Source: an optimization exercise on an open RTL-to-GDS flow (aim: small area, a short achievable clock period and few clock cycles). Production flows keep margins and buffers that such runs may drop. At most, simulation tests tie the RTL to the original design; equivalence was not proved. The series may have gaps, and a smaller design here may also do less where the tests do not look. The RTL of runs 3 and 4 was laid out without a check of its function. Power is estimated from default activity; no workload was simulated.

===== run.sh =====
#!/bin/bash
# synth_recipe.tcl (not shown) runs the flow's synth.tcl, then flattens the netlist and writes it again
# the make line also repeats each setting of config.mk as NAME=value (left out here)
make -C /OpenROAD-flow-scripts/flow DESIGN_CONFIG=/design/flow/config.mk WORK_HOME=/design/flow/orfs CLKGATE_MAP_FILE= SYNTH_SCRIPT=/design/flow/synth_recipe.tcl finish

===== config.mk =====
export PLATFORM = sky130hd
export DESIGN_NAME = cpu3
export DESIGN_NICKNAME = cpu3
export VERILOG_FILES = /design/flow/design.v
export SDC_FILE = /design/flow/constraint.sdc
export NUM_CORES = 4
export LEC_CHECK = 0
export CAP_MARGIN = 20
export CORE_MARGIN = 2
export CORE_UTILIZATION = 40
export PLACE_DENSITY = 0.6
export SLEW_MARGIN = 20

===== constraint.sdc =====
create_clock -name core_clock -period 6.0 [get_ports {clock}]
set_input_delay 1.2000 -clock core_clock [delete_from_list [all_inputs] [get_ports {clock}]]
set_output_delay 1.2000 -clock core_clock [all_outputs]
set_load 0.01 [all_outputs]

===== design.v =====
module alu #(parameter WORD_W = 8)
            (input logic clock, n_reset, load_REG, ALU_REG, ALU_add, ALU_sub, ALU_xor,
             input logic [WORD_W-1:0] Adata,
             output logic [WORD_W-1:0] Wdata,
             output logic z_flag);
always_comb
  if (Wdata == 0)
    z_flag = 1'b1;
  else
    z_flag = 1'b0;
always_ff @(posedge clock, negedge n_reset)
  begin
  if (!n_reset)
    Wdata <= 0;
  else
    if (load_REG)
      if (ALU_REG)
        begin
        if (ALU_add)
          Wdata <= Wdata + Adata;
        else if (ALU_sub)
          Wdata <= Wdata - Adata;
        else if (ALU_xor)
          Wdata <= Wdata ^ Adata;
        end
      else
        Wdata <= Adata;
  end
endmodule
module buffer #(parameter WORD_W = 8, OP_W = 3)
               (output logic [WORD_W-1:0] Sdata, 
                input logic [WORD_W-1:0] switches,
                input logic clock);
always_ff @(posedge clock)
  Sdata <= switches;
endmodule
module decoder #(parameter OP_W = 3)
                  (input logic clock, n_reset, z_flag,
                   input logic [OP_W-1:0] op,
                   output logic load_REG, load_PC, load_IR,  ALU_REG, 
                                ALU_add, ALU_sub, ALU_xor, INC_PC, WE, IMM, IND);
enum logic {fetch, execute} Present_State, Next_State;
always_ff @(posedge clock, negedge n_reset)
  begin: seq
    if (!n_reset)
      Present_State <= fetch;
    else
      Present_State <= Next_State;
    end
always_comb
  begin: com
  load_REG = 1'b0;
  load_IR = 1'b0;
  ALU_REG = 1'b0;
  ALU_add = 1'b0;
  ALU_sub = 1'b0;
  ALU_xor = 1'b0;
  INC_PC = 1'b0;
  load_PC = 1'b0;
  IND = 1'b0;
  WE = 1'b0;
  IMM = 1'b0;
  unique case (Present_State)
    fetch:  begin
      load_IR = 1'b1;
      Next_State = execute;
    end
    execute: begin
      load_PC = 1'b1;
      INC_PC = 1'b1;
      unique case (op)
      3'b001: begin
              WE = 1'b1;
              end
      3'b000:  begin
              load_REG = 1'b1;
              end
      3'b100:   begin
              if (z_flag == 1'b0)
                INC_PC = 1'b0;
              end    
      3'b010:   begin
              load_REG = 1'b1;
              ALU_REG = 1'b1;
              ALU_add = 1'b1;
              end    
      3'b011:   begin
              load_REG = 1'b1;
              ALU_REG = 1'b1;
              ALU_sub = 1'b1;
              end 
      3'b101:  begin
              IMM = 1'b1;
              load_REG = 1'b1;
              end
      3'b110:   begin
              load_REG = 1'b1;
              ALU_REG = 1'b1;
              ALU_xor = 1'b1;
              end  
      3'b111: begin
              load_REG = 1'b1;
              IND = 1'b1;
              end
      default:; 
      endcase
      Next_State = fetch;
      end
  endcase
  end
endmodule
module dmem #(parameter WORD_W = 8, OP_W = 3)
               (output logic [WORD_W-1:0] Mdata,
                input logic [WORD_W-1:0] Wdata,
                input logic [WORD_W-OP_W-1:0] Daddress,
                input logic WE, clock);
logic [WORD_W-1:0] mem [0:(2**(WORD_W-OP_W))-1]; 
always_ff @(posedge clock)
  if (WE)
    mem[Daddress] <= Wdata;
always_comb begin
  Mdata = mem[Daddress];
  case (Daddress)
    1: Mdata = 5'b01111;
    2: Mdata = 5'b01001;
    3: Mdata = 5'b11001;
    4: Mdata = 5'b10100;
    5: Mdata = 5'b01101;
    6: Mdata = 5'b01101;
    7: Mdata = 5'b10110;
    8: Mdata = 5'b01011;
    default: Mdata = mem[Daddress];
  endcase
end
endmodule
module ir  #(parameter WORD_W = 8, OP_W = 3)
             (input logic clock, n_reset, load_IR,
              input logic[WORD_W-1:0] Idata,
              output logic [WORD_W-OP_W-1:0] operand,
              output logic [OP_W-1:0] op);
logic  [WORD_W-1:0] instr_reg;
always_comb
  {op, operand} = instr_reg;
always_ff @(posedge clock, negedge n_reset)
  begin
  if (!n_reset)
    instr_reg <= 0;
  else
    if (load_IR)
      instr_reg <= Idata;
  end
endmodule
module pc #(parameter WORD_W = 8, OP_W = 3)
               (input logic clock, n_reset, INC_PC, load_PC,
                input logic [WORD_W-OP_W-1:0] branchaddr,
                output logic [WORD_W-OP_W-1:0] Iaddress);
always_ff @(posedge clock, negedge n_reset)
  begin
  if (!n_reset)
    Iaddress <= 0;
  else
    if (load_PC)
      if (INC_PC)
        Iaddress <= Iaddress + 1;
      else
        Iaddress <= branchaddr;
  end
endmodule
module register #(parameter WORD_W = 8, OP_W = 3)
                (output logic [WORD_W-1:0] digits,
                input logic [WORD_W-1:0] Wdata,
                input logic WE, clock);
always_ff @(posedge clock)
  begin
  if (WE) 
    digits <= Wdata;
  end
endmodule
module sevenseg(output logic [6:0] seg, 
                input logic [3:0] digit);
always_comb
  unique case (digit)
    4'b0000 : seg = 7'b1000000;
    4'b0001 : seg = 7'b1111001;
    4'b0010 : seg = 7'b0100100;
    4'b0011 : seg = 7'b0110000;
    4'b0100 : seg = 7'b0011001;
    4'b0101 : seg = 7'b0010010;
    4'b0110 : seg = 7'b0000010;
    4'b0111 : seg = 7'b1111000;
    4'b1000 : seg = 7'b0000000;
    4'b1001 : seg = 7'b0010000;
    4'b1010 : seg = 7'b0001000;
    4'b1011 : seg = 7'b0000011;
    4'b1100 : seg = 7'b1000110;
    4'b1101 : seg = 7'b0100001;
    4'b1110 : seg = 7'b0000110;
    4'b1111 : seg = 7'b0001110;
    default : seg = 7'b1111111;
  endcase
endmodule
module cpu3 #(parameter WORD_W = 8, OP_W = 3)
             (input logic clock, n_reset,
              input logic [WORD_W-1:0] switches,
              input logic [WORD_W-1:0] Idata,
              output logic [WORD_W-OP_W-1:0] Iaddress,
              output logic [6:0] disp0, disp1);
logic load_REG,  load_IR, ALU_REG, ALU_add, ALU_sub, ALU_xor, INC_PC, load_PC, WE, IMM, z_flag, IND;
logic [OP_W-1:0] op;
logic [WORD_W-OP_W-1:0] branchaddr;
logic [WORD_W-OP_W-1:0] operand;
logic [WORD_W-OP_W-1:0] Daddress;
logic [WORD_W-1:0] Wdata;
logic [WORD_W-1:0] Rdata;
logic [WORD_W-1:0] Adata;
logic [WORD_W-1:0] Sdata;
logic [WORD_W-1:0] Mdata;
logic [WORD_W-1:0] digits;
always_comb begin
  if (IND)
    Daddress = Wdata;
  else
    Daddress = operand;
end
always_comb begin
  branchaddr = operand;
  if (IMM) 
    Adata = {{OP_W{1'b0}},operand};
  else 
    Adata = Rdata;
end
pc #(.WORD_W(WORD_W), .OP_W(OP_W)) pc0 (.*);
ir #(.WORD_W(WORD_W), .OP_W(OP_W)) ir0  (.*);
decoder #(.OP_W(OP_W)) decoder0  (.*);
alu #(.WORD_W(WORD_W)) alu0 (.*);
dmem #(.WORD_W(WORD_W), .OP_W(OP_W)) dmem0 (.*);
register #(.WORD_W(WORD_W), .OP_W(OP_W)) reg0 (.WE(WE && (Daddress == (2**(WORD_W-OP_W) - 2))), .*);
sevenseg d0 (.digit(digits[3:0]), .seg(disp0));
sevenseg d1 (.digit(digits[7:4]), .seg(disp1));
buffer #(.WORD_W(WORD_W), .OP_W(OP_W)) buf0 (.*);
always_comb begin
  if (Daddress == (2**(WORD_W-OP_W) - 1))
    Rdata = Sdata;
  else
    Rdata = Mdata;
end
endmodule

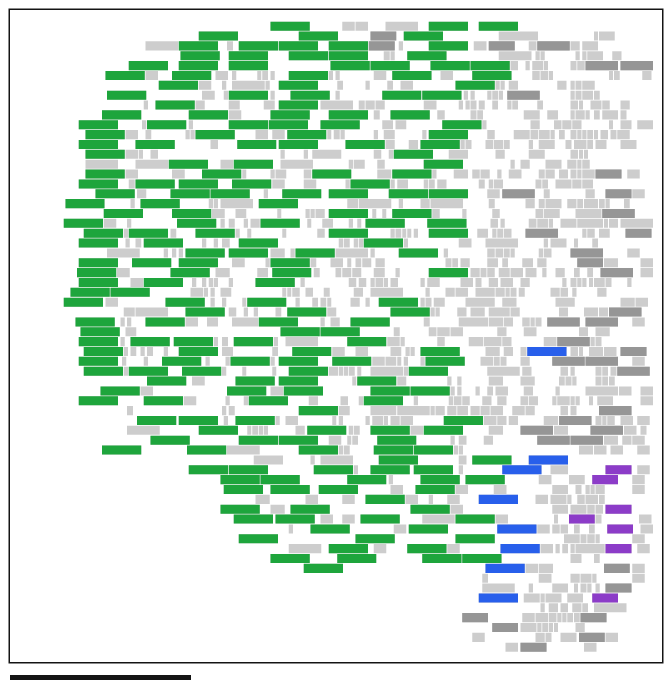
**Above:** run 1 (sequential cells colored by netlist name).
The bar under the picture is 50 um long. Other sequential cells in the stronger gray, the rest of the logic in the fainter gray.
netlist name	color	flops
reg0.digits	blue	8
dmem0.mem	green	219
disp0	purple	7
not colored	37
register area: 7807 sq um
post-layout util: 46.22%
Seq/total area: 55.37%

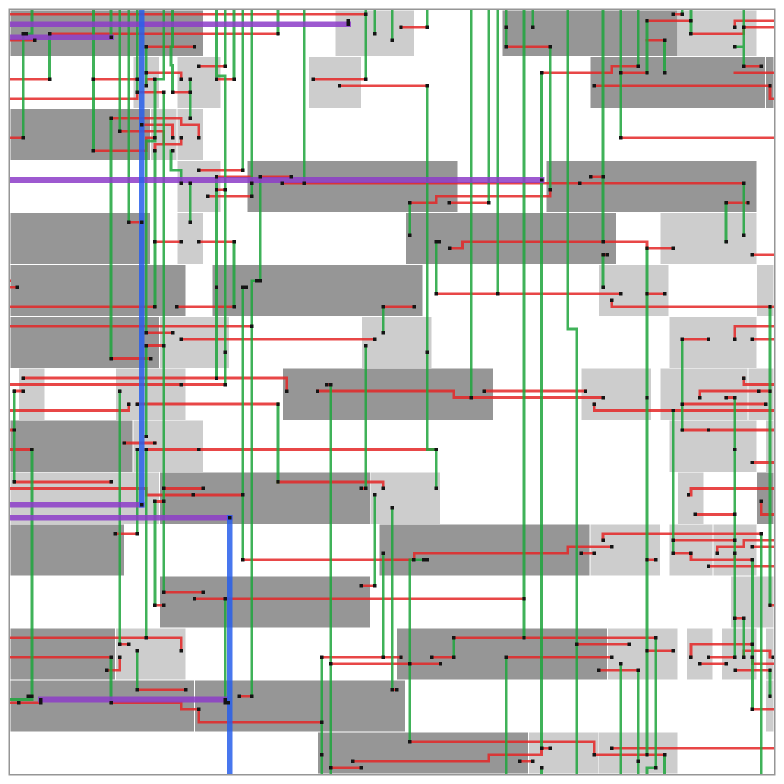
**Above:** run 1 (layout detail).
Window x 115 to 155, y 25 to 65 um. Cells in gray, sequential cells in the stronger gray; small squares are vias.
layer	color
M3	purple
M2	green
M1	red
M4	blue
sequential cells in the window	22
netlist names of flops here include	dmem0.mem (14), reg0.digits (6), ir0.instr_reg (2)
most frequent	edfxtp_1 (20), mux2i_1 (11), nand2_1 (4)
cells with their middle in the window	55

==> run notes, run 1 <==
- Cell taking the most area after synthesis: edfxtp_1
- Worst Reg-to-Reg Cells: 18
- Clock transition at path regs: 70 ps
- Starting Density: 40.57%
- CTS tree: yes
- Most common cell in the netlist: edfxtp_1
- Die H: 179.9 um
- Hold endpoint: pc0.Iaddress[4]$_DFFE_PN0P_
- WL/cell: 22.63 um
- Power density of the placed cells: 367.9 nW/um^2
- First drt pass iteration count: 7
- R2r endpoint: alu0.Wdata[7]$_DFFE_PN0P_
- Pre-CTS WS: 809.4 ps
- Routed wire length: 32610 um
- Status: complete, no violations
- DR vias/cell: 5.640
- DIE AREA: 32370 sq um
- Setup slack after layout: roughly 760 ps
- Synth async-reset ratio: 8.118%
- Total clock sinks: roughly 270
- First-pass GRT wire length: 49120 um
- Count of final setup violators: 0
- Critical Path AT: 5740 ps
- Leak pwr: between 5 and 6 nW
- Largest net degree at the start of global routing: between 50 and 60
- Syn Inst Count: 974
- Final net count: ~1100
- Post-cts hold buffer count: 0
- Number of I/O port buffers: 36
- Post-synth cell types: 74
- # diodes: 0
- Top reg by flops: dmem0.mem
Testbench counts for the RTL of run 1, summed over its fixed seeds: cycles 161,240.
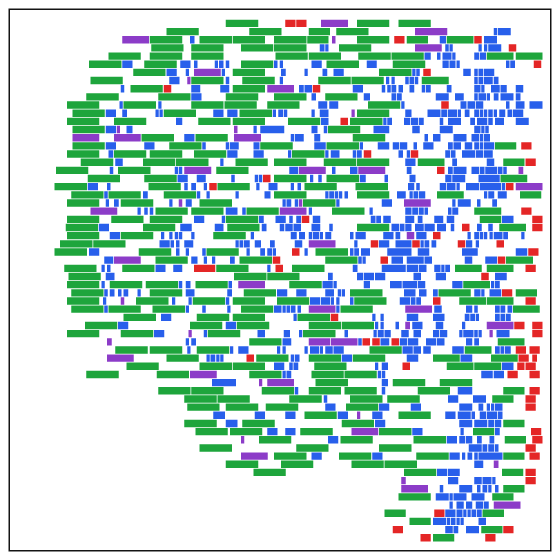
**Above:** run 1 (cell classes on the final placement).
class	color	cells
remaining logic cells	blue	652
clock drivers and dummy loads	purple	50
registers	green	271
remaining buffers and delay cells	red	72
total core area: 30510 sq um
FP Rows: 64
design area: 14100 sq um

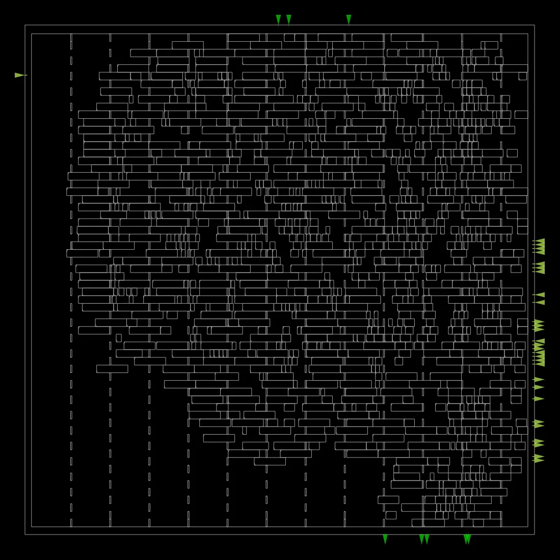
**Above:** run 1 (cell outlines without signal wires).
layout filler cell count: 2707
Tapcells: 396

## run 1: final cells by class
type | count | area, sq um | share of cell area, %
Inverter | 20 | 75.07 | 0.5324
Clock inverter | 12 | 97.59 | 0.6921
Multi-Input combinational cell | 632 | 4228 | 29.98
Clock buffer | 38 | 759.5 | 5.386
Tap cell | 396 | 495.5 | 3.514
Timing Repair Buffer | 72 | 638.1 | 4.525
Sequential cell | 271 | 7807 | 55.37
## run 1: worst max-delay path, delay by kind of cell, from the launching register on
| family | cells | cell delay (ps) |
|---|---|---|
| flops | 1 | 510 |
| fa+ha+maj | 1 | 280 |
| compound gates | 10 | 2100 |
| mux | 1 | 600 |
| buf+inv | 1 | 280 |
| simple gates | 5 | 1380 |
## run 1: through the flow
stage | util [%] | total power [mW] | std cells | hold WS (ps)
after floorplan | - | 3.108 | 974 | 565.0
after global routing | 46.22 | 5.405 | 1441 | 609.0
after CTS | 46.22 | 5.212 | 1441 | 578.6
after global placement | 43.43 | 3.556 | 1391 | 559.5
after detailed placement | 43.41 | 3.567 | 1391 | 569.0
final | 46.22 | 5.188 | 1441 | 579.1
## run 1: layout by cell type (no fill, tap or decap), drive strengths merged, types with 7 or more instances in the layout
cell           instances
a21oi                 30
a31oi                 10
nand3b                 7
o31ai                  7
o22ai                 13
mux2i                 83
nor2                 105
ha                    29
mux2                  23
nand4                 14
dfxtp                 22
clkinv                 9
nand3                 36
nand2                110
buf                   37
edfxtp               227
nor3                  11
nand2b                 7
inv                   21
nor3b                  7
dfrtp                 22
o21ai                 37
clkbuf                38
xnor2                  7
a32oi                 12
clkdlybuf4s50         35
## run 1: power breakdown
group / internal, mW / leakage, nW / switching (mW)
logic: 0.404 / 2.15 / 0.737
registers: 2.29 / 2.48 / 0.105
clock network: 0.930 / 0.418 / 0.726
## run 1: cell families (layout without fill, tap and decap cells)
kind of cell / after synthesis / count (layout) / share of synthesized area (%)
AO/OA/AOI/OAI: 164 / 164 / 8.846
XOR/XNOR: 7 / 7 / 0.4954
adder cells (fa/ha/maj): 31 / 31 / 3.255
buffers and inverters: 71 / 142 / 2.922
flip-flops: 271 / 271 / 63.08
multiplexers: 109 / 109 / 9.573
AND/OR/NAND/NOR: 321 / 321 / 11.83
## run 1: routing by layer
metal / track usage, % / share of wire, %
met3: 3.930 / 7.7
met1: 27.06 / 43
met5: 0 / 0
met2: 31.98 / 47
met4: 5.886 / 2.8
## run 1: worst max path at each step
| stage | from | end | slack [ps] |
|---|---|---|---|
| global route | ir0.instr_reg[6]$_DFFE_PN0N_ | alu0.Wdata[7]$_DFFE_PN0P_ | 400 |
| detailed placement | ir0.instr_reg[6]$_DFFE_PN0N_ | alu0.Wdata[7]$_DFFE_PN0P_ | 810 |
| floorplan | alu0.Wdata[2]$_DFFE_PN0P_ | alu0.Wdata[5]$_DFFE_PN0P_ | 1790 |
| global placement | ir0.instr_reg[6]$_DFFE_PN0N_ | alu0.Wdata[5]$_DFFE_PN0P_ | 950 |
| CTS | ir0.instr_reg[6]$_DFFE_PN0N_ | alu0.Wdata[7]$_DFFE_PN0P_ | 780 |
| finish | ir0.instr_reg[6]$_DFFE_PN0N_ | alu0.Wdata[7]$_DFFE_PN0P_ | 760 |
## Run 2: what changed since run 1
--- a/design.v
+++ b/design.v
@@ -111,27 +111,32 @@
 endmodule
 module dmem #(parameter WORD_W = 8, OP_W = 3)
                (output logic [WORD_W-1:0] Mdata,
+                output logic [WORD_W-1:0] digits,
                 input logic [WORD_W-1:0] Wdata,
-                input logic [WORD_W-OP_W-1:0] Daddress,
+                input logic [WORD_W-1:0] switches,
+                input logic [WORD_W-OP_W-1:0] Raddress,
+                input logic [WORD_W-OP_W-1:0] Waddress,
                 input logic WE, clock);
-logic [WORD_W-1:0] mem [0:(2**(WORD_W-OP_W))-1]; 
+logic [WORD_W-1:0] mem [0:30];
 always_ff @(posedge clock)
   if (WE)
-    mem[Daddress] <= Wdata;
-always_comb begin
-  Mdata = mem[Daddress];
-  case (Daddress)
-    1: Mdata = 5'b01111;
-    2: Mdata = 5'b01001;
-    3: Mdata = 5'b11001;
-    4: Mdata = 5'b10100;
-    5: Mdata = 5'b01101;
-    6: Mdata = 5'b01101;
-    7: Mdata = 5'b10110;
-    8: Mdata = 5'b01011;
-    default: Mdata = mem[Daddress];
-  endcase
-end
+    for (int i = 0; i <= 30; i++)
+      if ((i == 0 || i >= 9) && Waddress == i)
+        mem[i] <= Wdata;
+assign digits = mem[30];
+always_comb
+  case (Raddress)
+    1: Mdata = 8'd15;
+    2: Mdata = 8'd9;
+    3: Mdata = 8'd25;
+    4: Mdata = 8'd20;
+    5: Mdata = 8'd13;
+    6: Mdata = 8'd13;
+    7: Mdata = 8'd22;
+    8: Mdata = 8'd11;
+    31: Mdata = switches;
+    default: Mdata = mem[Raddress];
+  endcase
 endmodule
 module ir  #(parameter WORD_W = 8, OP_W = 3)
              (input logic clock, n_reset, load_IR,
@@ -205,43 +210,63 @@
               input logic [WORD_W-1:0] Idata,
               output logic [WORD_W-OP_W-1:0] Iaddress,
               output logic [6:0] disp0, disp1);
-logic load_REG,  load_IR, ALU_REG, ALU_add, ALU_sub, ALU_xor, INC_PC, load_PC, WE, IMM, z_flag, IND;
-logic [OP_W-1:0] op;
-logic [WORD_W-OP_W-1:0] branchaddr;
-logic [WORD_W-OP_W-1:0] operand;
-logic [WORD_W-OP_W-1:0] Daddress;
-logic [WORD_W-1:0] Wdata;
-logic [WORD_W-1:0] Rdata;
-logic [WORD_W-1:0] Adata;
-logic [WORD_W-1:0] Sdata;
-logic [WORD_W-1:0] Mdata;
-logic [WORD_W-1:0] digits;
+localparam A_W = WORD_W - OP_W;
+logic [WORD_W-1:0] instr_reg;
+logic [OP_W-1:0]   op;
+logic [A_W-1:0]    operand;
+logic [WORD_W-1:0] A, A_next, Mdata, digits, cmp;
+logic [A_W-1:0]    Raddress;
+logic              z_next, mem_op, taken;
+assign {op, operand} = instr_reg;
+assign Raddress = (op == 3'b111) ? A[A_W-1:0] : operand;
+dmem #(.WORD_W(WORD_W), .OP_W(OP_W)) dmem0
+  (.Mdata(Mdata), .digits(digits), .Wdata(A), .switches(switches),
+   .Raddress(Raddress), .Waddress(operand), .WE(op == 3'b001), .clock(clock));
+always_comb
+  case (op)
+    3'b000, 3'b111: A_next = Mdata;
+    3'b010:          A_next = A + Mdata;
+    3'b011:          A_next = A - Mdata;
+    3'b110:          A_next = A ^ Mdata;
+    3'b101:        A_next = {{OP_W{1'b0}}, operand};
+    default:       A_next = A;
+  endcase
 always_comb begin
-  if (IND)
-    Daddress = Wdata;
-  else
-    Daddress = operand;
+  mem_op = 1'b1;
+  case (op)
+    3'b010:          cmp = -A;
+    3'b011, 3'b110:    cmp = A;
+    default:       cmp = '0;
+  endcase
+  case (op)
+    3'b000, 3'b111, 3'b010, 3'b011, 3'b110: mem_op = 1'b1;
+    default:                         mem_op = 1'b0;
+  endcase
 end
-always_comb begin
-  branchaddr = operand;
-  if (IMM) 
-    Adata = {{OP_W{1'b0}},operand};
-  else 
-    Adata = Rdata;
-end
-pc #(.WORD_W(WORD_W), .OP_W(OP_W)) pc0 (.*);
-ir #(.WORD_W(WORD_W), .OP_W(OP_W)) ir0  (.*);
-decoder #(.OP_W(OP_W)) decoder0  (.*);
-alu #(.WORD_W(WORD_W)) alu0 (.*);
-dmem #(.WORD_W(WORD_W), .OP_W(OP_W)) dmem0 (.*);
-register #(.WORD_W(WORD_W), .OP_W(OP_W)) reg0 (.WE(WE && (Daddress == (2**(WORD_W-OP_W) - 2))), .*);
+always_comb
+  if (mem_op)
+    z_next = (Mdata == cmp);
+  else if (op == 3'b101)
+    z_next = (operand == 0);
+  else
+    z_next = (A == 0);
+always_ff @(posedge clock, negedge n_reset)
+  if (!n_reset)
+    A <= '0;
+  else
+    A <= A_next;
+assign taken = (Idata[WORD_W-1:A_W] == 3'b100) && !z_next;
+always_ff @(posedge clock, negedge n_reset)
+  if (!n_reset)
+    begin
+    Iaddress <= '0;
+    instr_reg <= {3'b100, {A_W{1'b0}}};
+    end
+  else
+    begin
+    Iaddress <= taken ? Idata[A_W-1:0] : Iaddress + 1'b1;
+    instr_reg <= Idata;
+    end
 sevenseg d0 (.digit(digits[3:0]), .seg(disp0));
 sevenseg d1 (.digit(digits[7:4]), .seg(disp1));
-buffer #(.WORD_W(WORD_W), .OP_W(OP_W)) buf0 (.*);
-always_comb begin
-  if (Daddress == (2**(WORD_W-OP_W) - 1))
-    Rdata = Sdata;
-  else
-    Rdata = Mdata;
-end
-endmodule
+endmodule
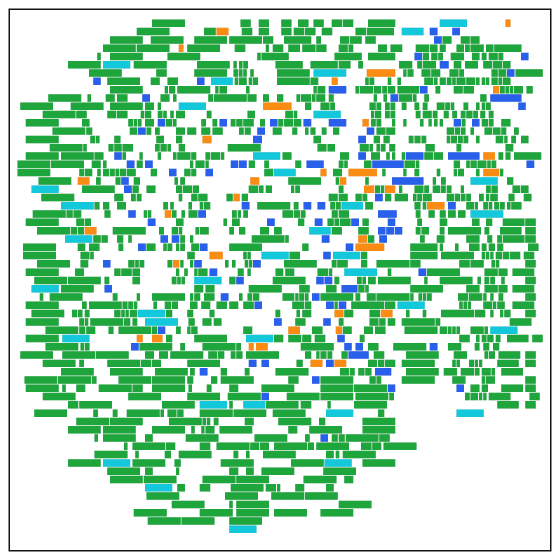
**Above:** run 2 (sizing map).
size	color	cells
x3 and x4	blue	101
x1 and smaller	green	1034
x6 and larger	cyan	35
x2	orange	36
setup slack after layout: 360.2 ps
layout overhead on the synthesized area: 17.65%
design area: 14100 sq um

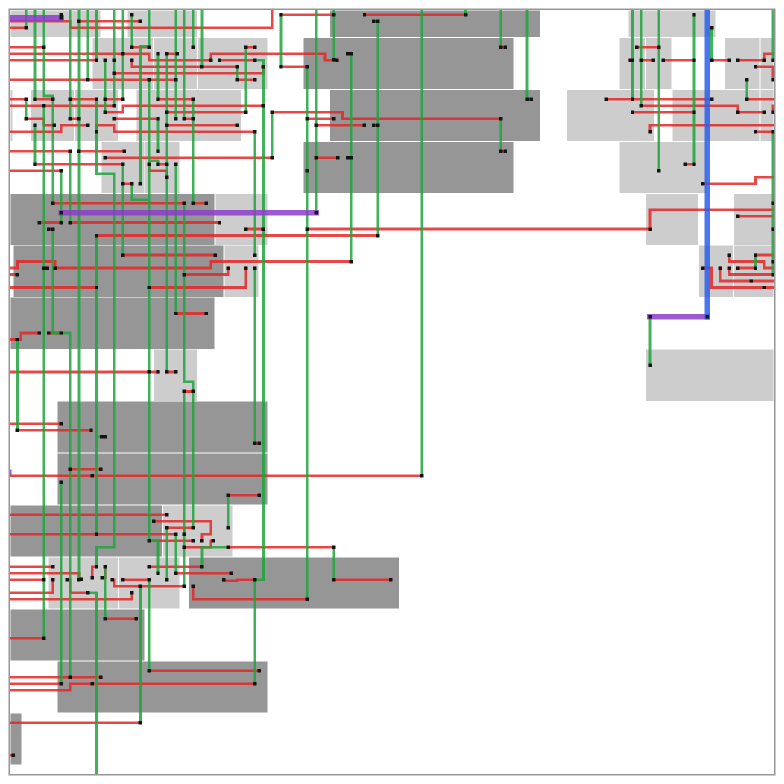
**Above:** run 2 (layout detail).
Window x 113 to 153, y 24 to 64 um. Cells in gray, sequential cells in the stronger gray; small squares are vias.
layer	color
M4	blue
M2	green
M1	red
M3	purple
most frequent	edfxtp_1 (13), ha_1 (4)
cells with their middle in the window	42
sequential cells in the window	13
netlist names of flops here include	dmem0.mem (13)

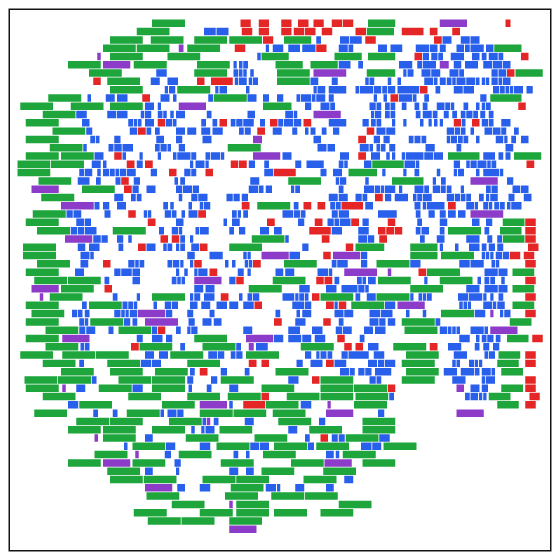
**Above:** run 2 (cell classes on the final placement).
class	color	cells
clock drivers and dummy loads	purple	44
remaining buffers and delay cells	red	128
remaining logic cells	blue	815
registers	green	219
Seq/total area: 45.05%
total core area: 29560 sq um
post-layout util: 47.69%

==> run notes, run 2 <==
- Critical Path AT: 6070 ps (was 5740 ps)
- Mux share of post-synthesis cell area: 3.905% (was 9.573%)
- Post-synth cell types: 89 (was 74)
- DIE AREA: 31360 sq um (was 32370 sq um)
- First drt pass iteration count: 5 (was 7)
- CP bufs+invs: 4 (was 1)
- First-pass GRT wire length: 66500 um (was 49120 um)
- Min Hold Slack: 532.8 ps (was 579.1 ps)
- Starting Density: 40.54% (was 40.57%)
- Leak pwr: 5.015 nW (was 5.045 nW)
- Most common cell in the netlist: edfxtp_1 (unchanged)
- Syn Inst Count: 1111 (was 974)
- CTS tree: yes (unchanged)
- Pre-CTS WS: 218.7 ps (was 809.4 ps)
- Largest net degree at the start of global routing: 45 (was 51)
- # diodes: 0 (unchanged)
- WL/cell: 28.59 um (was 22.63 um)
- Synth Area in XOR/XNOR: 1.608% (was 0.4953%)
- Post-Synth Adder-Cell Area: 2.464% (was 3.255%)
- Commonest non-fill, non-tap cell in the layout: edfxtp_1 (unchanged)
- Most frequent cells in the layout: 184 x edfxtp_1, 91 x nand2_1, 86 x buf_4, 77 x nor2_1, 59 x o21ai_0 (was 227 x edfxtp_1, 110 x nand2_1, 104 x nor2_1, 79 x mux2i_1)
- Complex-gate fraction of the synthesized area: 16.27% (was 8.846%)
- Worst path top cell family by delay: compound AO/OA/AOI/OAI gates (unchanged)
- Synth Area in Simple Gates: 18.92% (was 11.83%)
- DR vias/cell: 6.437 (was 5.640)
- Clock transition at path regs: 60 ps (was 70 ps)
- Status: complete, no violations (unchanged)
- Number of I/O port buffers: 36 (unchanged)
Testbench counts for the RTL of run 2, summed over its fixed seeds: cycles 80,620.
==> run 2: cell types whose count changed after synthesis, moves of 20 or more <==
cell,previous run,this run
mux2i_1,80,28
edfxtp_1,227,184
nor2_1,104,80
nor3_1,10,30
buf_2,10,35
o21ai_0,32,59
==> run 2: repair_timing <==
item | 4_1_cts | 5_1_grt
resized for setup | 0 | 12
setup endpoints to repair | 0 | 1
setup buffers | 0 | 4
==> run 2: cell families after synthesis <==
logic type / count (synthesis)
AND/OR/NAND/NOR: 422
AO/OA/AOI/OAI: 276
flip-flops: 219
buffers and inverters: 105
multiplexers: 44
adder cells (fa/ha/maj): 23
XOR/XNOR: 22
==> run 2: path summary, 6_finish.rpt <==
kind | from | endpoint | slack (ps) | cells past startpoint
worst min register to register | Iaddress[0]$_DFF_PN0_ | Iaddress[0]$_DFF_PN0_ | 530 | 1
worst max-delay path | instr_reg[4]$_DFF_PN0_ | A[7]$_DFFE_PN0P_ | 360 | 24
max in group asynchronous | n_reset | A[1]$_DFFE_PN0P_ | 4930 | 1
worst min-delay path | Iaddress[0]$_DFF_PN0_ | Iaddress[0]$_DFF_PN0_ | 530 | 1
worst max register to register | instr_reg[4]$_DFF_PN0_ | A[7]$_DFFE_PN0P_ | 360 | 24
min in group asynchronous | n_reset | A[3]$_DFFE_PN0P_ | 640 | 1
==> run 2: power breakdown <==
group          switching, mW  leakage [nW]  internal [mW]
clock network          0.650         0.394          0.915
registers              0.173          2.02           1.87
logic                   1.07          2.60          0.660
==> run 2: cell type report <==
class                      count  area [sq um]
timing repair buffer         128          1121
sequential                   219          6351
inverter                      28         105.1
clock buffer                  29         619.3
fill                        2725         15460
tap                          390         488.0
multi-input combinational    787          5209
clock inverter                15         203.9
==> run 2: routing by layer <==
layer	track usage, %	vias to the layer above	share of wire, %
met5	0	-	0
met4	13.09	0	5.4
met3	4.682	148	8.9
met2	44.39	627	44
met1	39.93	5046	42
li1	-	4452	-
==> run 2: per-stage QoR <==
| stage | area [sq um] | util [%] | power, mW |
|---|---|---|---|
| after detailed placement | 13210 | 44.70 | 3.735 |
| after CTS | 14040 | 47.48 | 5.290 |
| after floorplan | 11980 | - | 2.956 |
| final | 14100 | 47.69 | 5.331 |
| after global placement | 13190 | 44.63 | 3.717 |
| after global routing | 14100 | 47.69 | 5.522 |
## Run 3: what changed since run 2
--- a/design.v
+++ b/design.v
@@ -216,23 +216,24 @@
 logic [A_W-1:0]    operand;
 logic [WORD_W-1:0] A, A_next, Mdata, digits, cmp;
 logic [A_W-1:0]    Raddress;
-logic              z_next, mem_op, taken;
+logic              z_next, mem_op, taken, sub;
+logic [WORD_W:0]   sum;
 assign {op, operand} = instr_reg;
 assign Raddress = (op == 3'b111) ? A[A_W-1:0] : operand;
 dmem #(.WORD_W(WORD_W), .OP_W(OP_W)) dmem0
   (.Mdata(Mdata), .digits(digits), .Wdata(A), .switches(switches),
    .Raddress(Raddress), .Waddress(operand), .WE(op == 3'b001), .clock(clock));
+assign sub = (op == 3'b011);
+assign sum = {A, 1'b1} + {Mdata ^ {WORD_W{sub}}, sub};
 always_comb
   case (op)
     3'b000, 3'b111: A_next = Mdata;
-    3'b010:          A_next = A + Mdata;
-    3'b011:          A_next = A - Mdata;
+    3'b010, 3'b011:    A_next = sum[WORD_W:1];
     3'b110:          A_next = A ^ Mdata;
     3'b101:        A_next = {{OP_W{1'b0}}, operand};
     default:       A_next = A;
   endcase
 always_comb begin
-  mem_op = 1'b1;
   case (op)
     3'b010:          cmp = -A;
     3'b011, 3'b110:    cmp = A;
@@ -260,13 +261,15 @@
   if (!n_reset)
     begin
     Iaddress <= '0;
-    instr_reg <= {3'b100, {A_W{1'b0}}};
+    instr_reg[WORD_W-1:A_W] <= 3'b100;
     end
   else
     begin
     Iaddress <= taken ? Idata[A_W-1:0] : Iaddress + 1'b1;
-    instr_reg <= Idata;
-    end
+    instr_reg[WORD_W-1:A_W] <= Idata[WORD_W-1:A_W];
+    end
+always_ff @(posedge clock)
+  instr_reg[A_W-1:0] <= Idata[A_W-1:0];
 sevenseg d0 (.digit(digits[3:0]), .seg(disp0));
 sevenseg d1 (.digit(digits[7:4]), .seg(disp1));
 endmodule
--- a/config.mk
+++ b/config.mk
@@ -5,8 +5,10 @@
 export SDC_FILE = /design/flow/constraint.sdc
 export NUM_CORES = 4
 export LEC_CHECK = 0
+export ABC_AREA = 1
 export CAP_MARGIN = 20
 export CORE_MARGIN = 2
-export CORE_UTILIZATION = 40
-export PLACE_DENSITY = 0.6
+export CORE_UTILIZATION = 60
+export PLACE_DENSITY = 0.7
+export SETUP_SLACK_MARGIN = 3.0
 export SLEW_MARGIN = 20
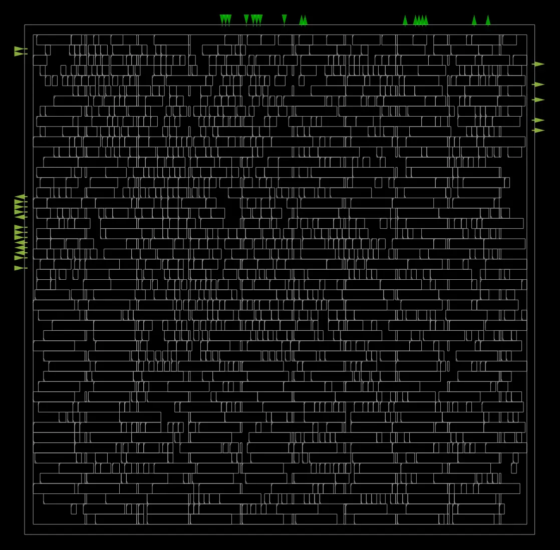
**Above:** run 3 (cell outlines without signal wires).
Seq/total area: 48.65%
post-layout util: 75.65%
final sequential cell count: 219

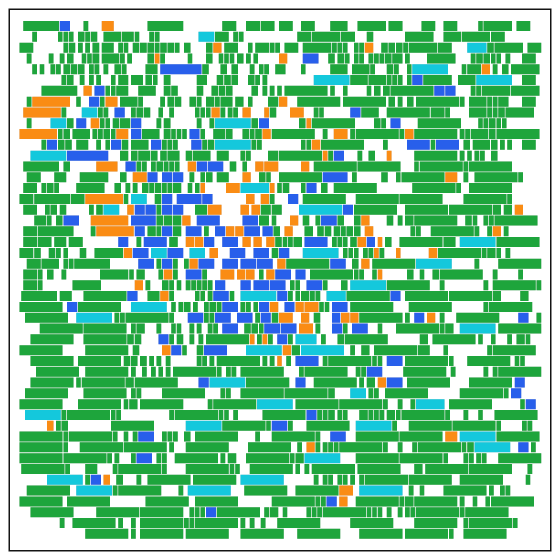
**Above:** run 3 (sizing map).
size	color	cells
x2	orange	98
x1 and smaller	green	975
x3 and x4	blue	121
x6 and larger	cyan	43
design area: 12990 sq um
bufs w/o clock: 108
layout overhead on the synthesized area: 24.37%
setup slack after layout: 2011 ps

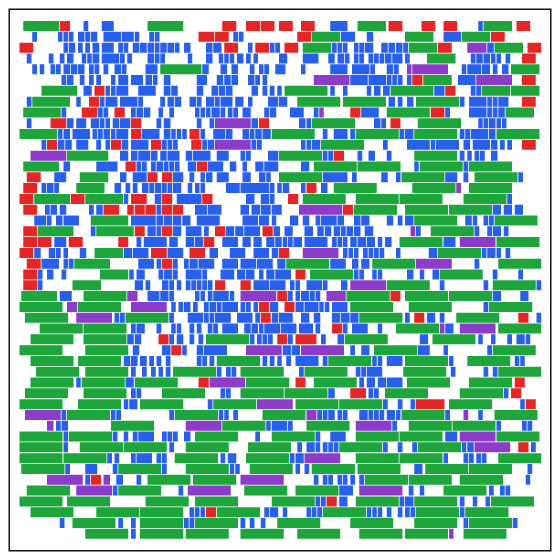
**Above:** run 3 (cell classes on the final placement).
class	color	cells
clock drivers and dummy loads	purple	44
registers	green	219
remaining buffers and delay cells	red	108
remaining logic cells	blue	866
FP Rows: 48
total core area: 17180 sq um

==> run notes, run 3 <==
- Status: complete, no violations (unchanged)
- Syn Inst Count: 1092 (was 1111)
- WL/cell: 20.11 um (was 28.59 um)
- First drt pass iteration count: 6 (was 5)
- Register area: 6321 sq um (was 6351 sq um)
- # diodes: 0 (unchanged)
- Clock transition at path regs: 60 ps (about the same)
- Leak pwr: 5.191 nW (was 5.015 nW)
- Starting Density: 60.82% (was 40.54%)
- Flop2flop setup slack: 2010 ps (was 360 ps)
- Commonest non-fill, non-tap cell in the layout: nand2_1 (was edfxtp_1)
- Synth async-reset ratio: 7.306% (was 9.589%)
- Worst Min Path Start: Iaddress[4]$_DFF_PN0_ (was Iaddress[0]$_DFF_PN0_)
- Synth Area in Simple Gates: 26.79% (was 18.92%)
- Worst Reg-to-Reg Cells: 29 (was 24)
- DP Cell Count: 1354 (was 1548)
- Synth Area in XOR/XNOR: 1.006% (was 1.608%)
- Complex-gate fraction of the synthesized area: 5.473% (was 16.27%)
- DIE AREA: 18480 sq um (was 31360 sq um)
- Largest net degree at the start of global routing: 30 (was 45)
- Post-synth cell types: 44 (was 89)
- R2r endpoint: A[4]$_DFFE_PN0P_ (was A[7]$_DFFE_PN0P_)
- Layout filler cell count: 1216 (was 2725)
- RR Startpoint: instr_reg[7]$_DFF_PN1_ (was instr_reg[4]$_DFF_PN0_)
- Critical Path AT: 4390 ps (was 6070 ps)
- Cell taking the most area after synthesis: edfxtp_1 (unchanged)
- Final net count: 1258 (was 1229)
- First-pass GRT wire length: 43990 um (was 66500 um)
- Post-Synth Adder-Cell Area: 2.515% (was 2.464%)
- Most frequent cells in the layout: 330 x nand2_1, 184 x edfxtp_1, 81 x nor2_1, 69 x nand3_1, 67 x inv_1 (was 184 x edfxtp_1, 91 x nand2_1, 86 x buf_4, 77 x nor2_1, 59 x o21ai_0)
- CTS tree: yes (unchanged)
- Post-cts hold buffer count: 0 (unchanged)
- Worst path top cell family by delay: simple AND/OR/NAND/NOR gates (was compound AO/OA/AOI/OAI gates)
- Largest family of logic cells by synthesized area: simple AND/OR/NAND/NOR gates (unchanged)
- Most common cell in the netlist: nand2_1 (was edfxtp_1)
- DR vias/cell: 5.850 (was 6.437)
- Power density of the placed cells: 347.8 nW/um^2 (was 378.1 nW/um^2)
- Number of I/O port buffers: 36 (unchanged)
run 3: worst min-delay path, cell delays in order, from the launching register on:
cell and delay, ps:
dfrtp_1 360, xnor2_1 80, nand2_1 60, nand2_1 50
run 3: layer usage:
layer	part of all wire, %	up-vias	routed length, um	global-route usage (%)
met5	0	-	0	0
met4	3.4	0	1013	10.24
met3	11	79	3119	5.369
met2	45	500	13170	49.10
met1	41	4001	12100	46.68
li1	-	3973	-	-
run 3: worst max-delay path by stage:
stage                             endpoint              startpoint  cells past startpoint  slack (ps)
after global placement    A[6]$_DFFE_PN0P_        A[4]$_DFFE_PN0P_                     25        1240
after global routing      A[6]$_DFFE_PN0P_  instr_reg[7]$_DFF_PN1_                     30        1760
after floorplan           A[6]$_DFFE_PN0P_  instr_reg[7]$_DFF_PN1_                     30        2530
after detailed placement  A[6]$_DFFE_PN0P_        A[4]$_DFFE_PN0P_                     26        1120
final                     A[4]$_DFFE_PN0P_  instr_reg[7]$_DFF_PN1_                     29        2010
after CTS                 A[6]$_DFFE_PN0P_  instr_reg[7]$_DFF_PN1_                     26        2020
run 3: timing repair:
action                                  CTS  global route
pin swaps                                34            19
endpoints found under the setup margin   27            27
gates cloned                              2             0
gates resized for setup                  90            42
buffers inserted                         47            15
run 3: power breakdown:
part	switching [mW]	leakage, nW	internal [mW]
combinational	0.674	2.78	0.375
clock	0.596	0.407	0.968
sequential	0.0989	2.01	1.81
total	1.37	5.19	3.15
run 3: cells by family after synthesis:
kind of cell             Yosys count
AO/OA/AOI/OAI                     98
XOR/XNOR                          12
adder cells (fa/ha/maj)           21
buffers and inverters             98
flip-flops                       219
AND/OR/NAND/NOR                  644
run 3: per-stage QoR:
stage	setup WS, ps	area (sq um)
after global placement	1239	11160
after CTS	2019	12710
after floorplan	2526	10520
final	2011	12990
after detailed placement	1124	11160
after global routing	1765	12990
run 3: cell type report:
| type | count | area share, % |
|---|---|---|
| tap | 225 | 2.167 |
| clock inverter | 11 | 1.435 |
| sequential | 219 | 48.65 |
| inverter | 89 | 2.696 |
| timing repair buffer | 108 | 7.299 |
| clock buffer | 33 | 5.200 |
| multi-input combinational | 777 | 32.56 |
## Run 4: what changed since run 3
==> config.mk (replaced) <==
export PLATFORM = sky130hd
export DESIGN_NAME = cpu3
export DESIGN_NICKNAME = cpu3
export VERILOG_FILES = /design/flow/design.v
export SDC_FILE = /design/flow/constraint.sdc
export NUM_CORES = 4
export LEC_CHECK = 0
export ABC_CLOCK_PERIOD_IN_PS = 2500
export CAP_MARGIN = 20
export CORE_MARGIN = 2
export CORE_UTILIZATION = 40
export PLACE_DENSITY = 0.6
export SETUP_SLACK_MARGIN = 3.0
export SLEW_MARGIN = 20
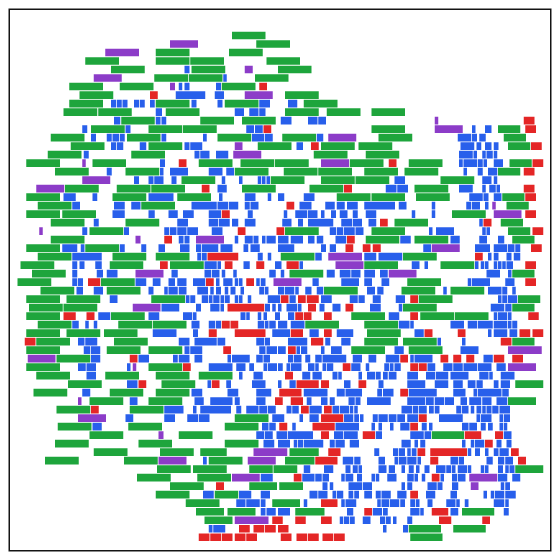
**Above:** run 4 (cell classes on the final placement).
class	color	cells
remaining logic cells	blue	734
clock drivers and dummy loads	purple	41
remaining buffers and delay cells	red	136
registers	green	219
total core area: 27930 sq um
design area: 14330 sq um

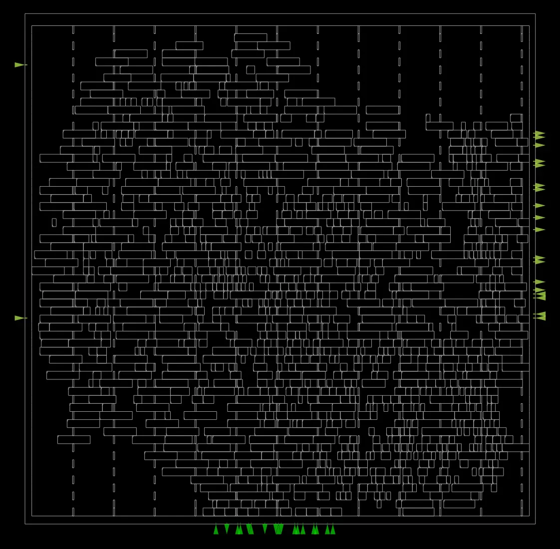
**Above:** run 4 (cell outlines without signal wires).
post-layout util: 51.31%
Seq/total area: 44.21%
Tapcells: 378
FP Rows: 61
final std cells w/o fill: 1508

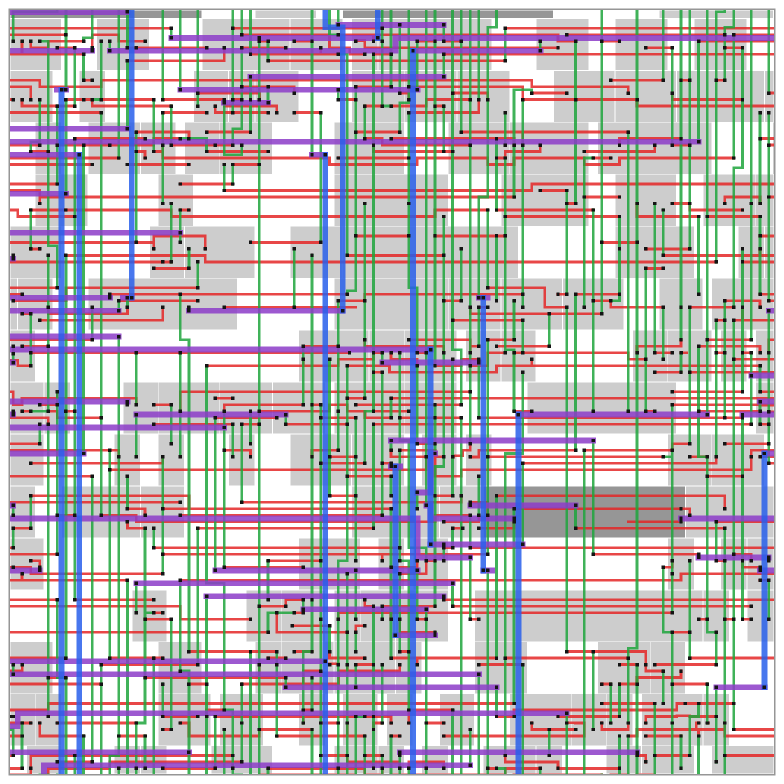
**Above:** run 4 (layout detail).
Window x 110 to 150, y 23 to 63 um. Cells in gray, sequential cells in the stronger gray; small squares are vias.
layer	color
M2	green
M4	blue
M1	red
M3	purple
netlist names of flops here include	A (1)
cells with their middle in the window	132
most frequent	nand2_1 (22), buf_4 (13), nor2_1 (8)
sequential cells in the window	1

==> run notes, run 4 <==
- Internal cell power: 3.483 mW (was 3.151 mW)
- Layout overhead on the synthesized area: 25.89% (was 24.37%)
- Starting Density: 40.76% (was 60.82%)
- DIE AREA: 29830 sq um (was 18480 sq um)
- Clock transition at path regs: 70 ps (was 60 ps)
- Status: complete, no violations (unchanged)
- Power density of the placed cells: 373.6 nW/um^2 (was 347.8 nW/um^2)
- Hold crit path type: register to register (unchanged)
- Total clock sinks: 219 (unchanged)
- Power share of the clock group: 28.4% (was 34.6%)
- Most frequent cells in the layout: 184 x edfxtp_1, 79 x nand2_1, 78 x buf_4, 63 x nor2_1, 49 x o21ai_0 (was 330 x nand2_1, 184 x edfxtp_1, 81 x nor2_1, 69 x nand3_1, 67 x inv_1)
- Slew HR: 29.53% (was 23.97%)
- Setup slack after layout: 1299 ps (was 2011 ps)
- DP Cell Count: 1401 (was 1354)
- RePlAce Congestion: 0.9706 (was 0.9470)
- Net switching power: 1.873 mW (was 1.369 mW)
- Flop pwr share: 38.3% (was 42.2%)
- Most common cell in the netlist: edfxtp_1 (was nand2_1)
- Synth async-reset ratio: 7.306% (unchanged)
- # diodes: 0 (unchanged)
- Final net count: 1154 (was 1258)
- DR vias/cell: 6.410 (was 5.850)
- Post-synth cell types: 84 (was 44)
- Critical Path AT: 5090 ps (was 4390 ps)
- Cell taking the most area after synthesis: edfxtp_1 (unchanged)
- CTS tree: yes (unchanged)
- Largest net degree at the start of global routing: 37 (was 30)
- First drt pass iteration count: 8 (was 6)
- Count of final setup violators: 0 (unchanged)
- Grt peak-use layer: met2 (unchanged)
- Min Hold Slack: 531.8 ps (was 581.6 ps)
- Commonest non-fill, non-tap cell in the layout: edfxtp_1 (was nand2_1)
- M1 GR Usage: 35.89% (was 46.68%)
- Switching part of the total: 34.97% (was 30.29%)
- M2 GR Usage: 40.75% (was 49.10%)
- WL/cell: 26.90 um (was 20.11 um)
- Pre-CTS WS: 578.0 ps (was 1124 ps)
- Final Power: 5.355 mW (was 4.520 mW)
- DP Area: 12330 sq um (was 11160 sq um)
- Logic pwr share: 33.3% (was 23.2%)
- Layout filler cell count: 2502 (was 1216)
- Number of I/O port buffers: 36 (unchanged)
- Ys Warns: 4 (unchanged)
- Syn Inst Count: 1022 (was 1092)
- Met3 Usage GRT: 4.881% (was 5.369%)
- First-pass GRT wire length: 59130 um (was 43990 um)
-- run 4: final timing paths --
kind	to	start	slack (ps)	cells past startpoint
setup / recovery	A[7]$_DFFE_PN0P_	instr_reg[7]$_DFF_PN1_	1300	16
hold / removal	Iaddress[0]$_DFF_PN0_	Iaddress[0]$_DFF_PN0_	530	1
setup reg to reg	A[7]$_DFFE_PN0P_	instr_reg[7]$_DFF_PN1_	1300	16
hold reg to reg	Iaddress[0]$_DFF_PN0_	Iaddress[0]$_DFF_PN0_	530	1
max in group asynchronous	A[3]$_DFFE_PN0P_	n_reset	4240	1
min in group asynchronous	Iaddress[3]$_DFF_PN0_	n_reset	1120	1
-- run 4: layout make-up --
| type | instances | area, sq um | area share [%] |
|---|---|---|---|
| sequential | 219 | 6337 | 44.21 |
| multi-input combinational | 710 | 5295 | 36.94 |
| timing repair buffer | 136 | 1324 | 9.235 |
| clock buffer | 25 | 604.3 | 4.216 |
| tap | 378 | 473.0 | 3.300 |
| clock inverter | 16 | 206.4 | 1.440 |
| inverter | 24 | 93.84 | 0.6547 |
-- run 4: repair_timing --
| action | 4_1_cts | 5_1_grt |
|---|---|---|
| gates cloned | 5 | 2 |
| buffers inserted | 44 | 15 |
| resized for setup | 83 | 59 |
| hold endpoints to repair | 0 | 0 |
| hold buffers | 0 | 0 |
| setup endpoints to repair | 37 | 45 |
| pin swaps | 24 | 17 |
-- run 4: power by group through the flow --
| stage | Combinational (mW) | Sequential (mW) | Clock, mW |
|---|---|---|---|
| floorplan | 0.902 | 2.03 | 0 |
| global placement | 1.38 | 2.10 | 0 |
| detailed placement | 1.39 | 2.10 | 0 |
| CTS | 1.65 | 2.03 | 1.54 |
| global route | 1.87 | 2.05 | 1.60 |
| finish | 1.79 | 2.05 | 1.52 |
-- run 4: critical path, stage by stage (launching register included) --
cell and delay [ps]:
dfstp_2 640, nand3_4 140, buf_12 170, buf_6 120, mux2i_1 110, buf_4 150
and3_1 180, a2111oi_0 700, and4_1 370, a32oi_2 210, xor2_1 190, ha_1 390
o21ai_0 160, a31oi_4 250, o21ai_1 80, nor4b_1 160, or4_1 510
-- run 4: logic make-up after synthesis --
logic type / Yosys count / share of synthesized area (%)
buf+inv: 96 / 3.582
flops: 219 / 55.40
mux: 35 / 3.176
xor+xnor: 22 / 1.692
compound gates: 273 / 16.99
simple gates: 356 / 16.86
fa+ha+maj: 21 / 2.308
-- run 4: metal layers --
layer,vias up,wire length (um),part of all wire (%)
li1,4163,-,-
met1,4747,16540,41
met2,615,17950,44
met3,142,3946,9.7
met4,0,2129,5.2
met5,-,0,0
## Run 5: what changed since run 4
--- a/design.v
+++ b/design.v
@@ -211,44 +211,44 @@
               output logic [WORD_W-OP_W-1:0] Iaddress,
               output logic [6:0] disp0, disp1);
 localparam A_W = WORD_W - OP_W;
-logic [WORD_W-1:0] instr_reg;
-logic [OP_W-1:0]   op;
-logic [A_W-1:0]    operand;
+logic do_load, do_store, do_add, do_sub, do_xor, do_loadi;
+logic [A_W-1:0]    Daddress;
 logic [WORD_W-1:0] A, A_next, Mdata, digits, cmp;
-logic [A_W-1:0]    Raddress;
-logic              z_next, mem_op, taken, sub;
-logic [WORD_W:0]   sum;
-assign {op, operand} = instr_reg;
-assign Raddress = (op == 3'b111) ? A[A_W-1:0] : operand;
+logic [WORD_W-1:0] sum, b;
+logic [WORD_W:0]   g0, p0, g1, p1, g2, p2, g3;
+logic              keep;
+logic [OP_W-1:0]   fop;
+logic              z_next, taken;
 dmem #(.WORD_W(WORD_W), .OP_W(OP_W)) dmem0
   (.Mdata(Mdata), .digits(digits), .Wdata(A), .switches(switches),
-   .Raddress(Raddress), .Waddress(operand), .WE(op == 3'b001), .clock(clock));
-assign sub = (op == 3'b011);
-assign sum = {A, 1'b1} + {Mdata ^ {WORD_W{sub}}, sub};
-always_comb
-  case (op)
-    3'b000, 3'b111: A_next = Mdata;
-    3'b010, 3'b011:    A_next = sum[WORD_W:1];
-    3'b110:          A_next = A ^ Mdata;
-    3'b101:        A_next = {{OP_W{1'b0}}, operand};
-    default:       A_next = A;
-  endcase
-always_comb begin
-  case (op)
-    3'b010:          cmp = -A;
-    3'b011, 3'b110:    cmp = A;
-    default:       cmp = '0;
-  endcase
-  case (op)
-    3'b000, 3'b111, 3'b010, 3'b011, 3'b110: mem_op = 1'b1;
-    default:                         mem_op = 1'b0;
-  endcase
-end
-always_comb
-  if (mem_op)
+   .Raddress(Daddress), .Waddress(Daddress), .WE(do_store), .clock(clock));
+assign b = Mdata ^ {WORD_W{do_sub}};
+assign g0 = {A & b, do_sub};
+assign p0 = {A | b, 1'b0};
+assign g1 = {g0[WORD_W:1] | (p0[WORD_W:1] & g0[WORD_W-1:0]), g0[0]};
+assign p1 = {p0[WORD_W:1] & p0[WORD_W-1:0], p0[0]};
+assign g2 = {g1[WORD_W:2] | (p1[WORD_W:2] & g1[WORD_W-2:0]), g1[1:0]};
+assign p2 = {p1[WORD_W:2] & p1[WORD_W-2:0], p1[1:0]};
+assign g3 = {g2[WORD_W:4] | (p2[WORD_W:4] & g2[WORD_W-4:0]), g2[3:0]};
+assign sum = A ^ b ^ g3[WORD_W-1:0];
+assign keep = !(do_load || do_add || do_sub || do_xor || do_loadi);
+assign A_next = ({WORD_W{do_load}} & Mdata)
+              | ({WORD_W{do_add || do_sub}} & sum)
+              | ({WORD_W{do_xor}} & (A ^ Mdata))
+              | ({WORD_W{do_loadi}} & {{OP_W{1'b0}}, Daddress})
+              | ({WORD_W{keep}} & A);
+always_comb
+  if (do_add)
+    cmp = -A;
+  else if (do_sub || do_xor)
+    cmp = A;
+  else
+    cmp = '0;
+always_comb
+  if (do_load || do_add || do_sub || do_xor)
     z_next = (Mdata == cmp);
-  else if (op == 3'b101)
-    z_next = (operand == 0);
+  else if (do_loadi)
+    z_next = (Daddress == 0);
   else
     z_next = (A == 0);
 always_ff @(posedge clock, negedge n_reset)
@@ -256,20 +256,31 @@
     A <= '0;
   else
     A <= A_next;
-assign taken = (Idata[WORD_W-1:A_W] == 3'b100) && !z_next;
+assign fop = Idata[WORD_W-1:A_W];
+assign taken = (fop == 3'b100) && !z_next;
 always_ff @(posedge clock, negedge n_reset)
   if (!n_reset)
     begin
     Iaddress <= '0;
-    instr_reg[WORD_W-1:A_W] <= 3'b100;
+    do_load  <= 1'b0;
+    do_store <= 1'b0;
+    do_add   <= 1'b0;
+    do_sub   <= 1'b0;
+    do_xor   <= 1'b0;
+    do_loadi <= 1'b0;
     end
   else
     begin
     Iaddress <= taken ? Idata[A_W-1:0] : Iaddress + 1'b1;
-    instr_reg[WORD_W-1:A_W] <= Idata[WORD_W-1:A_W];
-    end
-always_ff @(posedge clock)
-  instr_reg[A_W-1:0] <= Idata[A_W-1:0];
+    do_load  <= (fop == 3'b000) || (fop == 3'b111);
+    do_store <= (fop == 3'b001);
+    do_add   <= (fop == 3'b010);
+    do_sub   <= (fop == 3'b011);
+    do_xor   <= (fop == 3'b110);
+    do_loadi <= (fop == 3'b101);
+    end
+always_ff @(posedge clock)
+  Daddress <= (fop == 3'b111) ? A_next[A_W-1:0] : Idata[A_W-1:0];
 sevenseg d0 (.digit(digits[3:0]), .seg(disp0));
 sevenseg d1 (.digit(digits[7:4]), .seg(disp1));
 endmodule
==> config.mk (replaced) <==
export PLATFORM = sky130hd
export DESIGN_NAME = cpu3
export DESIGN_NICKNAME = cpu3
export VERILOG_FILES = /design/flow/design.v
export SDC_FILE = /design/flow/constraint.sdc
export NUM_CORES = 4
export LEC_CHECK = 0
export ABC_AREA = 1
export CAP_MARGIN = 20
export CORE_MARGIN = 2
export CORE_UTILIZATION = 60
export PLACE_DENSITY = 0.7
export SETUP_SLACK_MARGIN = 3.0
export SLEW_MARGIN = 20
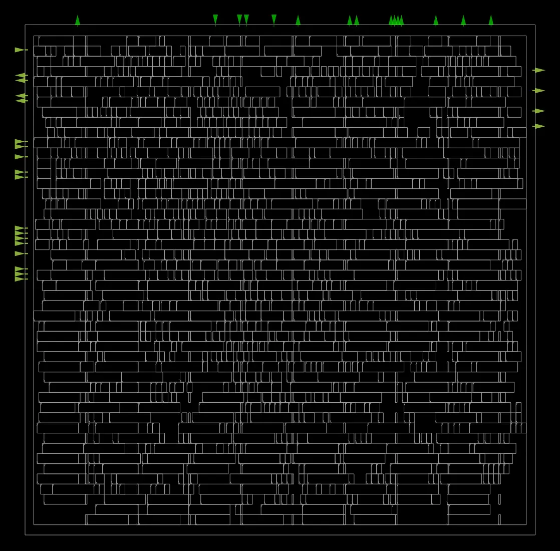
**Above:** run 5 (cell outlines without signal wires).
Seq/total area: 47.82%
Tapcells: 225
post-layout util: 77.92%
total core area: 17180 sq um
final sequential cell count: 222

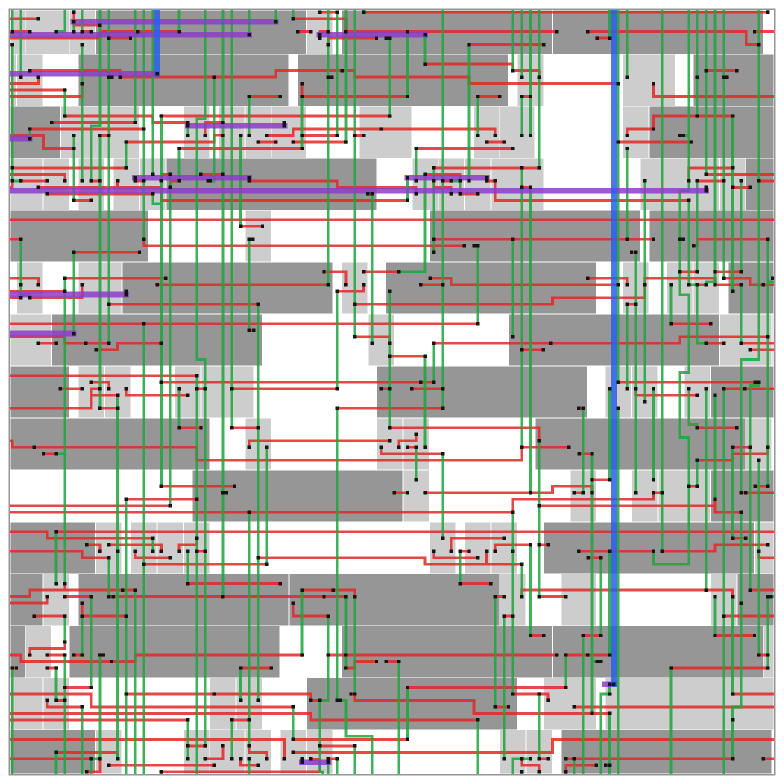
**Above:** run 5 (layout detail).
Window x 82 to 122, y 14 to 54 um. Cells in gray, sequential cells in the stronger gray; small squares are vias.
layer	color
M1	red
M3	purple
M4	blue
M2	green
netlist names of flops here include	dmem0.mem (26)
cells with their middle in the window	102
most frequent	nand2_1 (44), edfxtp_1 (26), nor2_1 (11)
sequential cells in the window	26

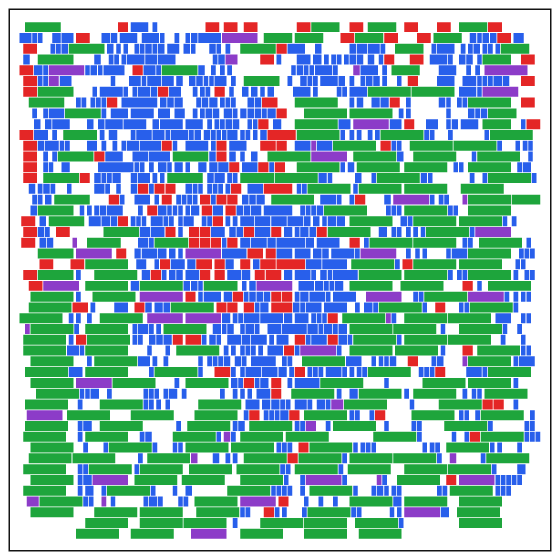
**Above:** run 5 (cell classes on the final placement).
class	color	cells
remaining buffers and delay cells	red	141
remaining logic cells	blue	865
registers	green	222
clock drivers and dummy loads	purple	44
FP Rows: 48
design area: 13380 sq um

==> run notes, run 5 <==
- Cell taking the most area after synthesis: edfxtp_1 (unchanged)
- DP Area: 11110 sq um (was 12330 sq um)
- Internal cell power: 3.335 mW (was 3.483 mW)
- Top cell type's share of synthesized area: 52.66% (was 48.53%)
- DIE AREA: 18560 sq um (was 29830 sq um)
- Die H: 136.2 um (was 172.7 um)
- DP HPWL: 17210 um (was 26470 um)
- DP Cell Count: 1355 (was 1401)
- Top reg by flops: dmem0.mem
- Switching part of the total: 33.15% (was 34.97%)
- First-pass GRT wire length: 41770 um (was 59130 um)
- WL/cell: 18.80 um (was 26.90 um)
- Final std cells w/o fill: 1497 (was 1508)
- Clock transition at path regs: 60 ps (was 70 ps)
- Met1 Wirelength: 11130 um (was 16540 um)
- Hold crit path type: register to register (unchanged)
- Flop pwr share: 40.9% (was 38.3%)
- Worst Clk Skew: 7.660 ps (was 38.83 ps)
- Slew HR: 31.82% (was 29.53%)
- Post-synth EDFFs: 184 (unchanged)
- Routed wire length: 28150 um (was 40570 um)
- Final net count: 1300 (was 1154)
- First drt pass iteration count: 7 (was 8)
- Most frequent cells in the layout: 363 x nand2_1, 184 x edfxtp_1, 92 x buf_4, 81 x nor2_1, 73 x nand3_1 (was 184 x edfxtp_1, 79 x nand2_1, 78 x buf_4, 63 x nor2_1, 49 x o21ai_0)
- Commonest non-fill, non-tap cell in the layout: nand2_1 (was edfxtp_1)
- Syn Inst Count: 1101 (was 1022)
- Sequential element share of the synthesized area: 60.82% (was 55.40%)
- Largest net degree at the start of global routing: 31 (was 37)
- Min Hold Slack: 575.4 ps (was 531.8 ps)
- # diodes: 0 (unchanged)
- Ys Warns: 4 (unchanged)
- Hold-critical path depth: 3 (was 1)
- Critical Path AT: 3610 ps (was 5090 ps)
- Metal3 WL: 2617 um (was 3946 um)
- Power share of the clock group: 29.0% (was 28.4%)
- Power density of the placed cells: 372.8 nW/um^2 (was 373.6 nW/um^2)
- Setup slack after layout: 2775 ps (was 1299 ps)
- Max Used Layer: met4 (unchanged)
- Number of I/O port buffers: 36 (unchanged)
- Total clock sinks: 222 (was 219)
- Root Buffer: clkbuf_16 (unchanged)
- Logic pwr share: 30.1% (was 33.3%)
- Ratio of cells with drive above 1 in the final layout: 24.06% (was 23.10%)
- WL met2: 12990 um (was 17950 um)
- Status: complete, no violations (unchanged)
- Net switching power: 1.654 mW (was 1.873 mW)
- RePlAce Congestion: 0.9799 (was 0.9706)
- Most common cell in the netlist: nand2_1 (was edfxtp_1)
- Worst endpoint required time: 6380 ps (was 6390 ps)
- Worst Reg-to-Reg Cells: 22 (was 16)
- Pre-CTS WS: 2269 ps (was 578.0 ps)
- Synth async-reset ratio: 8.559% (was 7.306%)
- Layout overhead on the synthesized area: 27.56% (was 25.89%)
Testbench counts for the RTL of run 5, summed over its fixed seeds: cycles 80,620.
==> run 5: cell count changes after synthesis, moves of 26 or more <==
| cell | previous run | this run |
|---|---|---|
| nor2_1 | 69 | 109 |
| mux2i_1 | 26 | 0 |
| nand3_1 | 47 | 92 |
| clkbuf_1 | 43 | 4 |
| nand2_1 | 81 | 392 |
| inv_1 | 24 | 87 |
| o21ai_0 | 63 | 36 |
==> run 5: metrics by stage <==
step                      total power, mW  utilization [%]
final                               4.989            77.92
after global routing                5.176            77.92
after CTS                           4.807            74.63
after detailed placement            3.122            64.68
after global placement              3.109            64.68
after floorplan                     2.714                -
==> run 5: area by class of cell <==
class,count,area [sq um]
Sequential cell,222,6400
Multi-Input combinational cell,773,4305
Fill cell,1112,3792
Timing Repair Buffer,141,1227
Clock buffer,29,640.6
Inverter,92,392.9
Tap cell,225,281.5
Clock inverter,15,136.4
==> run 5: kinds of logic after synthesis <==
kind of cell    count (synthesis)  synth area share [%]
simple gates                  657                 26.57
flops                         222                 60.82
buf+inv                       106                 4.054
compound gates                 77                 4.305
fa+ha+maj                      28                 3.339
xor+xnor                       11                0.9183
==> run 5: metal layers <==
layer  track usage (%)  vias up
met5                 0        -
met4             12.04        0
met3             6.301      126
met2             47.46      456
met1             40.15     4029
li1                  -     3996
==> run 5: critical path: stages (launching register included) <==
cell	delay (ps)
dfxtp_4	390
nor2_4	290
nand2_2	150
nor2_4	180
buf_4	140
nand2_1	40
nand2_1	90
nor2_2	60
nand2_1	120
nor2_2	70
nand4_1	170
nand2_2	100
xor2_2	160
inv_1	70
ha_1	160
inv_1	70
a21oi_2	150
o21ai_2	90
a21oi_2	140
o21ai_2	70
or2_4	230
nand3_2	50
o2111ai_1	90
==> run 5: power by group through the flow <==
stage / combinational (mW) / sequential, mW / clock, mW
floorplan: 0.619 / 2.09 / 0
global placement: 1.05 / 2.06 / 0
detailed placement: 1.05 / 2.07 / 0
CTS: 1.30 / 2.04 / 1.46
global route: 1.61 / 2.05 / 1.51
finish: 1.50 / 2.04 / 1.45
==> run 5: final timing paths <==
kind	start	slack, ps	to
min reg2reg	Iaddress[4]$_DFF_PN0_	580	Iaddress[4]$_DFF_PN0_
max	Daddress[2]$_DFF_P_	2770	A[6]$_DFF_PN0_
max in group asynchronous	n_reset	4220	Iaddress[4]$_DFF_PN0_
min	Iaddress[4]$_DFF_PN0_	580	Iaddress[4]$_DFF_PN0_
min in group asynchronous	n_reset	1210	A[5]$_DFF_PN0_
max reg2reg	Daddress[2]$_DFF_P_	2770	A[6]$_DFF_PN0_
==> run 5: repair_timing <==
action                                 in CTS  in global routing
endpoints found under the hold margin       0                  0
buffers inserted                           56                 42
pin swaps                                  58                 45
hold buffers                                0                  0
resized for setup                         154                 61
setup endpoints to repair                  32                 29
gates cloned                                0                  0
## Run 6: files that changed since run 5, shown whole
==> design.v <==
module alu #(parameter WORD_W = 8)
            (input logic clock, n_reset, load_REG, ALU_REG, ALU_add, ALU_sub, ALU_xor,
             input logic [WORD_W-1:0] Adata,
             output logic [WORD_W-1:0] Wdata,
             output logic z_flag);
always_comb
  if (Wdata == 0)
    z_flag = 1'b1;
  else
    z_flag = 1'b0;
always_ff @(posedge clock, negedge n_reset)
  begin
  if (!n_reset)
    Wdata <= 0;
  else
    if (load_REG)
      if (ALU_REG)
        begin
        if (ALU_add)
          Wdata <= Wdata + Adata;
        else if (ALU_sub)
          Wdata <= Wdata - Adata;
        else if (ALU_xor)
          Wdata <= Wdata ^ Adata;
        end
      else
        Wdata <= Adata;
  end
endmodule
module buffer #(parameter WORD_W = 8, OP_W = 3)
               (output logic [WORD_W-1:0] Sdata, 
                input logic [WORD_W-1:0] switches,
                input logic clock);
always_ff @(posedge clock)
  Sdata <= switches;
endmodule
module decoder #(parameter OP_W = 3)
                  (input logic clock, n_reset, z_flag,
                   input logic [OP_W-1:0] op,
                   output logic load_REG, load_PC, load_IR,  ALU_REG, 
                                ALU_add, ALU_sub, ALU_xor, INC_PC, WE, IMM, IND);
enum logic {fetch, execute} Present_State, Next_State;
always_ff @(posedge clock, negedge n_reset)
  begin: seq
    if (!n_reset)
      Present_State <= fetch;
    else
      Present_State <= Next_State;
    end
always_comb
  begin: com
  load_REG = 1'b0;
  load_IR = 1'b0;
  ALU_REG = 1'b0;
  ALU_add = 1'b0;
  ALU_sub = 1'b0;
  ALU_xor = 1'b0;
  INC_PC = 1'b0;
  load_PC = 1'b0;
  IND = 1'b0;
  WE = 1'b0;
  IMM = 1'b0;
  unique case (Present_State)
    fetch:  begin
      load_IR = 1'b1;
      Next_State = execute;
    end
    execute: begin
      load_PC = 1'b1;
      INC_PC = 1'b1;
      unique case (op)
      3'b001: begin
              WE = 1'b1;
              end
      3'b000:  begin
              load_REG = 1'b1;
              end
      3'b100:   begin
              if (z_flag == 1'b0)
                INC_PC = 1'b0;
              end    
      3'b010:   begin
              load_REG = 1'b1;
              ALU_REG = 1'b1;
              ALU_add = 1'b1;
              end    
      3'b011:   begin
              load_REG = 1'b1;
              ALU_REG = 1'b1;
              ALU_sub = 1'b1;
              end 
      3'b101:  begin
              IMM = 1'b1;
              load_REG = 1'b1;
              end
      3'b110:   begin
              load_REG = 1'b1;
              ALU_REG = 1'b1;
              ALU_xor = 1'b1;
              end  
      3'b111: begin
              load_REG = 1'b1;
              IND = 1'b1;
              end
      default:; 
      endcase
      Next_State = fetch;
      end
  endcase
  end
endmodule
module dmem #(parameter WORD_W = 8, OP_W = 3)
               (output logic [WORD_W-1:0] Mdata, Ndata,
                output logic [WORD_W-1:0] digits,
                input logic [WORD_W-1:0] Wdata,
                input logic [WORD_W-1:0] switches,
                input logic [WORD_W-OP_W-1:0] Raddress, Naddress,
                input logic [WORD_W-OP_W-1:0] Waddress,
                input logic WE, clock);
logic [WORD_W-1:0] mem [0:30];
always_ff @(posedge clock)
  if (WE)
    for (int i = 0; i <= 30; i++)
      if ((i == 0 || i >= 9) && Waddress == i)
        mem[i] <= Wdata;
assign digits = mem[30];
function automatic logic [WORD_W-1:0] rd(input logic [WORD_W-OP_W-1:0] a);
  case (a)
    1: rd = 8'd15;
    2: rd = 8'd9;
    3: rd = 8'd25;
    4: rd = 8'd20;
    5: rd = 8'd13;
    6: rd = 8'd13;
    7: rd = 8'd22;
    8: rd = 8'd11;
    31: rd = switches;
    default: rd = mem[a];
  endcase
endfunction
assign Mdata = rd(Raddress);
assign Ndata = rd(Naddress);
endmodule
module ir  #(parameter WORD_W = 8, OP_W = 3)
             (input logic clock, n_reset, load_IR,
              input logic[WORD_W-1:0] Idata,
              output logic [WORD_W-OP_W-1:0] operand,
              output logic [OP_W-1:0] op);
logic  [WORD_W-1:0] instr_reg;
always_comb
  {op, operand} = instr_reg;
always_ff @(posedge clock, negedge n_reset)
  begin
  if (!n_reset)
    instr_reg <= 0;
  else
    if (load_IR)
      instr_reg <= Idata;
  end
endmodule
module pc #(parameter WORD_W = 8, OP_W = 3)
               (input logic clock, n_reset, INC_PC, load_PC,
                input logic [WORD_W-OP_W-1:0] branchaddr,
                output logic [WORD_W-OP_W-1:0] Iaddress);
always_ff @(posedge clock, negedge n_reset)
  begin
  if (!n_reset)
    Iaddress <= 0;
  else
    if (load_PC)
      if (INC_PC)
        Iaddress <= Iaddress + 1;
      else
        Iaddress <= branchaddr;
  end
endmodule
module register #(parameter WORD_W = 8, OP_W = 3)
                (output logic [WORD_W-1:0] digits,
                input logic [WORD_W-1:0] Wdata,
                input logic WE, clock);
always_ff @(posedge clock)
  begin
  if (WE) 
    digits <= Wdata;
  end
endmodule
module sevenseg(output logic [6:0] seg, 
                input logic [3:0] digit);
always_comb
  unique case (digit)
    4'b0000 : seg = 7'b1000000;
    4'b0001 : seg = 7'b1111001;
    4'b0010 : seg = 7'b0100100;
    4'b0011 : seg = 7'b0110000;
    4'b0100 : seg = 7'b0011001;
    4'b0101 : seg = 7'b0010010;
    4'b0110 : seg = 7'b0000010;
    4'b0111 : seg = 7'b1111000;
    4'b1000 : seg = 7'b0000000;
    4'b1001 : seg = 7'b0010000;
    4'b1010 : seg = 7'b0001000;
    4'b1011 : seg = 7'b0000011;
    4'b1100 : seg = 7'b1000110;
    4'b1101 : seg = 7'b0100001;
    4'b1110 : seg = 7'b0000110;
    4'b1111 : seg = 7'b0001110;
    default : seg = 7'b1111111;
  endcase
endmodule
module cpu3 #(parameter WORD_W = 8, OP_W = 3)
             (input logic clock, n_reset,
              input logic [WORD_W-1:0] switches,
              input logic [WORD_W-1:0] Idata,
              output logic [WORD_W-OP_W-1:0] Iaddress,
              output logic [6:0] disp0, disp1);
localparam A_W = WORD_W - OP_W;
logic do_load, do_loadr, do_store, do_add, do_sub, do_xor, do_loadi;
logic [A_W-1:0]    Daddress;
logic [WORD_W-1:0] Mreg;
logic [WORD_W-1:0] A, A_next, Mdata, Ndata, digits, sum, b;
logic [WORD_W:0]   g0, p0, g1, p1, g2, p2, g3;
logic [OP_W-1:0]   fop;
logic [A_W-1:0]    fadr;
logic              z_next, taken, keep, fwd, stall;
dmem #(.WORD_W(WORD_W), .OP_W(OP_W)) dmem0
  (.Mdata(Mdata), .Ndata(Ndata), .digits(digits), .Wdata(A), .switches(switches),
   .Raddress(fadr), .Naddress(A[A_W-1:0]), .Waddress(Daddress), .WE(do_store),
   .clock(clock));
assign b = Mreg ^ {WORD_W{do_sub}};
assign g0 = {A & b, do_sub};
assign p0 = {A | b, 1'b0};
assign g1 = {g0[WORD_W:1] | (p0[WORD_W:1] & g0[WORD_W-1:0]), g0[0]};
assign p1 = {p0[WORD_W:1] & p0[WORD_W-1:0], p0[0]};
assign g2 = {g1[WORD_W:2] | (p1[WORD_W:2] & g1[WORD_W-2:0]), g1[1:0]};
assign p2 = {p1[WORD_W:2] & p1[WORD_W-2:0], p1[1:0]};
assign g3 = {g2[WORD_W:4] | (p2[WORD_W:4] & g2[WORD_W-4:0]), g2[3:0]};
assign sum = A ^ b ^ g3[WORD_W-1:0];
assign keep = !(do_load || do_loadr || do_add || do_sub || do_xor || do_loadi);
assign A_next = ({WORD_W{do_load}} & Mreg)
              | ({WORD_W{do_loadr}} & Ndata)
              | ({WORD_W{do_add || do_sub}} & sum)
              | ({WORD_W{do_xor}} & (A ^ Mreg))
              | ({WORD_W{do_loadi}} & {{OP_W{1'b0}}, Daddress})
              | ({WORD_W{keep}} & A);
assign z_next = (({WORD_W{do_load}} & Mreg)
               | ({WORD_W{do_add || do_sub}} & sum)
               | ({WORD_W{do_xor}} & (A ^ Mreg))
               | ({WORD_W{do_loadi}} & {{OP_W{1'b0}}, Daddress})
               | ({WORD_W{keep}} & A)) == 0;
always_ff @(posedge clock, negedge n_reset)
  if (!n_reset)
    A <= '0;
  else
    A <= A_next;
assign fop = Idata[WORD_W-1:A_W];
assign fadr = Idata[A_W-1:0];
assign stall = (fop == 3'b100) && do_loadr;
assign taken = (fop == 3'b100) && !z_next;
assign fwd = do_store && (Daddress == fadr) && (fadr == 0 || (fadr >= 9 && fadr <= 30));
always_ff @(posedge clock, negedge n_reset)
  if (!n_reset)
    begin
    Iaddress <= '0;
    do_load  <= 1'b0;
    do_loadr <= 1'b0;
    do_store <= 1'b0;
    do_add   <= 1'b0;
    do_sub   <= 1'b0;
    do_xor   <= 1'b0;
    do_loadi <= 1'b0;
    end
  else
    begin
    if (!stall)
      Iaddress <= taken ? fadr : Iaddress + 1'b1;
    do_load  <= (fop == 3'b000);
    do_loadr <= (fop == 3'b111);
    do_store <= (fop == 3'b001);
    do_add   <= (fop == 3'b010);
    do_sub   <= (fop == 3'b011);
    do_xor   <= (fop == 3'b110);
    do_loadi <= (fop == 3'b101);
    end
always_ff @(posedge clock)
  begin
  Daddress <= fadr;
  Mreg <= fwd ? A : Mdata;
  end
sevenseg d0 (.digit(digits[3:0]), .seg(disp0));
sevenseg d1 (.digit(digits[7:4]), .seg(disp1));
endmodule
==> config.mk <==
export PLATFORM = sky130hd
export DESIGN_NAME = cpu3
export DESIGN_NICKNAME = cpu3
export VERILOG_FILES = /design/flow/design.v
export SDC_FILE = /design/flow/constraint.sdc
export NUM_CORES = 4
export LEC_CHECK = 0
export ABC_AREA = 1
export CAP_MARGIN = 20
export CORE_MARGIN = 2
export CORE_UTILIZATION = 60
export PLACE_DENSITY = 0.7
export SETUP_SLACK_MARGIN = 3.5
export SLEW_MARGIN = 20
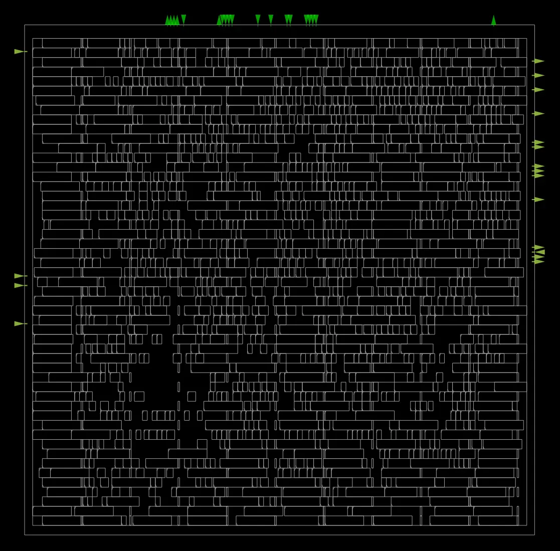
**Above:** run 6 (cell outlines without signal wires).
FP Rows: 51
Seq/total area: 45.70%
total core area: 19530 sq um
post-layout util: 73.76%
layout filler cell count: 1420

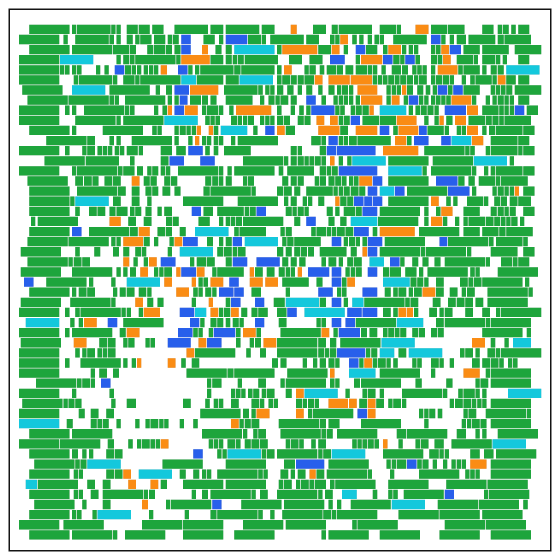
**Above:** run 6 (sizing map).
size	color	cells
x1 and smaller	green	1201
x2	orange	111
x6 and larger	cyan	45
x3 and x4	blue	95
layout overhead on the synthesized area: 20.24%
bufs w/o clock: 95
design area: 14400 sq um
setup slack after layout: 3480 ps

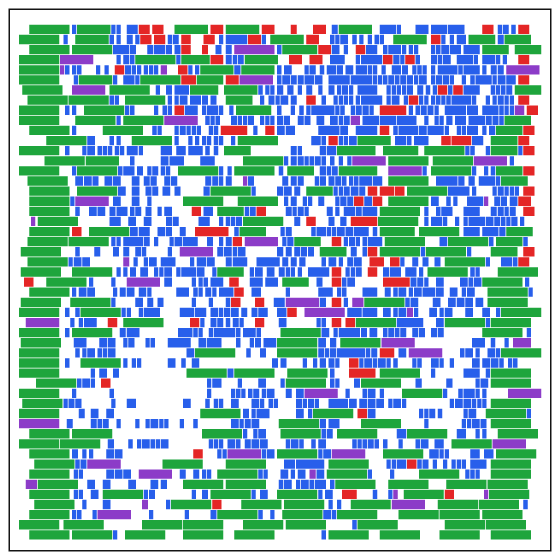
**Above:** run 6 (cell classes on the final placement).
class	color	cells
clock drivers and dummy loads	purple	44
remaining logic cells	blue	1082
remaining buffers and delay cells	red	95
registers	green	231

==> run notes, run 6 <==
- Worst Clk Skew: 22.62 ps (was 7.660 ps)
- Leak pwr: 6.058 nW (was 5.614 nW)
- WL/cell: 23.58 um (was 18.80 um)
- Syn Inst Count: 1332 (was 1101)
- Status: complete, no violations (unchanged)
- Total clock sinks: 231 (was 222)
- Complex-gate fraction of the synthesized area: 12.57% (was 4.305%)
- Worst Min Path Start: Iaddress[4]$_DFFE_PN0N_ (was Iaddress[4]$_DFF_PN0_)
- Hold crit path type: register to register (unchanged)
- Slowest stage delay, CP: 500 ps (was 390 ps)
- DP HPWL: 28170 um (was 17210 um)
- Setup crit start: A[0]$_DFF_PN0_ (was Daddress[2]$_DFF_P_)
- Synth Area in Simple Gates: 21.11% (was 26.57%)
- Post-synth EDFFs: 184 (unchanged)
- Starting Density: 61.34% (was 61.09%)
- CTS tree: yes (unchanged)
- Top cell type's share of synthesized area: 46.13% (was 52.66%)
- Largest net degree at the start of global routing: 29 (was 31)
- Slew HR: 33.60% (was 31.82%)
- Most frequent CP cell: nand3_1 (was nand2_1)
- DIE AREA: 21110 sq um (was 18560 sq um)
- Most common cell in the netlist: nand2_1 (unchanged)
- Final Power: 5.761 mW (was 4.989 mW)
- Die H: 145.3 um (was 136.2 um)
- Worst endpoint required time: 6410 ps (was 6380 ps)
- Metal3 WL: 5067 um (was 2617 um)
- CP bufs+invs: 4 (was 3)
- Pre-CTS WS: 1972 ps (was 2269 ps)
- Synth async-reset ratio: 8.658% (was 8.559%)
- Post-Synth Adder-Cell Area: 2.612% (was 3.339%)
- Sequential element share of the synthesized area: 54.82% (was 60.82%)
Testbench counts for the RTL of run 6, summed over its fixed seeds: cycles 80,948.
==> run 6: cell types whose count changed in the layout (fill, tap and decap cells not counted), sizes merged, moves of 15 or more <==
cell           before  now
o21ai              40   66
buf               105   61
o22ai               0   88
nand4              16   34
dlygate4sd2         0   19
clkdlybuf4s50      36   11
a21oi              16   51
nand3              94  109
inv                91  225
nand2             401  266
==> run 6: per-layer routing <==
metal	up-vias	global-route usage, %
met4	0	19.07
met2	834	56.92
li1	4804	-
met3	201	7.390
met1	5050	50.20
met5	-	0
==> run 6: final cells by class <==
cell class,count,area (sq um)
flip-flops and latches,231,6581
fillers,1420,5124
multi-input cells,857,4945
inverters,225,867.1
repair buffers,95,865.8
clock buffers,30,654.4
well taps,265,331.6
clock inverters,14,155.1
diodes,1,2.502
==> run 6: final timing paths <==
path | to | slack, ps | cells after the start
max in group asynchronous | A[2]$_DFF_PN0_ | 4960 | 1
min in group asynchronous | do_loadr$_DFF_PN0_ | 630 | 1
max reg2reg | A[1]$_DFF_PN0_ | 3480 | 14
min reg2reg | Iaddress[4]$_DFFE_PN0N_ | 520 | 2
min | Iaddress[4]$_DFFE_PN0N_ | 520 | 2
max | A[1]$_DFF_PN0_ | 3480 | 14
==> run 6: power by group <==
| part | internal, mW | leakage (nW) | switching [mW] |
|---|---|---|---|
| sequential | 1.98 | 2.13 | 0.0900 |
| combinational | 0.710 | 3.53 | 1.42 |
| clock | 0.906 | 0.394 | 0.649 |
| total | 3.60 | 6.06 | 2.16 |
==> run 6: worst min-delay path, cell delays in order (launching register included) <==
cell,delay (ps)
dfrtp_1,370
nand2_1,60
nand2_1,60
==> run 6: metrics by stage <==
step / std cells / area (sq um) / hold WS (ps)
after floorplan: 1332 / 12030 / 549.4
after global placement: 1625 / 12690 / 519.7
after detailed placement: 1625 / 12690 / 514.5
after CTS: 1688 / 13840 / 522.7
after global routing: 1717 / 14400 / 586.8
final: 1718 / 14400 / 520.0
==> run 6: logic make-up after synthesis <==
group | Yosys count
fa+ha+maj | 25
flops | 231
simple gates | 572
compound gates | 247
buf+inv | 244
xor+xnor | 13
==> run 6: repair_timing <==
| item | in CTS | in global routing |
|---|---|---|
| gates resized for setup | 106 | 88 |
| gates cloned | 0 | 1 |
| hold endpoints to repair | 0 | 0 |
| endpoints found under the setup margin | 52 | 31 |
| hold buffers | 0 | 0 |
| pin swaps | 8 | 42 |
| buffers inserted | 19 | 28 |
## Run 7: what changed since run 6
--- a/design.v
+++ b/design.v
@@ -117,29 +117,39 @@
                 input logic [WORD_W-OP_W-1:0] Raddress, Naddress,
                 input logic [WORD_W-OP_W-1:0] Waddress,
                 input logic WE, clock);
-logic [WORD_W-1:0] mem [0:30];
+localparam N = 2**(WORD_W-OP_W);
+logic [WORD_W-1:0] mem [0:N-1];
 always_ff @(posedge clock)
   if (WE)
     for (int i = 0; i <= 30; i++)
       if ((i == 0 || i >= 9) && Waddress == i)
         mem[i] <= Wdata;
 assign digits = mem[30];
-function automatic logic [WORD_W-1:0] rd(input logic [WORD_W-OP_W-1:0] a);
-  case (a)
-    1: rd = 8'd15;
-    2: rd = 8'd9;
-    3: rd = 8'd25;
-    4: rd = 8'd20;
-    5: rd = 8'd13;
-    6: rd = 8'd13;
-    7: rd = 8'd22;
-    8: rd = 8'd11;
-    31: rd = switches;
-    default: rd = mem[a];
-  endcase
-endfunction
-assign Mdata = rd(Raddress);
-assign Ndata = rd(Naddress);
+logic [WORD_W-1:0] word [0:N-1];
+always_comb
+  for (int i = 0; i < N; i++)
+    case (i)
+      1: word[i] = 8'd15;
+      2: word[i] = 8'd9;
+      3: word[i] = 8'd25;
+      4: word[i] = 8'd20;
+      5: word[i] = 8'd13;
+      6: word[i] = 8'd13;
+      7: word[i] = 8'd22;
+      8: word[i] = 8'd11;
+      31: word[i] = switches;
+      default: word[i] = mem[i];
+    endcase
+always_comb
+  begin
+  Mdata = '0;
+  Ndata = '0;
+  for (int i = 0; i < N; i++)
+    begin
+    Mdata = Mdata | ({WORD_W{Raddress == i}} & word[i]);
+    Ndata = Ndata | ({WORD_W{Naddress == i}} & word[i]);
+    end
+  end
 endmodule
 module ir  #(parameter WORD_W = 8, OP_W = 3)
              (input logic clock, n_reset, load_IR,
@@ -217,7 +227,7 @@
 logic do_load, do_loadr, do_store, do_add, do_sub, do_xor, do_loadi;
 logic [A_W-1:0]    Daddress;
 logic [WORD_W-1:0] Mreg;
-logic [WORD_W-1:0] A, A_next, Mdata, Ndata, digits, sum, b;
+logic [WORD_W-1:0] A, A_next, Mdata, Ndata, digits, sum, b, x, k;
 logic [WORD_W:0]   g0, p0, g1, p1, g2, p2, g3;
 logic [OP_W-1:0]   fop;
 logic [A_W-1:0]    fadr;
@@ -234,19 +244,27 @@
 assign g2 = {g1[WORD_W:2] | (p1[WORD_W:2] & g1[WORD_W-2:0]), g1[1:0]};
 assign p2 = {p1[WORD_W:2] & p1[WORD_W-2:0], p1[1:0]};
 assign g3 = {g2[WORD_W:4] | (p2[WORD_W:4] & g2[WORD_W-4:0]), g2[3:0]};
-assign sum = A ^ b ^ g3[WORD_W-1:0];
+assign sum = x ^ g3[WORD_W-1:0];
 assign keep = !(do_load || do_loadr || do_add || do_sub || do_xor || do_loadi);
 assign A_next = ({WORD_W{do_load}} & Mreg)
               | ({WORD_W{do_loadr}} & Ndata)
               | ({WORD_W{do_add || do_sub}} & sum)
-              | ({WORD_W{do_xor}} & (A ^ Mreg))
+              | ({WORD_W{do_xor}} & x)
               | ({WORD_W{do_loadi}} & {{OP_W{1'b0}}, Daddress})
               | ({WORD_W{keep}} & A);
-assign z_next = (({WORD_W{do_load}} & Mreg)
-               | ({WORD_W{do_add || do_sub}} & sum)
-               | ({WORD_W{do_xor}} & (A ^ Mreg))
-               | ({WORD_W{do_loadi}} & {{OP_W{1'b0}}, Daddress})
-               | ({WORD_W{keep}} & A)) == 0;
+assign x = A ^ b;
+assign k = {A[WORD_W-2:0] | b[WORD_W-2:0], do_sub};
+always_comb
+  if (do_add || do_sub)
+    z_next = (x == k);
+  else if (do_xor)
+    z_next = (x == 0);
+  else if (do_load)
+    z_next = (Mreg == 0);
+  else if (do_loadi)
+    z_next = (Daddress == 0);
+  else
+    z_next = (A == 0);
 always_ff @(posedge clock, negedge n_reset)
   if (!n_reset)
     A <= '0;
--- a/config.mk
+++ b/config.mk
@@ -9,6 +9,9 @@
 export CAP_MARGIN = 20
 export CORE_MARGIN = 2
 export CORE_UTILIZATION = 60
+export CTS_BUF_LIST = sky130_fd_sc_hd__clkbuf_8
+export CTS_CLUSTER_DIAMETER = 50
+export CTS_CLUSTER_SIZE = 16
 export PLACE_DENSITY = 0.7
-export SETUP_SLACK_MARGIN = 3.5
+export SETUP_SLACK_MARGIN = 3.7
 export SLEW_MARGIN = 20
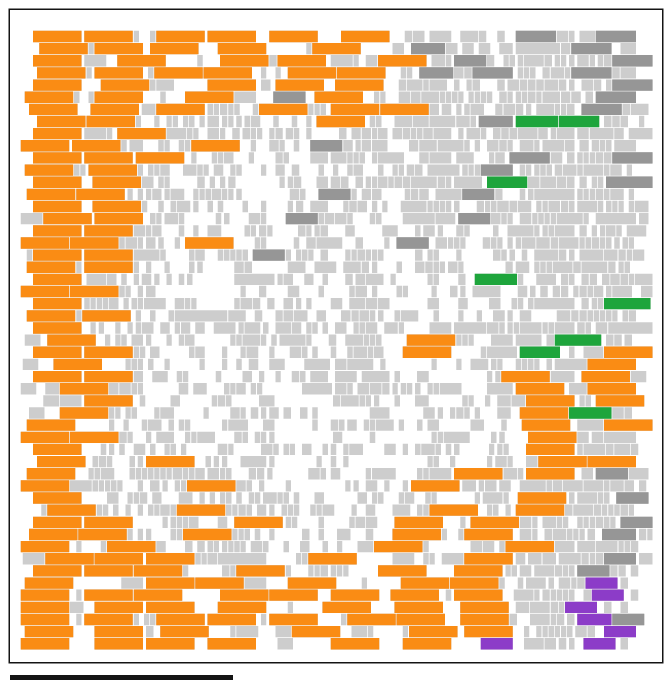
**Above:** run 7 (sequential cells colored by netlist name).
The bar under the picture is 50 um long. Other sequential cells in the stronger gray, the rest of the logic in the fainter gray.
netlist name	color	flops
dmem0.mem	orange	184
disp0	purple	7
A	green	8
post-layout util: 73.99%
register area: 6588 sq um
sequential group power: 2.07 mW

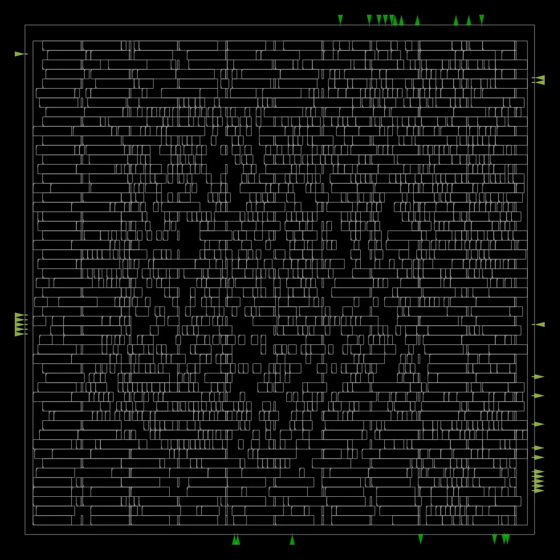
**Above:** run 7 (cell outlines without signal wires).
Seq/total area: 45.30%
final std cells w/o fill: 1815
final sequential cell count: 231
total core area: 19650 sq um

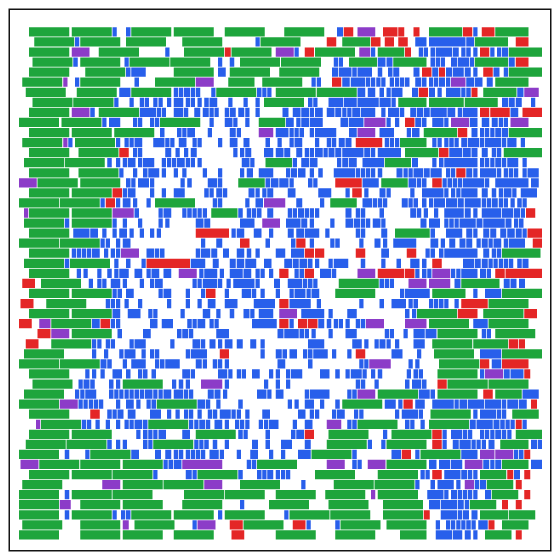
**Above:** run 7 (cell classes on the final placement).
design area: 14540 sq um

==> run notes, run 7 <==
- DP Area: 12860 sq um (was 12690 sq um)
- Synth async-reset ratio: 8.658% (unchanged)
- Worst endpoint required time: 6520 ps (was 6410 ps)
- Worst Reg-to-Reg Cells: 12 (was 14)
- DIE AREA: 21320 sq um (was 21110 sq um)
- RePlAce Congestion: 1.200 (was 1.078)
- Power density of the placed cells: 380.3 nW/um^2 (was 400.0 nW/um^2)
- Most frequent cells in the layout: 430 x nand2_1, 184 x edfxtp_1, 155 x inv_1, 138 x nor2_1, 56 x nand3_1 (was 243 x nand2_1, 199 x inv_1, 184 x edfxtp_1, 98 x nand3_1, 89 x nor2_1)
- FP Rows: 51 (unchanged)
- Syn Inst Count: 1411 (was 1332)
- Worst Clk Skew: 62.91 ps (was 22.62 ps)
- Top reg by flops: dmem0.mem (unchanged)
- Leak pwr: 6.115 nW (was 6.058 nW)
- Starting DRC count in detailed routing: 2077 (was 1542)
- Commonest non-fill, non-tap cell in the layout: nand2_1 (unchanged)
- Pre-CTS WS: 2205 ps (was 1972 ps)
- Sequential element share of the synthesized area: 54.27% (was 54.82%)
- Post-cts hold buffer count: 0 (unchanged)
- Layout overhead on the synthesized area: 20.18% (was 20.24%)
- Largest family of logic cells by synthesized area: simple AND/OR/NAND/NOR gates (unchanged)
- Status: complete, no violations (unchanged)
- Root Buffer: clkbuf_8 (was clkbuf_16)
- Post-synth EDFFs: 184 (unchanged)
- Slew HR: 30.07% (was 33.60%)
- Die H: 146.0 um (was 145.3 um)
- Final net count: 1572 (was 1478)
- First drt pass iteration count: 9 (unchanged)
- CP Capture Type: register (unchanged)
- Min Hold Slack: 607.7 ps (was 520.0 ps)
- Post-synth cell types: 45 (was 50)
- Synthesized flop and latch total: 231 (unchanged)
- Largest net degree at the start of global routing: 31 (was 29)
- Routed wire length: 51230 um (was 40510 um)
- Total clock sinks: 231 (unchanged)
- Synth Area in Simple Gates: 27.22% (was 21.11%)
- Most common cell in the netlist: nand2_1 (unchanged)
- DR vias/cell: 6.699 (was 6.338)
- CTS tree: yes (unchanged)
- Synth Area in XOR/XNOR: 0.8686% (was 0.9506%)
- Cell taking the most area after synthesis: edfxtp_1 (unchanged)
- WL/cell: 28.22 um (was 23.58 um)
- Top cell type's share of synthesized area: 45.66% (was 46.13%)
- Mux share of post-synthesis cell area: 0% (unchanged)
- Hold-critical path depth: 3 (was 2)
- Clock transition at path regs: 90 ps (was 60 ps)
- Number of I/O port buffers: 36 (unchanged)
- Ys Warns: 5 (was 4)
- Count of final setup violators: 0 (unchanged)
Testbench counts for the RTL of run 7, summed over its fixed seeds: cycles 80,948.
==> run 7: metrics by stage <==
stage,instances,util (%)
floorplan,1411,-
global placement,1710,65.36
detailed placement,1711,65.44
CTS,1782,70.65
global route,1814,73.98
finish,1815,73.99
==> run 7: final timing paths <==
path / from / end / slack [ps]
min reg2reg: Iaddress[4]$_DFFE_PN0N_ / Iaddress[4]$_DFFE_PN0N_ / 610
min: Iaddress[4]$_DFFE_PN0N_ / Iaddress[4]$_DFFE_PN0N_ / 610
min in group asynchronous: n_reset / A[3]$_DFF_PN0_ / 1190
max: do_sub$_DFF_PN0_ / Iaddress[2]$_DFFE_PN0N_ / 3600
max reg2reg: do_sub$_DFF_PN0_ / Iaddress[2]$_DFFE_PN0N_ / 3600
max in group asynchronous: n_reset / do_sub$_DFF_PN0_ / 4060
==> run 7: report_power, final <==
group	total [mW]	internal [mW]	switching (mW)
clock	1.27	0.557	0.716
sequential	2.07	1.98	0.0919
combinational	2.19	0.682	1.50
==> run 7: repair_timing <==
action / CTS / global route
hold endpoints to repair: 0 / 0
setup buffers: 18 / 31
endpoints found under the setup margin: 53 / 39
resized for setup: 182 / 112
pin swaps: 7 / 24
gates cloned: 1 / 1
==> run 7: layer usage <==
| layer | global-route usage [%] | up-vias | wire (um) |
|---|---|---|---|
| li1 | - | 4981 | - |
| met1 | 60.99 | 5529 | 17470 |
| met2 | 67.26 | 1275 | 20870 |
| met3 | 15.78 | 368 | 7981 |
| met4 | 28.64 | 6 | 4864 |
| met5 | 0 | - | 39 |
==> run 7: worst max-delay path: stages (launching register included) <==
cell and delay (ps):
dfrtp_4 580, buf_8 180, nor2_1 550, a21oi_1 150, nand2_1 110, nor2_1 60
nand3_1 90, nor2_2 60, nor2_4 200, nand2_4 100, nand2_2 100, nand3_2 90
nand2_1 80
==> run 7: kinds of logic after synthesis <==
logic type / count (synthesis)
adders and majority gates: 27
xor gates and xnor gates: 12
buffers and inverters: 188
and+or+nand+nor: 785
DFF: 231
AOI/OAI and AO/OA: 168
==> run 7: area by class of cell <==
class                   count  area [sq um]
flip-flops and latches    231          6588
multi-input cells         992          5401
fillers                  1431          5111
repair buffers             99         878.3
inverters                 175         684.4
clock buffers              29         399.1
well taps                 265         331.6
clock inverters            23         257.7
diodes                      1         2.502
## Run 8: what changed since run 7
--- a/design.v
+++ b/design.v
@@ -244,7 +244,7 @@
 assign g2 = {g1[WORD_W:2] | (p1[WORD_W:2] & g1[WORD_W-2:0]), g1[1:0]};
 assign p2 = {p1[WORD_W:2] & p1[WORD_W-2:0], p1[1:0]};
 assign g3 = {g2[WORD_W:4] | (p2[WORD_W:4] & g2[WORD_W-4:0]), g2[3:0]};
-assign sum = x ^ g3[WORD_W-1:0];
+assign sum = A ^ b ^ g3[WORD_W-1:0];
 assign keep = !(do_load || do_loadr || do_add || do_sub || do_xor || do_loadi);
 assign A_next = ({WORD_W{do_load}} & Mreg)
               | ({WORD_W{do_loadr}} & Ndata)
@@ -252,12 +252,12 @@
               | ({WORD_W{do_xor}} & x)
               | ({WORD_W{do_loadi}} & {{OP_W{1'b0}}, Daddress})
               | ({WORD_W{keep}} & A);
-assign x = A ^ b;
-assign k = {A[WORD_W-2:0] | b[WORD_W-2:0], do_sub};
+assign x = A ^ Mreg;
+assign k = {A[WORD_W-2:0] | Mreg[WORD_W-2:0], 1'b0};
 always_comb
-  if (do_add || do_sub)
+  if (do_add)
     z_next = (x == k);
-  else if (do_xor)
+  else if (do_sub || do_xor)
     z_next = (x == 0);
   else if (do_load)
     z_next = (Mreg == 0);
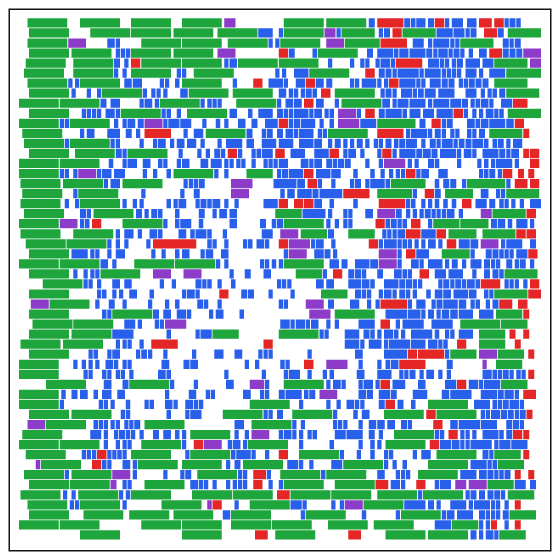
**Above:** run 8 (cell classes on the final placement).
Seq/total area: 45.29%
design area: 14540 sq um

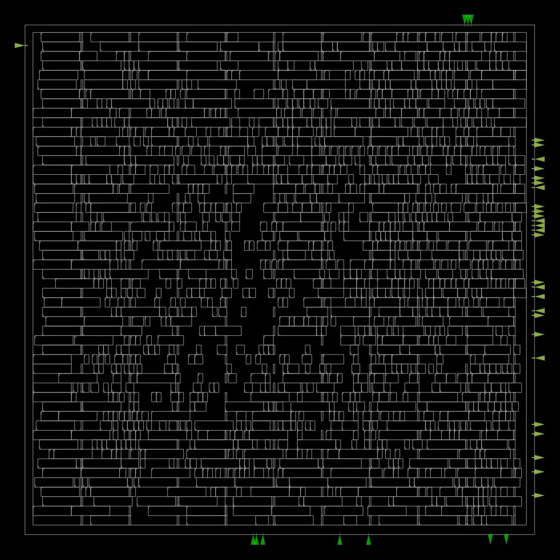
**Above:** run 8 (cell outlines without signal wires).
layout filler cell count: 1552
final std cells w/o fill: 1810

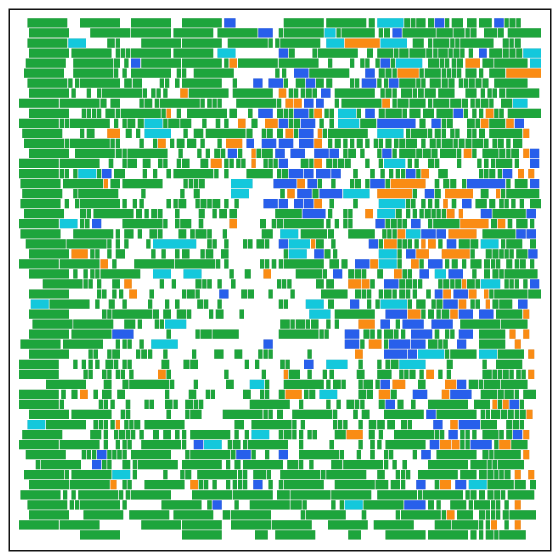
**Above:** run 8 (sizing map).
size	color	cells
x2	orange	112
x1 and smaller	green	1242
x6 and larger	cyan	53
x3 and x4	blue	133
layout overhead on the synthesized area: 19.64%
bufs w/o clock: 114
setup slack after layout: 3639 ps

==> run notes, run 8 <==
- Worst path cell trace: buf_2 (was buf_8 > nor2_1 > a21oi_1 > nand2_1 > nor2_1 > nand3_1 > nor2_2 > nor2_4 > nand2_4 > nand2_2 > nand3_2 > nand2_1)
- Slowest stage cell on the critical path: dfrtp_1 (was dfrtp_4)
- Hold crit path type: register to register (unchanged)
- Slew HR: 19.83% (was 30.07%)
- Starting Density: 60.63% (was 61.57%)
- Commonest non-fill, non-tap cell in the layout: nand2_1 (unchanged)
- Most frequent cells in the layout: 411 x nand2_1, 184 x edfxtp_1, 163 x inv_1, 102 x nor2_1, 67 x buf_4 (was 430 x nand2_1, 184 x edfxtp_1, 155 x inv_1, 138 x nor2_1, 56 x nand3_1)
- Root Buffer: clkbuf_8 (unchanged)
- Cell taking the most area after synthesis: edfxtp_1 (unchanged)
- Syn Inst Count: 1392 (was 1411)
- Top cell type's share of synthesized area: 45.47% (was 45.66%)
- DIE AREA: 21410 sq um (was 21320 sq um)
- CTS tree: yes (unchanged)
- Total core area: 20040 sq um (was 19650 sq um)
- Synthesized flop and latch total: 231 (unchanged)
- Count of final setup violators: 0 (unchanged)
- Number of I/O port buffers: 36 (unchanged)
- Worst path top cell family by delay: flip-flops (was simple AND/OR/NAND/NOR gates)
- DP HPWL: 38560 um (was 36340 um)
- Pre-CTS WS: 1949 ps (was 2205 ps)
- Final net count: 1574 (was 1572)
- Status: complete, no violations (unchanged)
- Most common cell in the netlist: nand2_1 (unchanged)
- Sequential element share of the synthesized area: 54.04% (was 54.27%)
- DR vias/cell: 6.704 (was 6.699)
- # diodes: 0 (was 1)
- Worst Reg-to-Reg Cells: 13 (was 12)
- Post-synth EDFFs: 184 (unchanged)
- Clock transition at path regs: 90 ps (about the same)
- First-pass GRT wire length: 73550 um (was 71670 um)
- FP Rows: 52 (was 51)
- Min Hold Slack: 632.7 ps (was 607.7 ps)
- RR Startpoint: A[0]$_DFF_PN0_ (was do_sub$_DFF_PN0_)
- Final Power: 5.328 mW (was 5.530 mW)
- Power density of the placed cells: 366.5 nW/um^2 (was 380.3 nW/um^2)
- WL/cell: 29.72 um (was 28.22 um)
- Routed wire length: 53800 um (was 51230 um)
- Flop2flop setup slack: 3640 ps (was 3600 ps)
- CP bufs+invs: 1 (unchanged)
- DP Area: 12930 sq um (was 12860 sq um)
- Ratio of cells with drive above 1 in the final layout: 19.35% (was 19.24%)
Testbench counts for the RTL of run 8, summed over its fixed seeds: cycles 80,948.
-- run 8: how the worst max path moves through the flow --
stage	startpoint	to	slack [ps]	cells past startpoint
final	Iaddress[4]$_DFFE_PN0N_	Iaddress[4]	3640	1
after global routing	Iaddress[4]$_DFFE_PN0N_	Iaddress[4]	3620	1
after CTS	Idata[3]	Mreg[3]$_DFF_P_	3620	13
after detailed placement	Idata[4]	Mreg[3]$_DFF_P_	1950	12
after global placement	Idata[4]	Mreg[3]$_DFF_P_	2010	12
after floorplan	Idata[0]	Mreg[1]$_DFF_P_	3710	10
-- run 8: cell families (layout without fill, tap and decap cells) --
| logic type | Yosys count | in the layout | share of synthesized area, % |
|---|---|---|---|
| DFF | 231 | 231 | 54.04 |
| xor gates and xnor gates | 13 | 13 | 0.9371 |
| and+or+nand+nor | 743 | 744 | 26.20 |
| adders and majority gates | 32 | 32 | 3.295 |
| buffers and inverters | 202 | 349 | 6.436 |
| AOI/OAI and AO/OA | 171 | 171 | 9.093 |
-- run 8: cell type report --
class                           instances  area (sq um)
Inverter                              190         758.2
Tap cell                              270         337.8
Multi-Input combinational cell        960          5276
Clock buffer                           27         371.6
Timing Repair Buffer                  114          1018
Timing Repair inverter                  1         5.005
Sequential cell                       231          6584
Clock inverter                         17         185.2
Fill cell                            1552          5503
-- run 8: layer usage --
metal  vias up  wire length, um  GRT usage, %
met4         2             5499         34.32
met2      1210            22390         71.77
met3       373             8106         14.78
met1      5571            17790         61.34
met5         -               13             0
li1       4978                -             -
-- run 8: metrics by stage --
step | util [%] | instances
floorplan | - | 1392
CTS | 69.63 | 1774
finish | 72.54 | 1810
global placement | 64.54 | 1700
global route | 72.54 | 1810
detailed placement | 64.54 | 1700
-- run 8: timing repair --
item	4_1_cts	5_1_grt
resized for setup	186	79
setup buffers	29	32
hold buffers	0	0
gates cloned	1	2
setup endpoints to repair	54	48
pin swaps	9	22
-- run 8: power by group --
group,internal (mW),switching (mW)
Clock,0.464,0.675
Combinational,0.674,1.45
Sequential,1.98,0.0842
## Run 9: what changed since run 8
--- a/design.v
+++ b/design.v
@@ -244,7 +244,7 @@
 assign g2 = {g1[WORD_W:2] | (p1[WORD_W:2] & g1[WORD_W-2:0]), g1[1:0]};
 assign p2 = {p1[WORD_W:2] & p1[WORD_W-2:0], p1[1:0]};
 assign g3 = {g2[WORD_W:4] | (p2[WORD_W:4] & g2[WORD_W-4:0]), g2[3:0]};
-assign sum = A ^ b ^ g3[WORD_W-1:0];
+assign sum = x ^ g3[WORD_W-1:0];
 assign keep = !(do_load || do_loadr || do_add || do_sub || do_xor || do_loadi);
 assign A_next = ({WORD_W{do_load}} & Mreg)
               | ({WORD_W{do_loadr}} & Ndata)
@@ -252,12 +252,12 @@
               | ({WORD_W{do_xor}} & x)
               | ({WORD_W{do_loadi}} & {{OP_W{1'b0}}, Daddress})
               | ({WORD_W{keep}} & A);
-assign x = A ^ Mreg;
-assign k = {A[WORD_W-2:0] | Mreg[WORD_W-2:0], 1'b0};
+assign x = A ^ b;
+assign k = {A[WORD_W-2:0] | b[WORD_W-2:0], do_sub};
 always_comb
-  if (do_add)
+  if (do_add || do_sub)
     z_next = (x == k);
-  else if (do_sub || do_xor)
+  else if (do_xor)
     z_next = (x == 0);
   else if (do_load)
     z_next = (Mreg == 0);
==> flow/run.sh (new file) <==
#!/bin/bash
# Layout flow: the standard flow (standard.sh, unchanged synthesis and
# steps), except that the ports are buffered with sky130_fd_sc_hd__buf_4
# cells instead of the delay buffer that buffer_ports picks on its own.
# The make output goes to standard.log; ORFS keeps each step's log under
# orfs/logs/.
set -euo pipefail
export BUFFER_PORTS_ARGS="-buffer_cell sky130_fd_sc_hd__buf_4"
bash standard.sh > standard.log 2>&1
==> standard.sh (new file) <==
#!/bin/bash
# synth_recipe.tcl (not shown) runs the flow's synth.tcl, then flattens the netlist and writes it again
# the make line also repeats each setting of config.mk as NAME=value (left out here)
make -C /OpenROAD-flow-scripts/flow DESIGN_CONFIG=/design/flow/config.mk WORK_HOME=/design/flow/orfs CLKGATE_MAP_FILE= SYNTH_SCRIPT=/design/flow/synth_recipe.tcl "${@:-finish}"
removed: run.sh
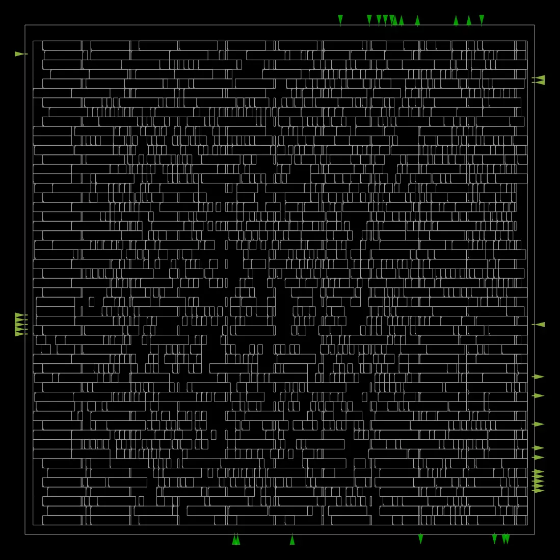
**Above:** run 9 (cell outlines without signal wires).
post-layout util: 74.77%
layout filler cell count: 1395
Seq/total area: 44.80%

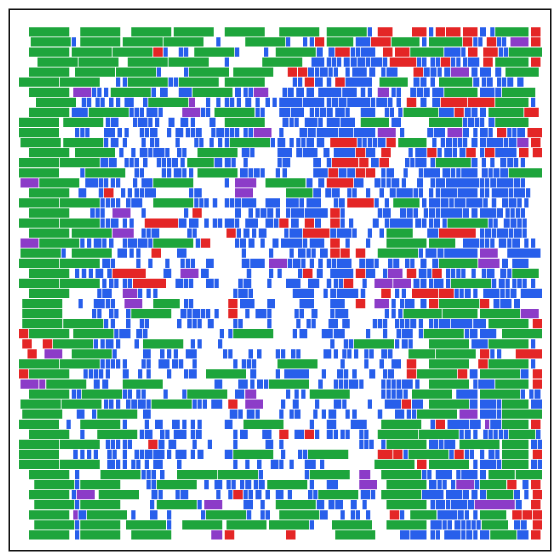
**Above:** run 9 (cell classes on the final placement).
design area: 14700 sq um

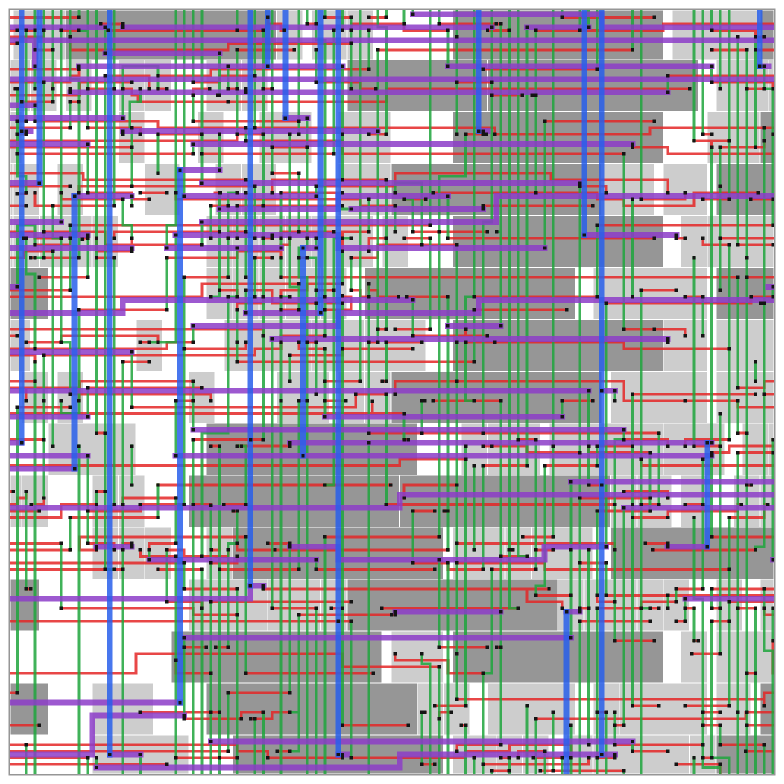
**Above:** run 9 (layout detail).
Window x 90 to 130, y 17 to 57 um. Cells in gray, sequential cells in the stronger gray; small squares are vias.
layer	color
M3	purple
M4	blue
M2	green
M1	red
most frequent	nand2_1 (39), edfxtp_1 (19), inv_1 (14)
sequential cells in the window	20
netlist names of flops here include	dmem0.mem (19), Mreg (1)
cells with their middle in the window	125

==> run notes, run 9 <==
- DIE AREA: 21320 sq um (was 21410 sq um)
- WL/cell: 29.57 um (was 29.72 um)
- CTS tree: yes (unchanged)
- Slowest stage cell on the critical path: dfrtp_2 (was dfrtp_1)
- First-pass GRT wire length: 73010 um (was 73550 um)
- Synth async-reset ratio: 8.658% (unchanged)
- Cell taking the most area after synthesis: edfxtp_1 (unchanged)
- DR vias/cell: 6.790 (was 6.704)
- Count of final setup violators: 0 (unchanged)
- Commonest non-fill, non-tap cell in the layout: nand2_1 (unchanged)
- Largest net degree at the start of global routing: 31 (unchanged)
- Post-synth EDFFs: 184 (unchanged)
- Starting DRC count in detailed routing: 2326 (was 2096)
- Power share of the clock group: 20.7% (was 21.4%)
- Top cell type's share of synthesized area: 45.66% (was 45.47%)
- Ratio of cells with drive above 1 in the final layout: 20.61% (was 19.35%)
- Total clock sinks: 231 (unchanged)
- Net switching power: 2.297 mW (was 2.212 mW)
- Status: complete, no violations (unchanged)
- Root Buffer: clkbuf_8 (unchanged)
- RePlAce Congestion: 1.179 (was 1.230)
- Ys Warns: 5 (unchanged)
- Setup slack after layout: 3515 ps (was 3639 ps)
- Most frequent CP cell: nor2_1
- DP Area: 12790 sq um (was 12930 sq um)
- Total core area: 19650 sq um (was 20040 sq um)
- Final net count: 1591 (was 1574)
- Post-synth cell types: 45 (was 49)
- Synthesized flop and latch total: 231 (unchanged)
- Worst path top cell family by delay: simple AND/OR/NAND/NOR gates (was flip-flops)
- DP Cell Count: 1714 (was 1700)
- Number of I/O port buffers: 36 (unchanged)
- Hold crit path type: input port to async pin (was register to register)
- Slowest stage delay, CP: 490 ps (was 410 ps)
- Pre-CTS WS: 2843 ps (was 1949 ps)
- Logic pwr share: 41.5% (was 39.9%)
- First drt pass iteration count: 12 (unchanged)
- Final Power: 5.478 mW (was 5.328 mW)
- Flop pwr share: 37.8% (was 38.7%)
- Top reg by flops: dmem0.mem (unchanged)
- CP Capture Type: register (was output port)
- Layout overhead on the synthesized area: 21.45% (was 19.64%)
- Switching part of the total: 41.93% (was 41.52%)
- Syn Inst Count: 1411 (was 1392)
- Clock transition at path regs: 90 ps (about the same)
- Post-cts hold buffer count: 0 (unchanged)
Testbench counts for the RTL of run 9, summed over its fixed seeds: cycles 80,948.
==> run 9: changes by cell type in the layout (fill, tap and decap cells not counted), moves of 8 or more <==
| cell | delta |
|---|---|
| buf_6 | +9 |
| nor2_1 | +37 |
| inv_1 | -19 |
| buf_2 | -18 |
| a21oi_1 | +11 |
| nor2_2 | +9 |
| nand4_1 | -11 |
| nor2_4 | -13 |
| clkdlybuf4s50_1 | -12 |
| nand2_1 | +21 |
| buf_4 | +28 |
| nand2_2 | -8 |
| ha_1 | -10 |
==> run 9: power by group through the flow <==
stage	Clock (mW)	Combinational, mW	Sequential (mW)
2_1_floorplan	0	0.798	2.16
3_3_place_gp	0	1.47	2.13
3_5_place_dp	0	1.48	2.14
4_1_cts	1.13	1.71	2.07
5_1_grt	1.19	2.31	2.07
6_report	1.13	2.28	2.07
==> run 9: worst paths after layout <==
kind                                            to               startpoint  cells after the start  slack, ps
max reg2reg                         A[5]$_DFF_PN0_         do_sub$_DFF_PN0_                     12       3520
min reg2reg                Iaddress[4]$_DFFE_PN0N_  Iaddress[4]$_DFFE_PN0N_                      2        560
max in group asynchronous           A[1]$_DFF_PN0_                  n_reset                      1       5230
min                                 A[3]$_DFF_PN0_                  n_reset                      1        500
max                                 A[5]$_DFF_PN0_         do_sub$_DFF_PN0_                     12       3520
min in group core_clock    Iaddress[4]$_DFFE_PN0N_  Iaddress[4]$_DFFE_PN0N_                      2        560
==> run 9: logic make-up after synthesis <==
group | after synthesis | synth area share (%)
AND/OR/NAND/NOR | 785 | 27.22
flip-flops | 231 | 54.27
buffers and inverters | 188 | 5.966
AO/OA/AOI/OAI | 168 | 8.893
adder cells (fa/ha/maj) | 27 | 2.792
XOR/XNOR | 12 | 0.8686
==> run 9: area by class of cell <==
cell class | count | area, sq um | share of cell area, %
Sequential cell | 231 | 6584 | 44.80
Multi-Input combinational cell | 992 | 5378 | 36.59
Timing Repair Buffer | 121 | 1155 | 7.859
Inverter | 175 | 704.4 | 4.794
Clock buffer | 25 | 344.1 | 2.341
Tap cell | 265 | 331.6 | 2.256
Clock inverter | 18 | 196.4 | 1.337
Antenna cell | 1 | 2.502 | 0.01703
==> run 9: per-layer routing <==
metal  GRT usage [%]  wire length [um]  up-vias
li1                -                 -     5027
met1           62.76             17640     5670
met2           70.33             22140     1317
met3           12.41              9068      398
met4           29.71              5212        0
met5               0                 0        -
==> run 9: repair_timing <==
action	4_1_cts	5_1_grt
cloned	0	3
pin swaps	3	36
setup endpoints to repair	39	36
endpoints found under the hold margin	0	0
gates resized for setup	77	121
buffers inserted	16	51
## Run 10: what changed since run 9
--- a/design.v
+++ b/design.v
@@ -224,17 +224,19 @@
               output logic [WORD_W-OP_W-1:0] Iaddress,
               output logic [6:0] disp0, disp1);
 localparam A_W = WORD_W - OP_W;
-logic do_load, do_loadr, do_store, do_add, do_sub, do_xor, do_loadi;
+logic do_load, do_loadr, do_store, do_add, do_dbl, do_sub, do_xor, do_loadi,
+      do_keep;
 logic [A_W-1:0]    Daddress;
 logic [WORD_W-1:0] Mreg;
+logic [A_W-1:0]    Aaddr_n;
 logic [WORD_W-1:0] A, A_next, Mdata, Ndata, digits, sum, b, x, k;
 logic [WORD_W:0]   g0, p0, g1, p1, g2, p2, g3;
 logic [OP_W-1:0]   fop;
 logic [A_W-1:0]    fadr;
-logic              z_next, taken, keep, fwd, stall;
+logic              z_next, taken, fwd, stall;
 dmem #(.WORD_W(WORD_W), .OP_W(OP_W)) dmem0
   (.Mdata(Mdata), .Ndata(Ndata), .digits(digits), .Wdata(A), .switches(switches),
-   .Raddress(fadr), .Naddress(A[A_W-1:0]), .Waddress(Daddress), .WE(do_store),
+   .Raddress(fadr), .Naddress(~Aaddr_n), .Waddress(Daddress), .WE(do_store),
    .clock(clock));
 assign b = Mreg ^ {WORD_W{do_sub}};
 assign g0 = {A & b, do_sub};
@@ -244,32 +246,42 @@
 assign g2 = {g1[WORD_W:2] | (p1[WORD_W:2] & g1[WORD_W-2:0]), g1[1:0]};
 assign p2 = {p1[WORD_W:2] & p1[WORD_W-2:0], p1[1:0]};
 assign g3 = {g2[WORD_W:4] | (p2[WORD_W:4] & g2[WORD_W-4:0]), g2[3:0]};
-assign sum = x ^ g3[WORD_W-1:0];
-assign keep = !(do_load || do_loadr || do_add || do_sub || do_xor || do_loadi);
+assign sum = A ^ b ^ g3[WORD_W-1:0];
+assign x = A ^ Mreg;
 assign A_next = ({WORD_W{do_load}} & Mreg)
               | ({WORD_W{do_loadr}} & Ndata)
               | ({WORD_W{do_add || do_sub}} & sum)
+              | ({WORD_W{do_dbl}} & {A[WORD_W-2:0], 1'b0})
               | ({WORD_W{do_xor}} & x)
               | ({WORD_W{do_loadi}} & {{OP_W{1'b0}}, Daddress})
-              | ({WORD_W{keep}} & A);
-assign x = A ^ b;
-assign k = {A[WORD_W-2:0] | b[WORD_W-2:0], do_sub};
+              | ({WORD_W{do_keep}} & A);
+assign k = {A[WORD_W-2:0] | Mreg[WORD_W-2:0], 1'b0};
 always_comb
-  if (do_add || do_sub)
+  if (do_add)
     z_next = (x == k);
-  else if (do_xor)
+  else if (do_sub || do_xor)
     z_next = (x == 0);
   else if (do_load)
     z_next = (Mreg == 0);
   else if (do_loadi)
     z_next = (Daddress == 0);
-  else
+  else if (do_keep)
     z_next = (A == 0);
+  else if (do_dbl)
+    z_next = (A[WORD_W-2:0] == 0);
+  else
+    z_next = 1'b1;
 always_ff @(posedge clock, negedge n_reset)
   if (!n_reset)
+    begin
     A <= '0;
+    Aaddr_n <= '1;
+    end
   else
+    begin
     A <= A_next;
+    Aaddr_n <= ~A_next[A_W-1:0];
+    end
 assign fop = Idata[WORD_W-1:A_W];
 assign fadr = Idata[A_W-1:0];
 assign stall = (fop == 3'b100) && do_loadr;
@@ -283,26 +295,30 @@
     do_loadr <= 1'b0;
     do_store <= 1'b0;
     do_add   <= 1'b0;
+    do_dbl   <= 1'b0;
     do_sub   <= 1'b0;
     do_xor   <= 1'b0;
     do_loadi <= 1'b0;
+    do_keep  <= 1'b0;
     end
   else
     begin
     if (!stall)
       Iaddress <= taken ? fadr : Iaddress + 1'b1;
-    do_load  <= (fop == 3'b000);
+    do_load  <= (fop == 3'b000) && !fwd;
     do_loadr <= (fop == 3'b111);
     do_store <= (fop == 3'b001);
-    do_add   <= (fop == 3'b010);
-    do_sub   <= (fop == 3'b011);
-    do_xor   <= (fop == 3'b110);
+    do_add   <= (fop == 3'b010) && !fwd;
+    do_dbl   <= (fop == 3'b010) && fwd;
+    do_sub   <= (fop == 3'b011) && !fwd;
+    do_xor   <= (fop == 3'b110) && !fwd;
     do_loadi <= (fop == 3'b101);
+    do_keep  <= (fop == 3'b001) || (fop == 3'b100) || ((fop == 3'b000) && fwd);
     end
 always_ff @(posedge clock)
   begin
   Daddress <= fadr;
-  Mreg <= fwd ? A : Mdata;
+  Mreg <= Mdata;
   end
 sevenseg d0 (.digit(digits[3:0]), .seg(disp0));
 sevenseg d1 (.digit(digits[7:4]), .seg(disp1));
==> run.sh (new file) <==
#!/bin/bash
# synth_recipe.tcl (not shown) runs the flow's synth.tcl, then flattens the netlist and writes it again
# the make line also repeats each setting of config.mk as NAME=value (left out here)
make -C /OpenROAD-flow-scripts/flow DESIGN_CONFIG=/design/flow/config.mk WORK_HOME=/design/flow/orfs CLKGATE_MAP_FILE= SYNTH_SCRIPT=/design/flow/synth_recipe.tcl finish
removed: flow/run.sh
removed: standard.sh
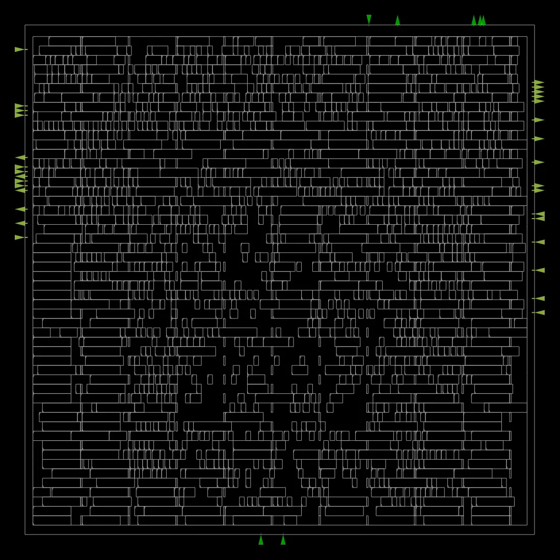
**Above:** run 10 (cell outlines without signal wires).
FP Rows: 52
final std cells w/o fill: 1795
Tapcells: 270
Seq/total area: 47.34%

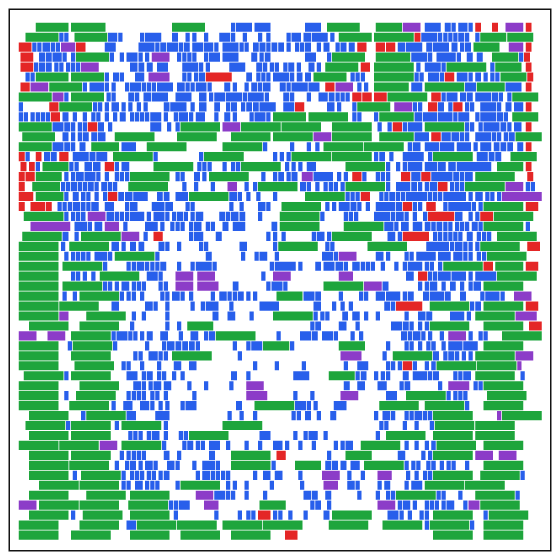
**Above:** run 10 (cell classes on the final placement).
design area: 14280 sq um
post-layout util: 70.57%

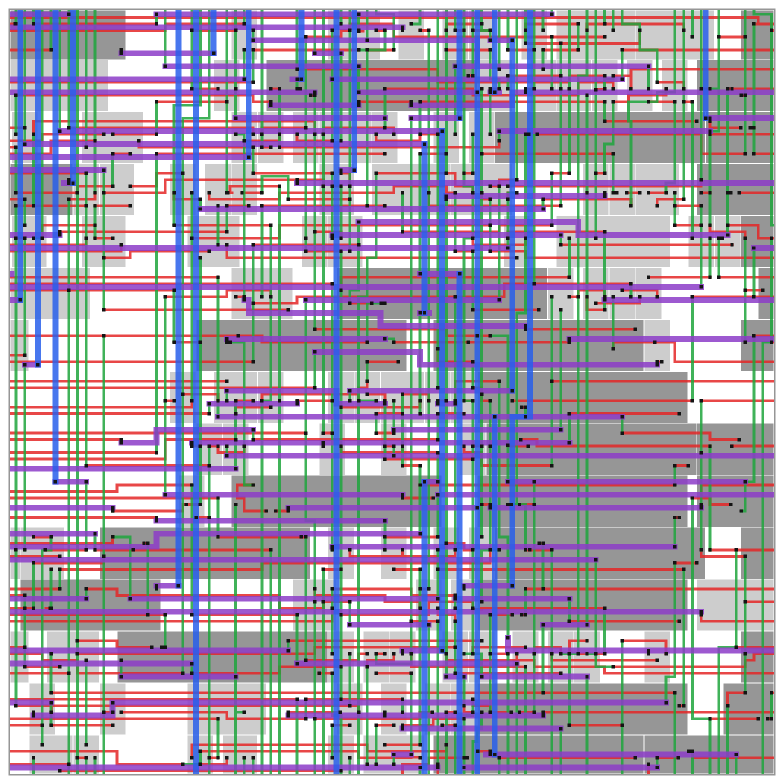
**Above:** run 10 (layout detail).
Window x 91 to 131, y 17 to 57 um. Cells in gray, sequential cells in the stronger gray; small squares are vias.

==> run notes, run 10 <==
- Count of final setup violators: 0 (unchanged)
- Starting Density: 61.07% (was 61.57%)
- Sequential element share of the synthesized area: 54.60% (was 54.27%)
- Leak pwr: 5.987 nW (was 6.184 nW)
- Final net count: 1553 (was 1591)
- DIE AREA: 21760 sq um (was 21320 sq um)
- Slowest stage cell on the critical path: dfrtp_1 (was dfrtp_2)
- First-pass GRT wire length: 70710 um (was 73010 um)
- Most frequent cells in the layout: 469 x nand2_1, 184 x edfxtp_1, 143 x inv_1, 111 x nor2_1, 60 x nand3_1 (was 432 x nand2_1, 184 x edfxtp_1, 144 x inv_1, 139 x nor2_1, 95 x buf_4)
- Worst path top cell family by delay: flip-flops (was simple AND/OR/NAND/NOR gates)
- CP Capture Type: output port (was register)
- Most common cell in the netlist: nand2_1 (unchanged)
- CP bufs+invs: 1 (was 3)
- RePlAce Congestion: 1.218 (was 1.179)
- Syn Inst Count: 1408 (was 1411)
- Die H: 147.5 um (was 146.0 um)
- Routed wire length: 49510 um (was 54060 um)
- Hold crit path type: register to register (was input port to async pin)
- Top cell type's share of synthesized area: 44.71% (was 45.66%)
- Post-cts hold buffer count: 0 (unchanged)
- Cell taking the most area after synthesis: edfxtp_1 (unchanged)
- Layout overhead on the synthesized area: 15.54% (was 21.45%)
- Worst path cell trace: buf_2 (was buf_4 > xnor2_2 > inv_1 > ha_1 > inv_1 > nor2_1 > nor2_1 > o311ai_0 > nor2_1 > nor2_1 > nand2_1 > nand3_1)
- Worst endpoint required time: 4800 ps (was 6420 ps)
- Ratio of cells with drive above 1 in the final layout: 16.79% (was 20.61%)
- Number of I/O port buffers: 36 (unchanged)
- Worst Clk Skew: 21.90 ps (was 52.48 ps)
- WL/cell: 27.58 um (was 29.57 um)
- Top reg by flops: dmem0.mem (unchanged)
- Setup slack after layout: 3637 ps (was 3515 ps)
- Total clock sinks: 238 (was 231)
- Ys Warns: 5 (unchanged)
- # diodes: 0 (was 1)
- DP HPWL: 36180 um (was 37230 um)
- Pre-CTS WS: 2088 ps (was 2843 ps)
- Power density of the placed cells: 373.4 nW/um^2 (was 372.8 nW/um^2)
- Slowest stage delay, CP: 410 ps (was 490 ps)
- Status: complete, no violations (unchanged)
- Clock transition at path regs: 80 ps (was 90 ps)
- DR vias/cell: 6.504 (was 6.790)
Testbench counts for the RTL of run 10, summed over its fixed seeds: cycles 80,948.
-- run 10: changes by cell type after synthesis, sizes merged, moves of 7 or more --
cell	previous run	this run
nor2	170	139
a221oi	4	12
o22ai	21	11
a21oi	34	20
nand2	463	495
a22oi	8	1
-- run 10: final cells by class --
cell class                 instances  area (sq um)
clock inverter                    22         285.3
inverter                         178         688.2
sequential                       238          6759
tap                              270         337.8
fill                            1520          5956
multi-input combinational        980          5172
timing repair buffer              75         595.6
clock buffer                      32         440.4
-- run 10: stage by stage --
| step | util (%) | hold slack (ps) | area [sq um] | cells |
|---|---|---|---|---|
| final | 70.57 | 576.1 | 14280 | 1795 |
| after global routing | 70.57 | 584.8 | 14280 | 1795 |
| after CTS | 68.78 | 569.7 | 13920 | 1779 |
| after detailed placement | 64.56 | 540.5 | 13060 | 1711 |
| after global placement | 64.56 | 536.0 | 13060 | 1711 |
| after floorplan | - | 464.6 | 12360 | 1408 |
-- run 10: worst paths after layout --
kind | from | end | slack [ps] | cells after the start
setup / recovery | Iaddress[0]$_DFFE_PN0N_ | Iaddress[0] | 3640 | 1
hold / removal | dmem0.mem[21][4]$_DFFE_PP_ | Mreg[4]$_DFF_P_ | 580 | 2
setup reg to reg | Aaddr_n[2]$_DFF_PN1_ | A[1]$_DFF_PN0_ | 3670 | 11
hold reg to reg | dmem0.mem[21][4]$_DFFE_PP_ | Mreg[4]$_DFF_P_ | 580 | 2
max in group asynchronous | n_reset | do_sub$_DFF_PN0_ | 4740 | 2
min in group asynchronous | n_reset | A[0]$_DFF_PN0_ | 970 | 2
-- run 10: worst min-delay path: cells and delay by family (launching register included) --
| family | cells | cell delay, ps |
|---|---|---|
| AOI/OAI and AO/OA | 1 | 100 |
| and+or+nand+nor | 1 | 80 |
| DFF | 1 | 360 |
-- run 10: cells by family after synthesis --
group                      synth area share, %
and+or+nand+nor                          27.27
xor gates and xnor gates                0.9213
AOI/OAI and AO/OA                        8.008
adders and majority gates                3.240
DFF                                      54.60
buffers and inverters                    5.963
-- run 10: report_power, final --
group | leakage (nW) | internal [mW] | switching (mW)
logic | 3.39 | 0.498 | 1.29
clock network | 0.366 | 0.644 | 0.758
registers | 2.23 | 2.04 | 0.0977
-- run 10: repair_timing --
action	4_1_cts	5_1_grt
cloned	0	0
pin swaps	3	14
setup endpoints to repair	60	45
buffers inserted	14	16
gates resized for setup	129	72
-- run 10: layer usage --
metal | track usage (%) | share of wire (%)
met2 | 63.23 | 39
met1 | 65.13 | 37
met5 | 2.500 | 0.18
met4 | 21.25 | 7.4
met3 | 14.35 | 16

-- static timing again, ports no longer ideal --
The flow's constraints put no driver on any port. The routed layouts listed below were extracted and timed again, unchanged, in two steps. Step 1: set_driving_cell puts a clkbuf_16 on clock and a buf_2 on each other input, an assumption about the parent block. Step 2, shift: input delay + t, output delay - t, t = (earliest + latest rising clock arrival at the registers) / 2. This alone moves slack from input paths to output paths. Slacks: no drivers / after step 1 / after step 2; pairs: no drivers / after step 1.
run | shift t [ns] | slack for setup (ns) | hold WS [ns] | pins driven straight from the clock port
run 1 | 0.607 | 0.755 / 0.755 / 0.755 | 0.579 / 0.579 / 0.579 | 1
run 2 | 0.596 | 0.360 / 0.360 / 0.360 | 0.533 / 0.533 / 0.533 | 1
run 3 | 0.566 | 2.011 / 2.011 / 2.011 | 0.582 / 0.582 / 0.582 | 1
run 4 | 0.582 | 1.299 / 1.299 / 1.299 | 0.532 / 0.532 / 0.532 | 1
run 5 | 0.557 | 2.775 / 2.775 / 2.267 | 0.575 / 0.575 / 0.575 | 1
run 6 | 0.587 | 3.480 / 3.470 / 2.928 | 0.520 / 0.520 / 0.520 | 1
run 7 | 0.640 | 3.598 / 3.598 / 3.049 | 0.608 / 0.608 / 0.608 | 1
run 8 | 0.641 | 3.639 / 3.593 / 3.053 | 0.633 / 0.633 / 0.633 | 1
run 9 | 0.634 | 3.515 / 3.515 / 2.978 | 0.502 / 0.481 / 0.560 | 1
run 10 | 0.660 | 3.637 / 3.589 / 3.067 | 0.576 / 0.576 / 0.576 | 1
After both steps every run listed still meets setup and hold. The setup slack of run 8, which loses most, moves by -0.046 ns with the drivers and by -0.586 ns with both steps.
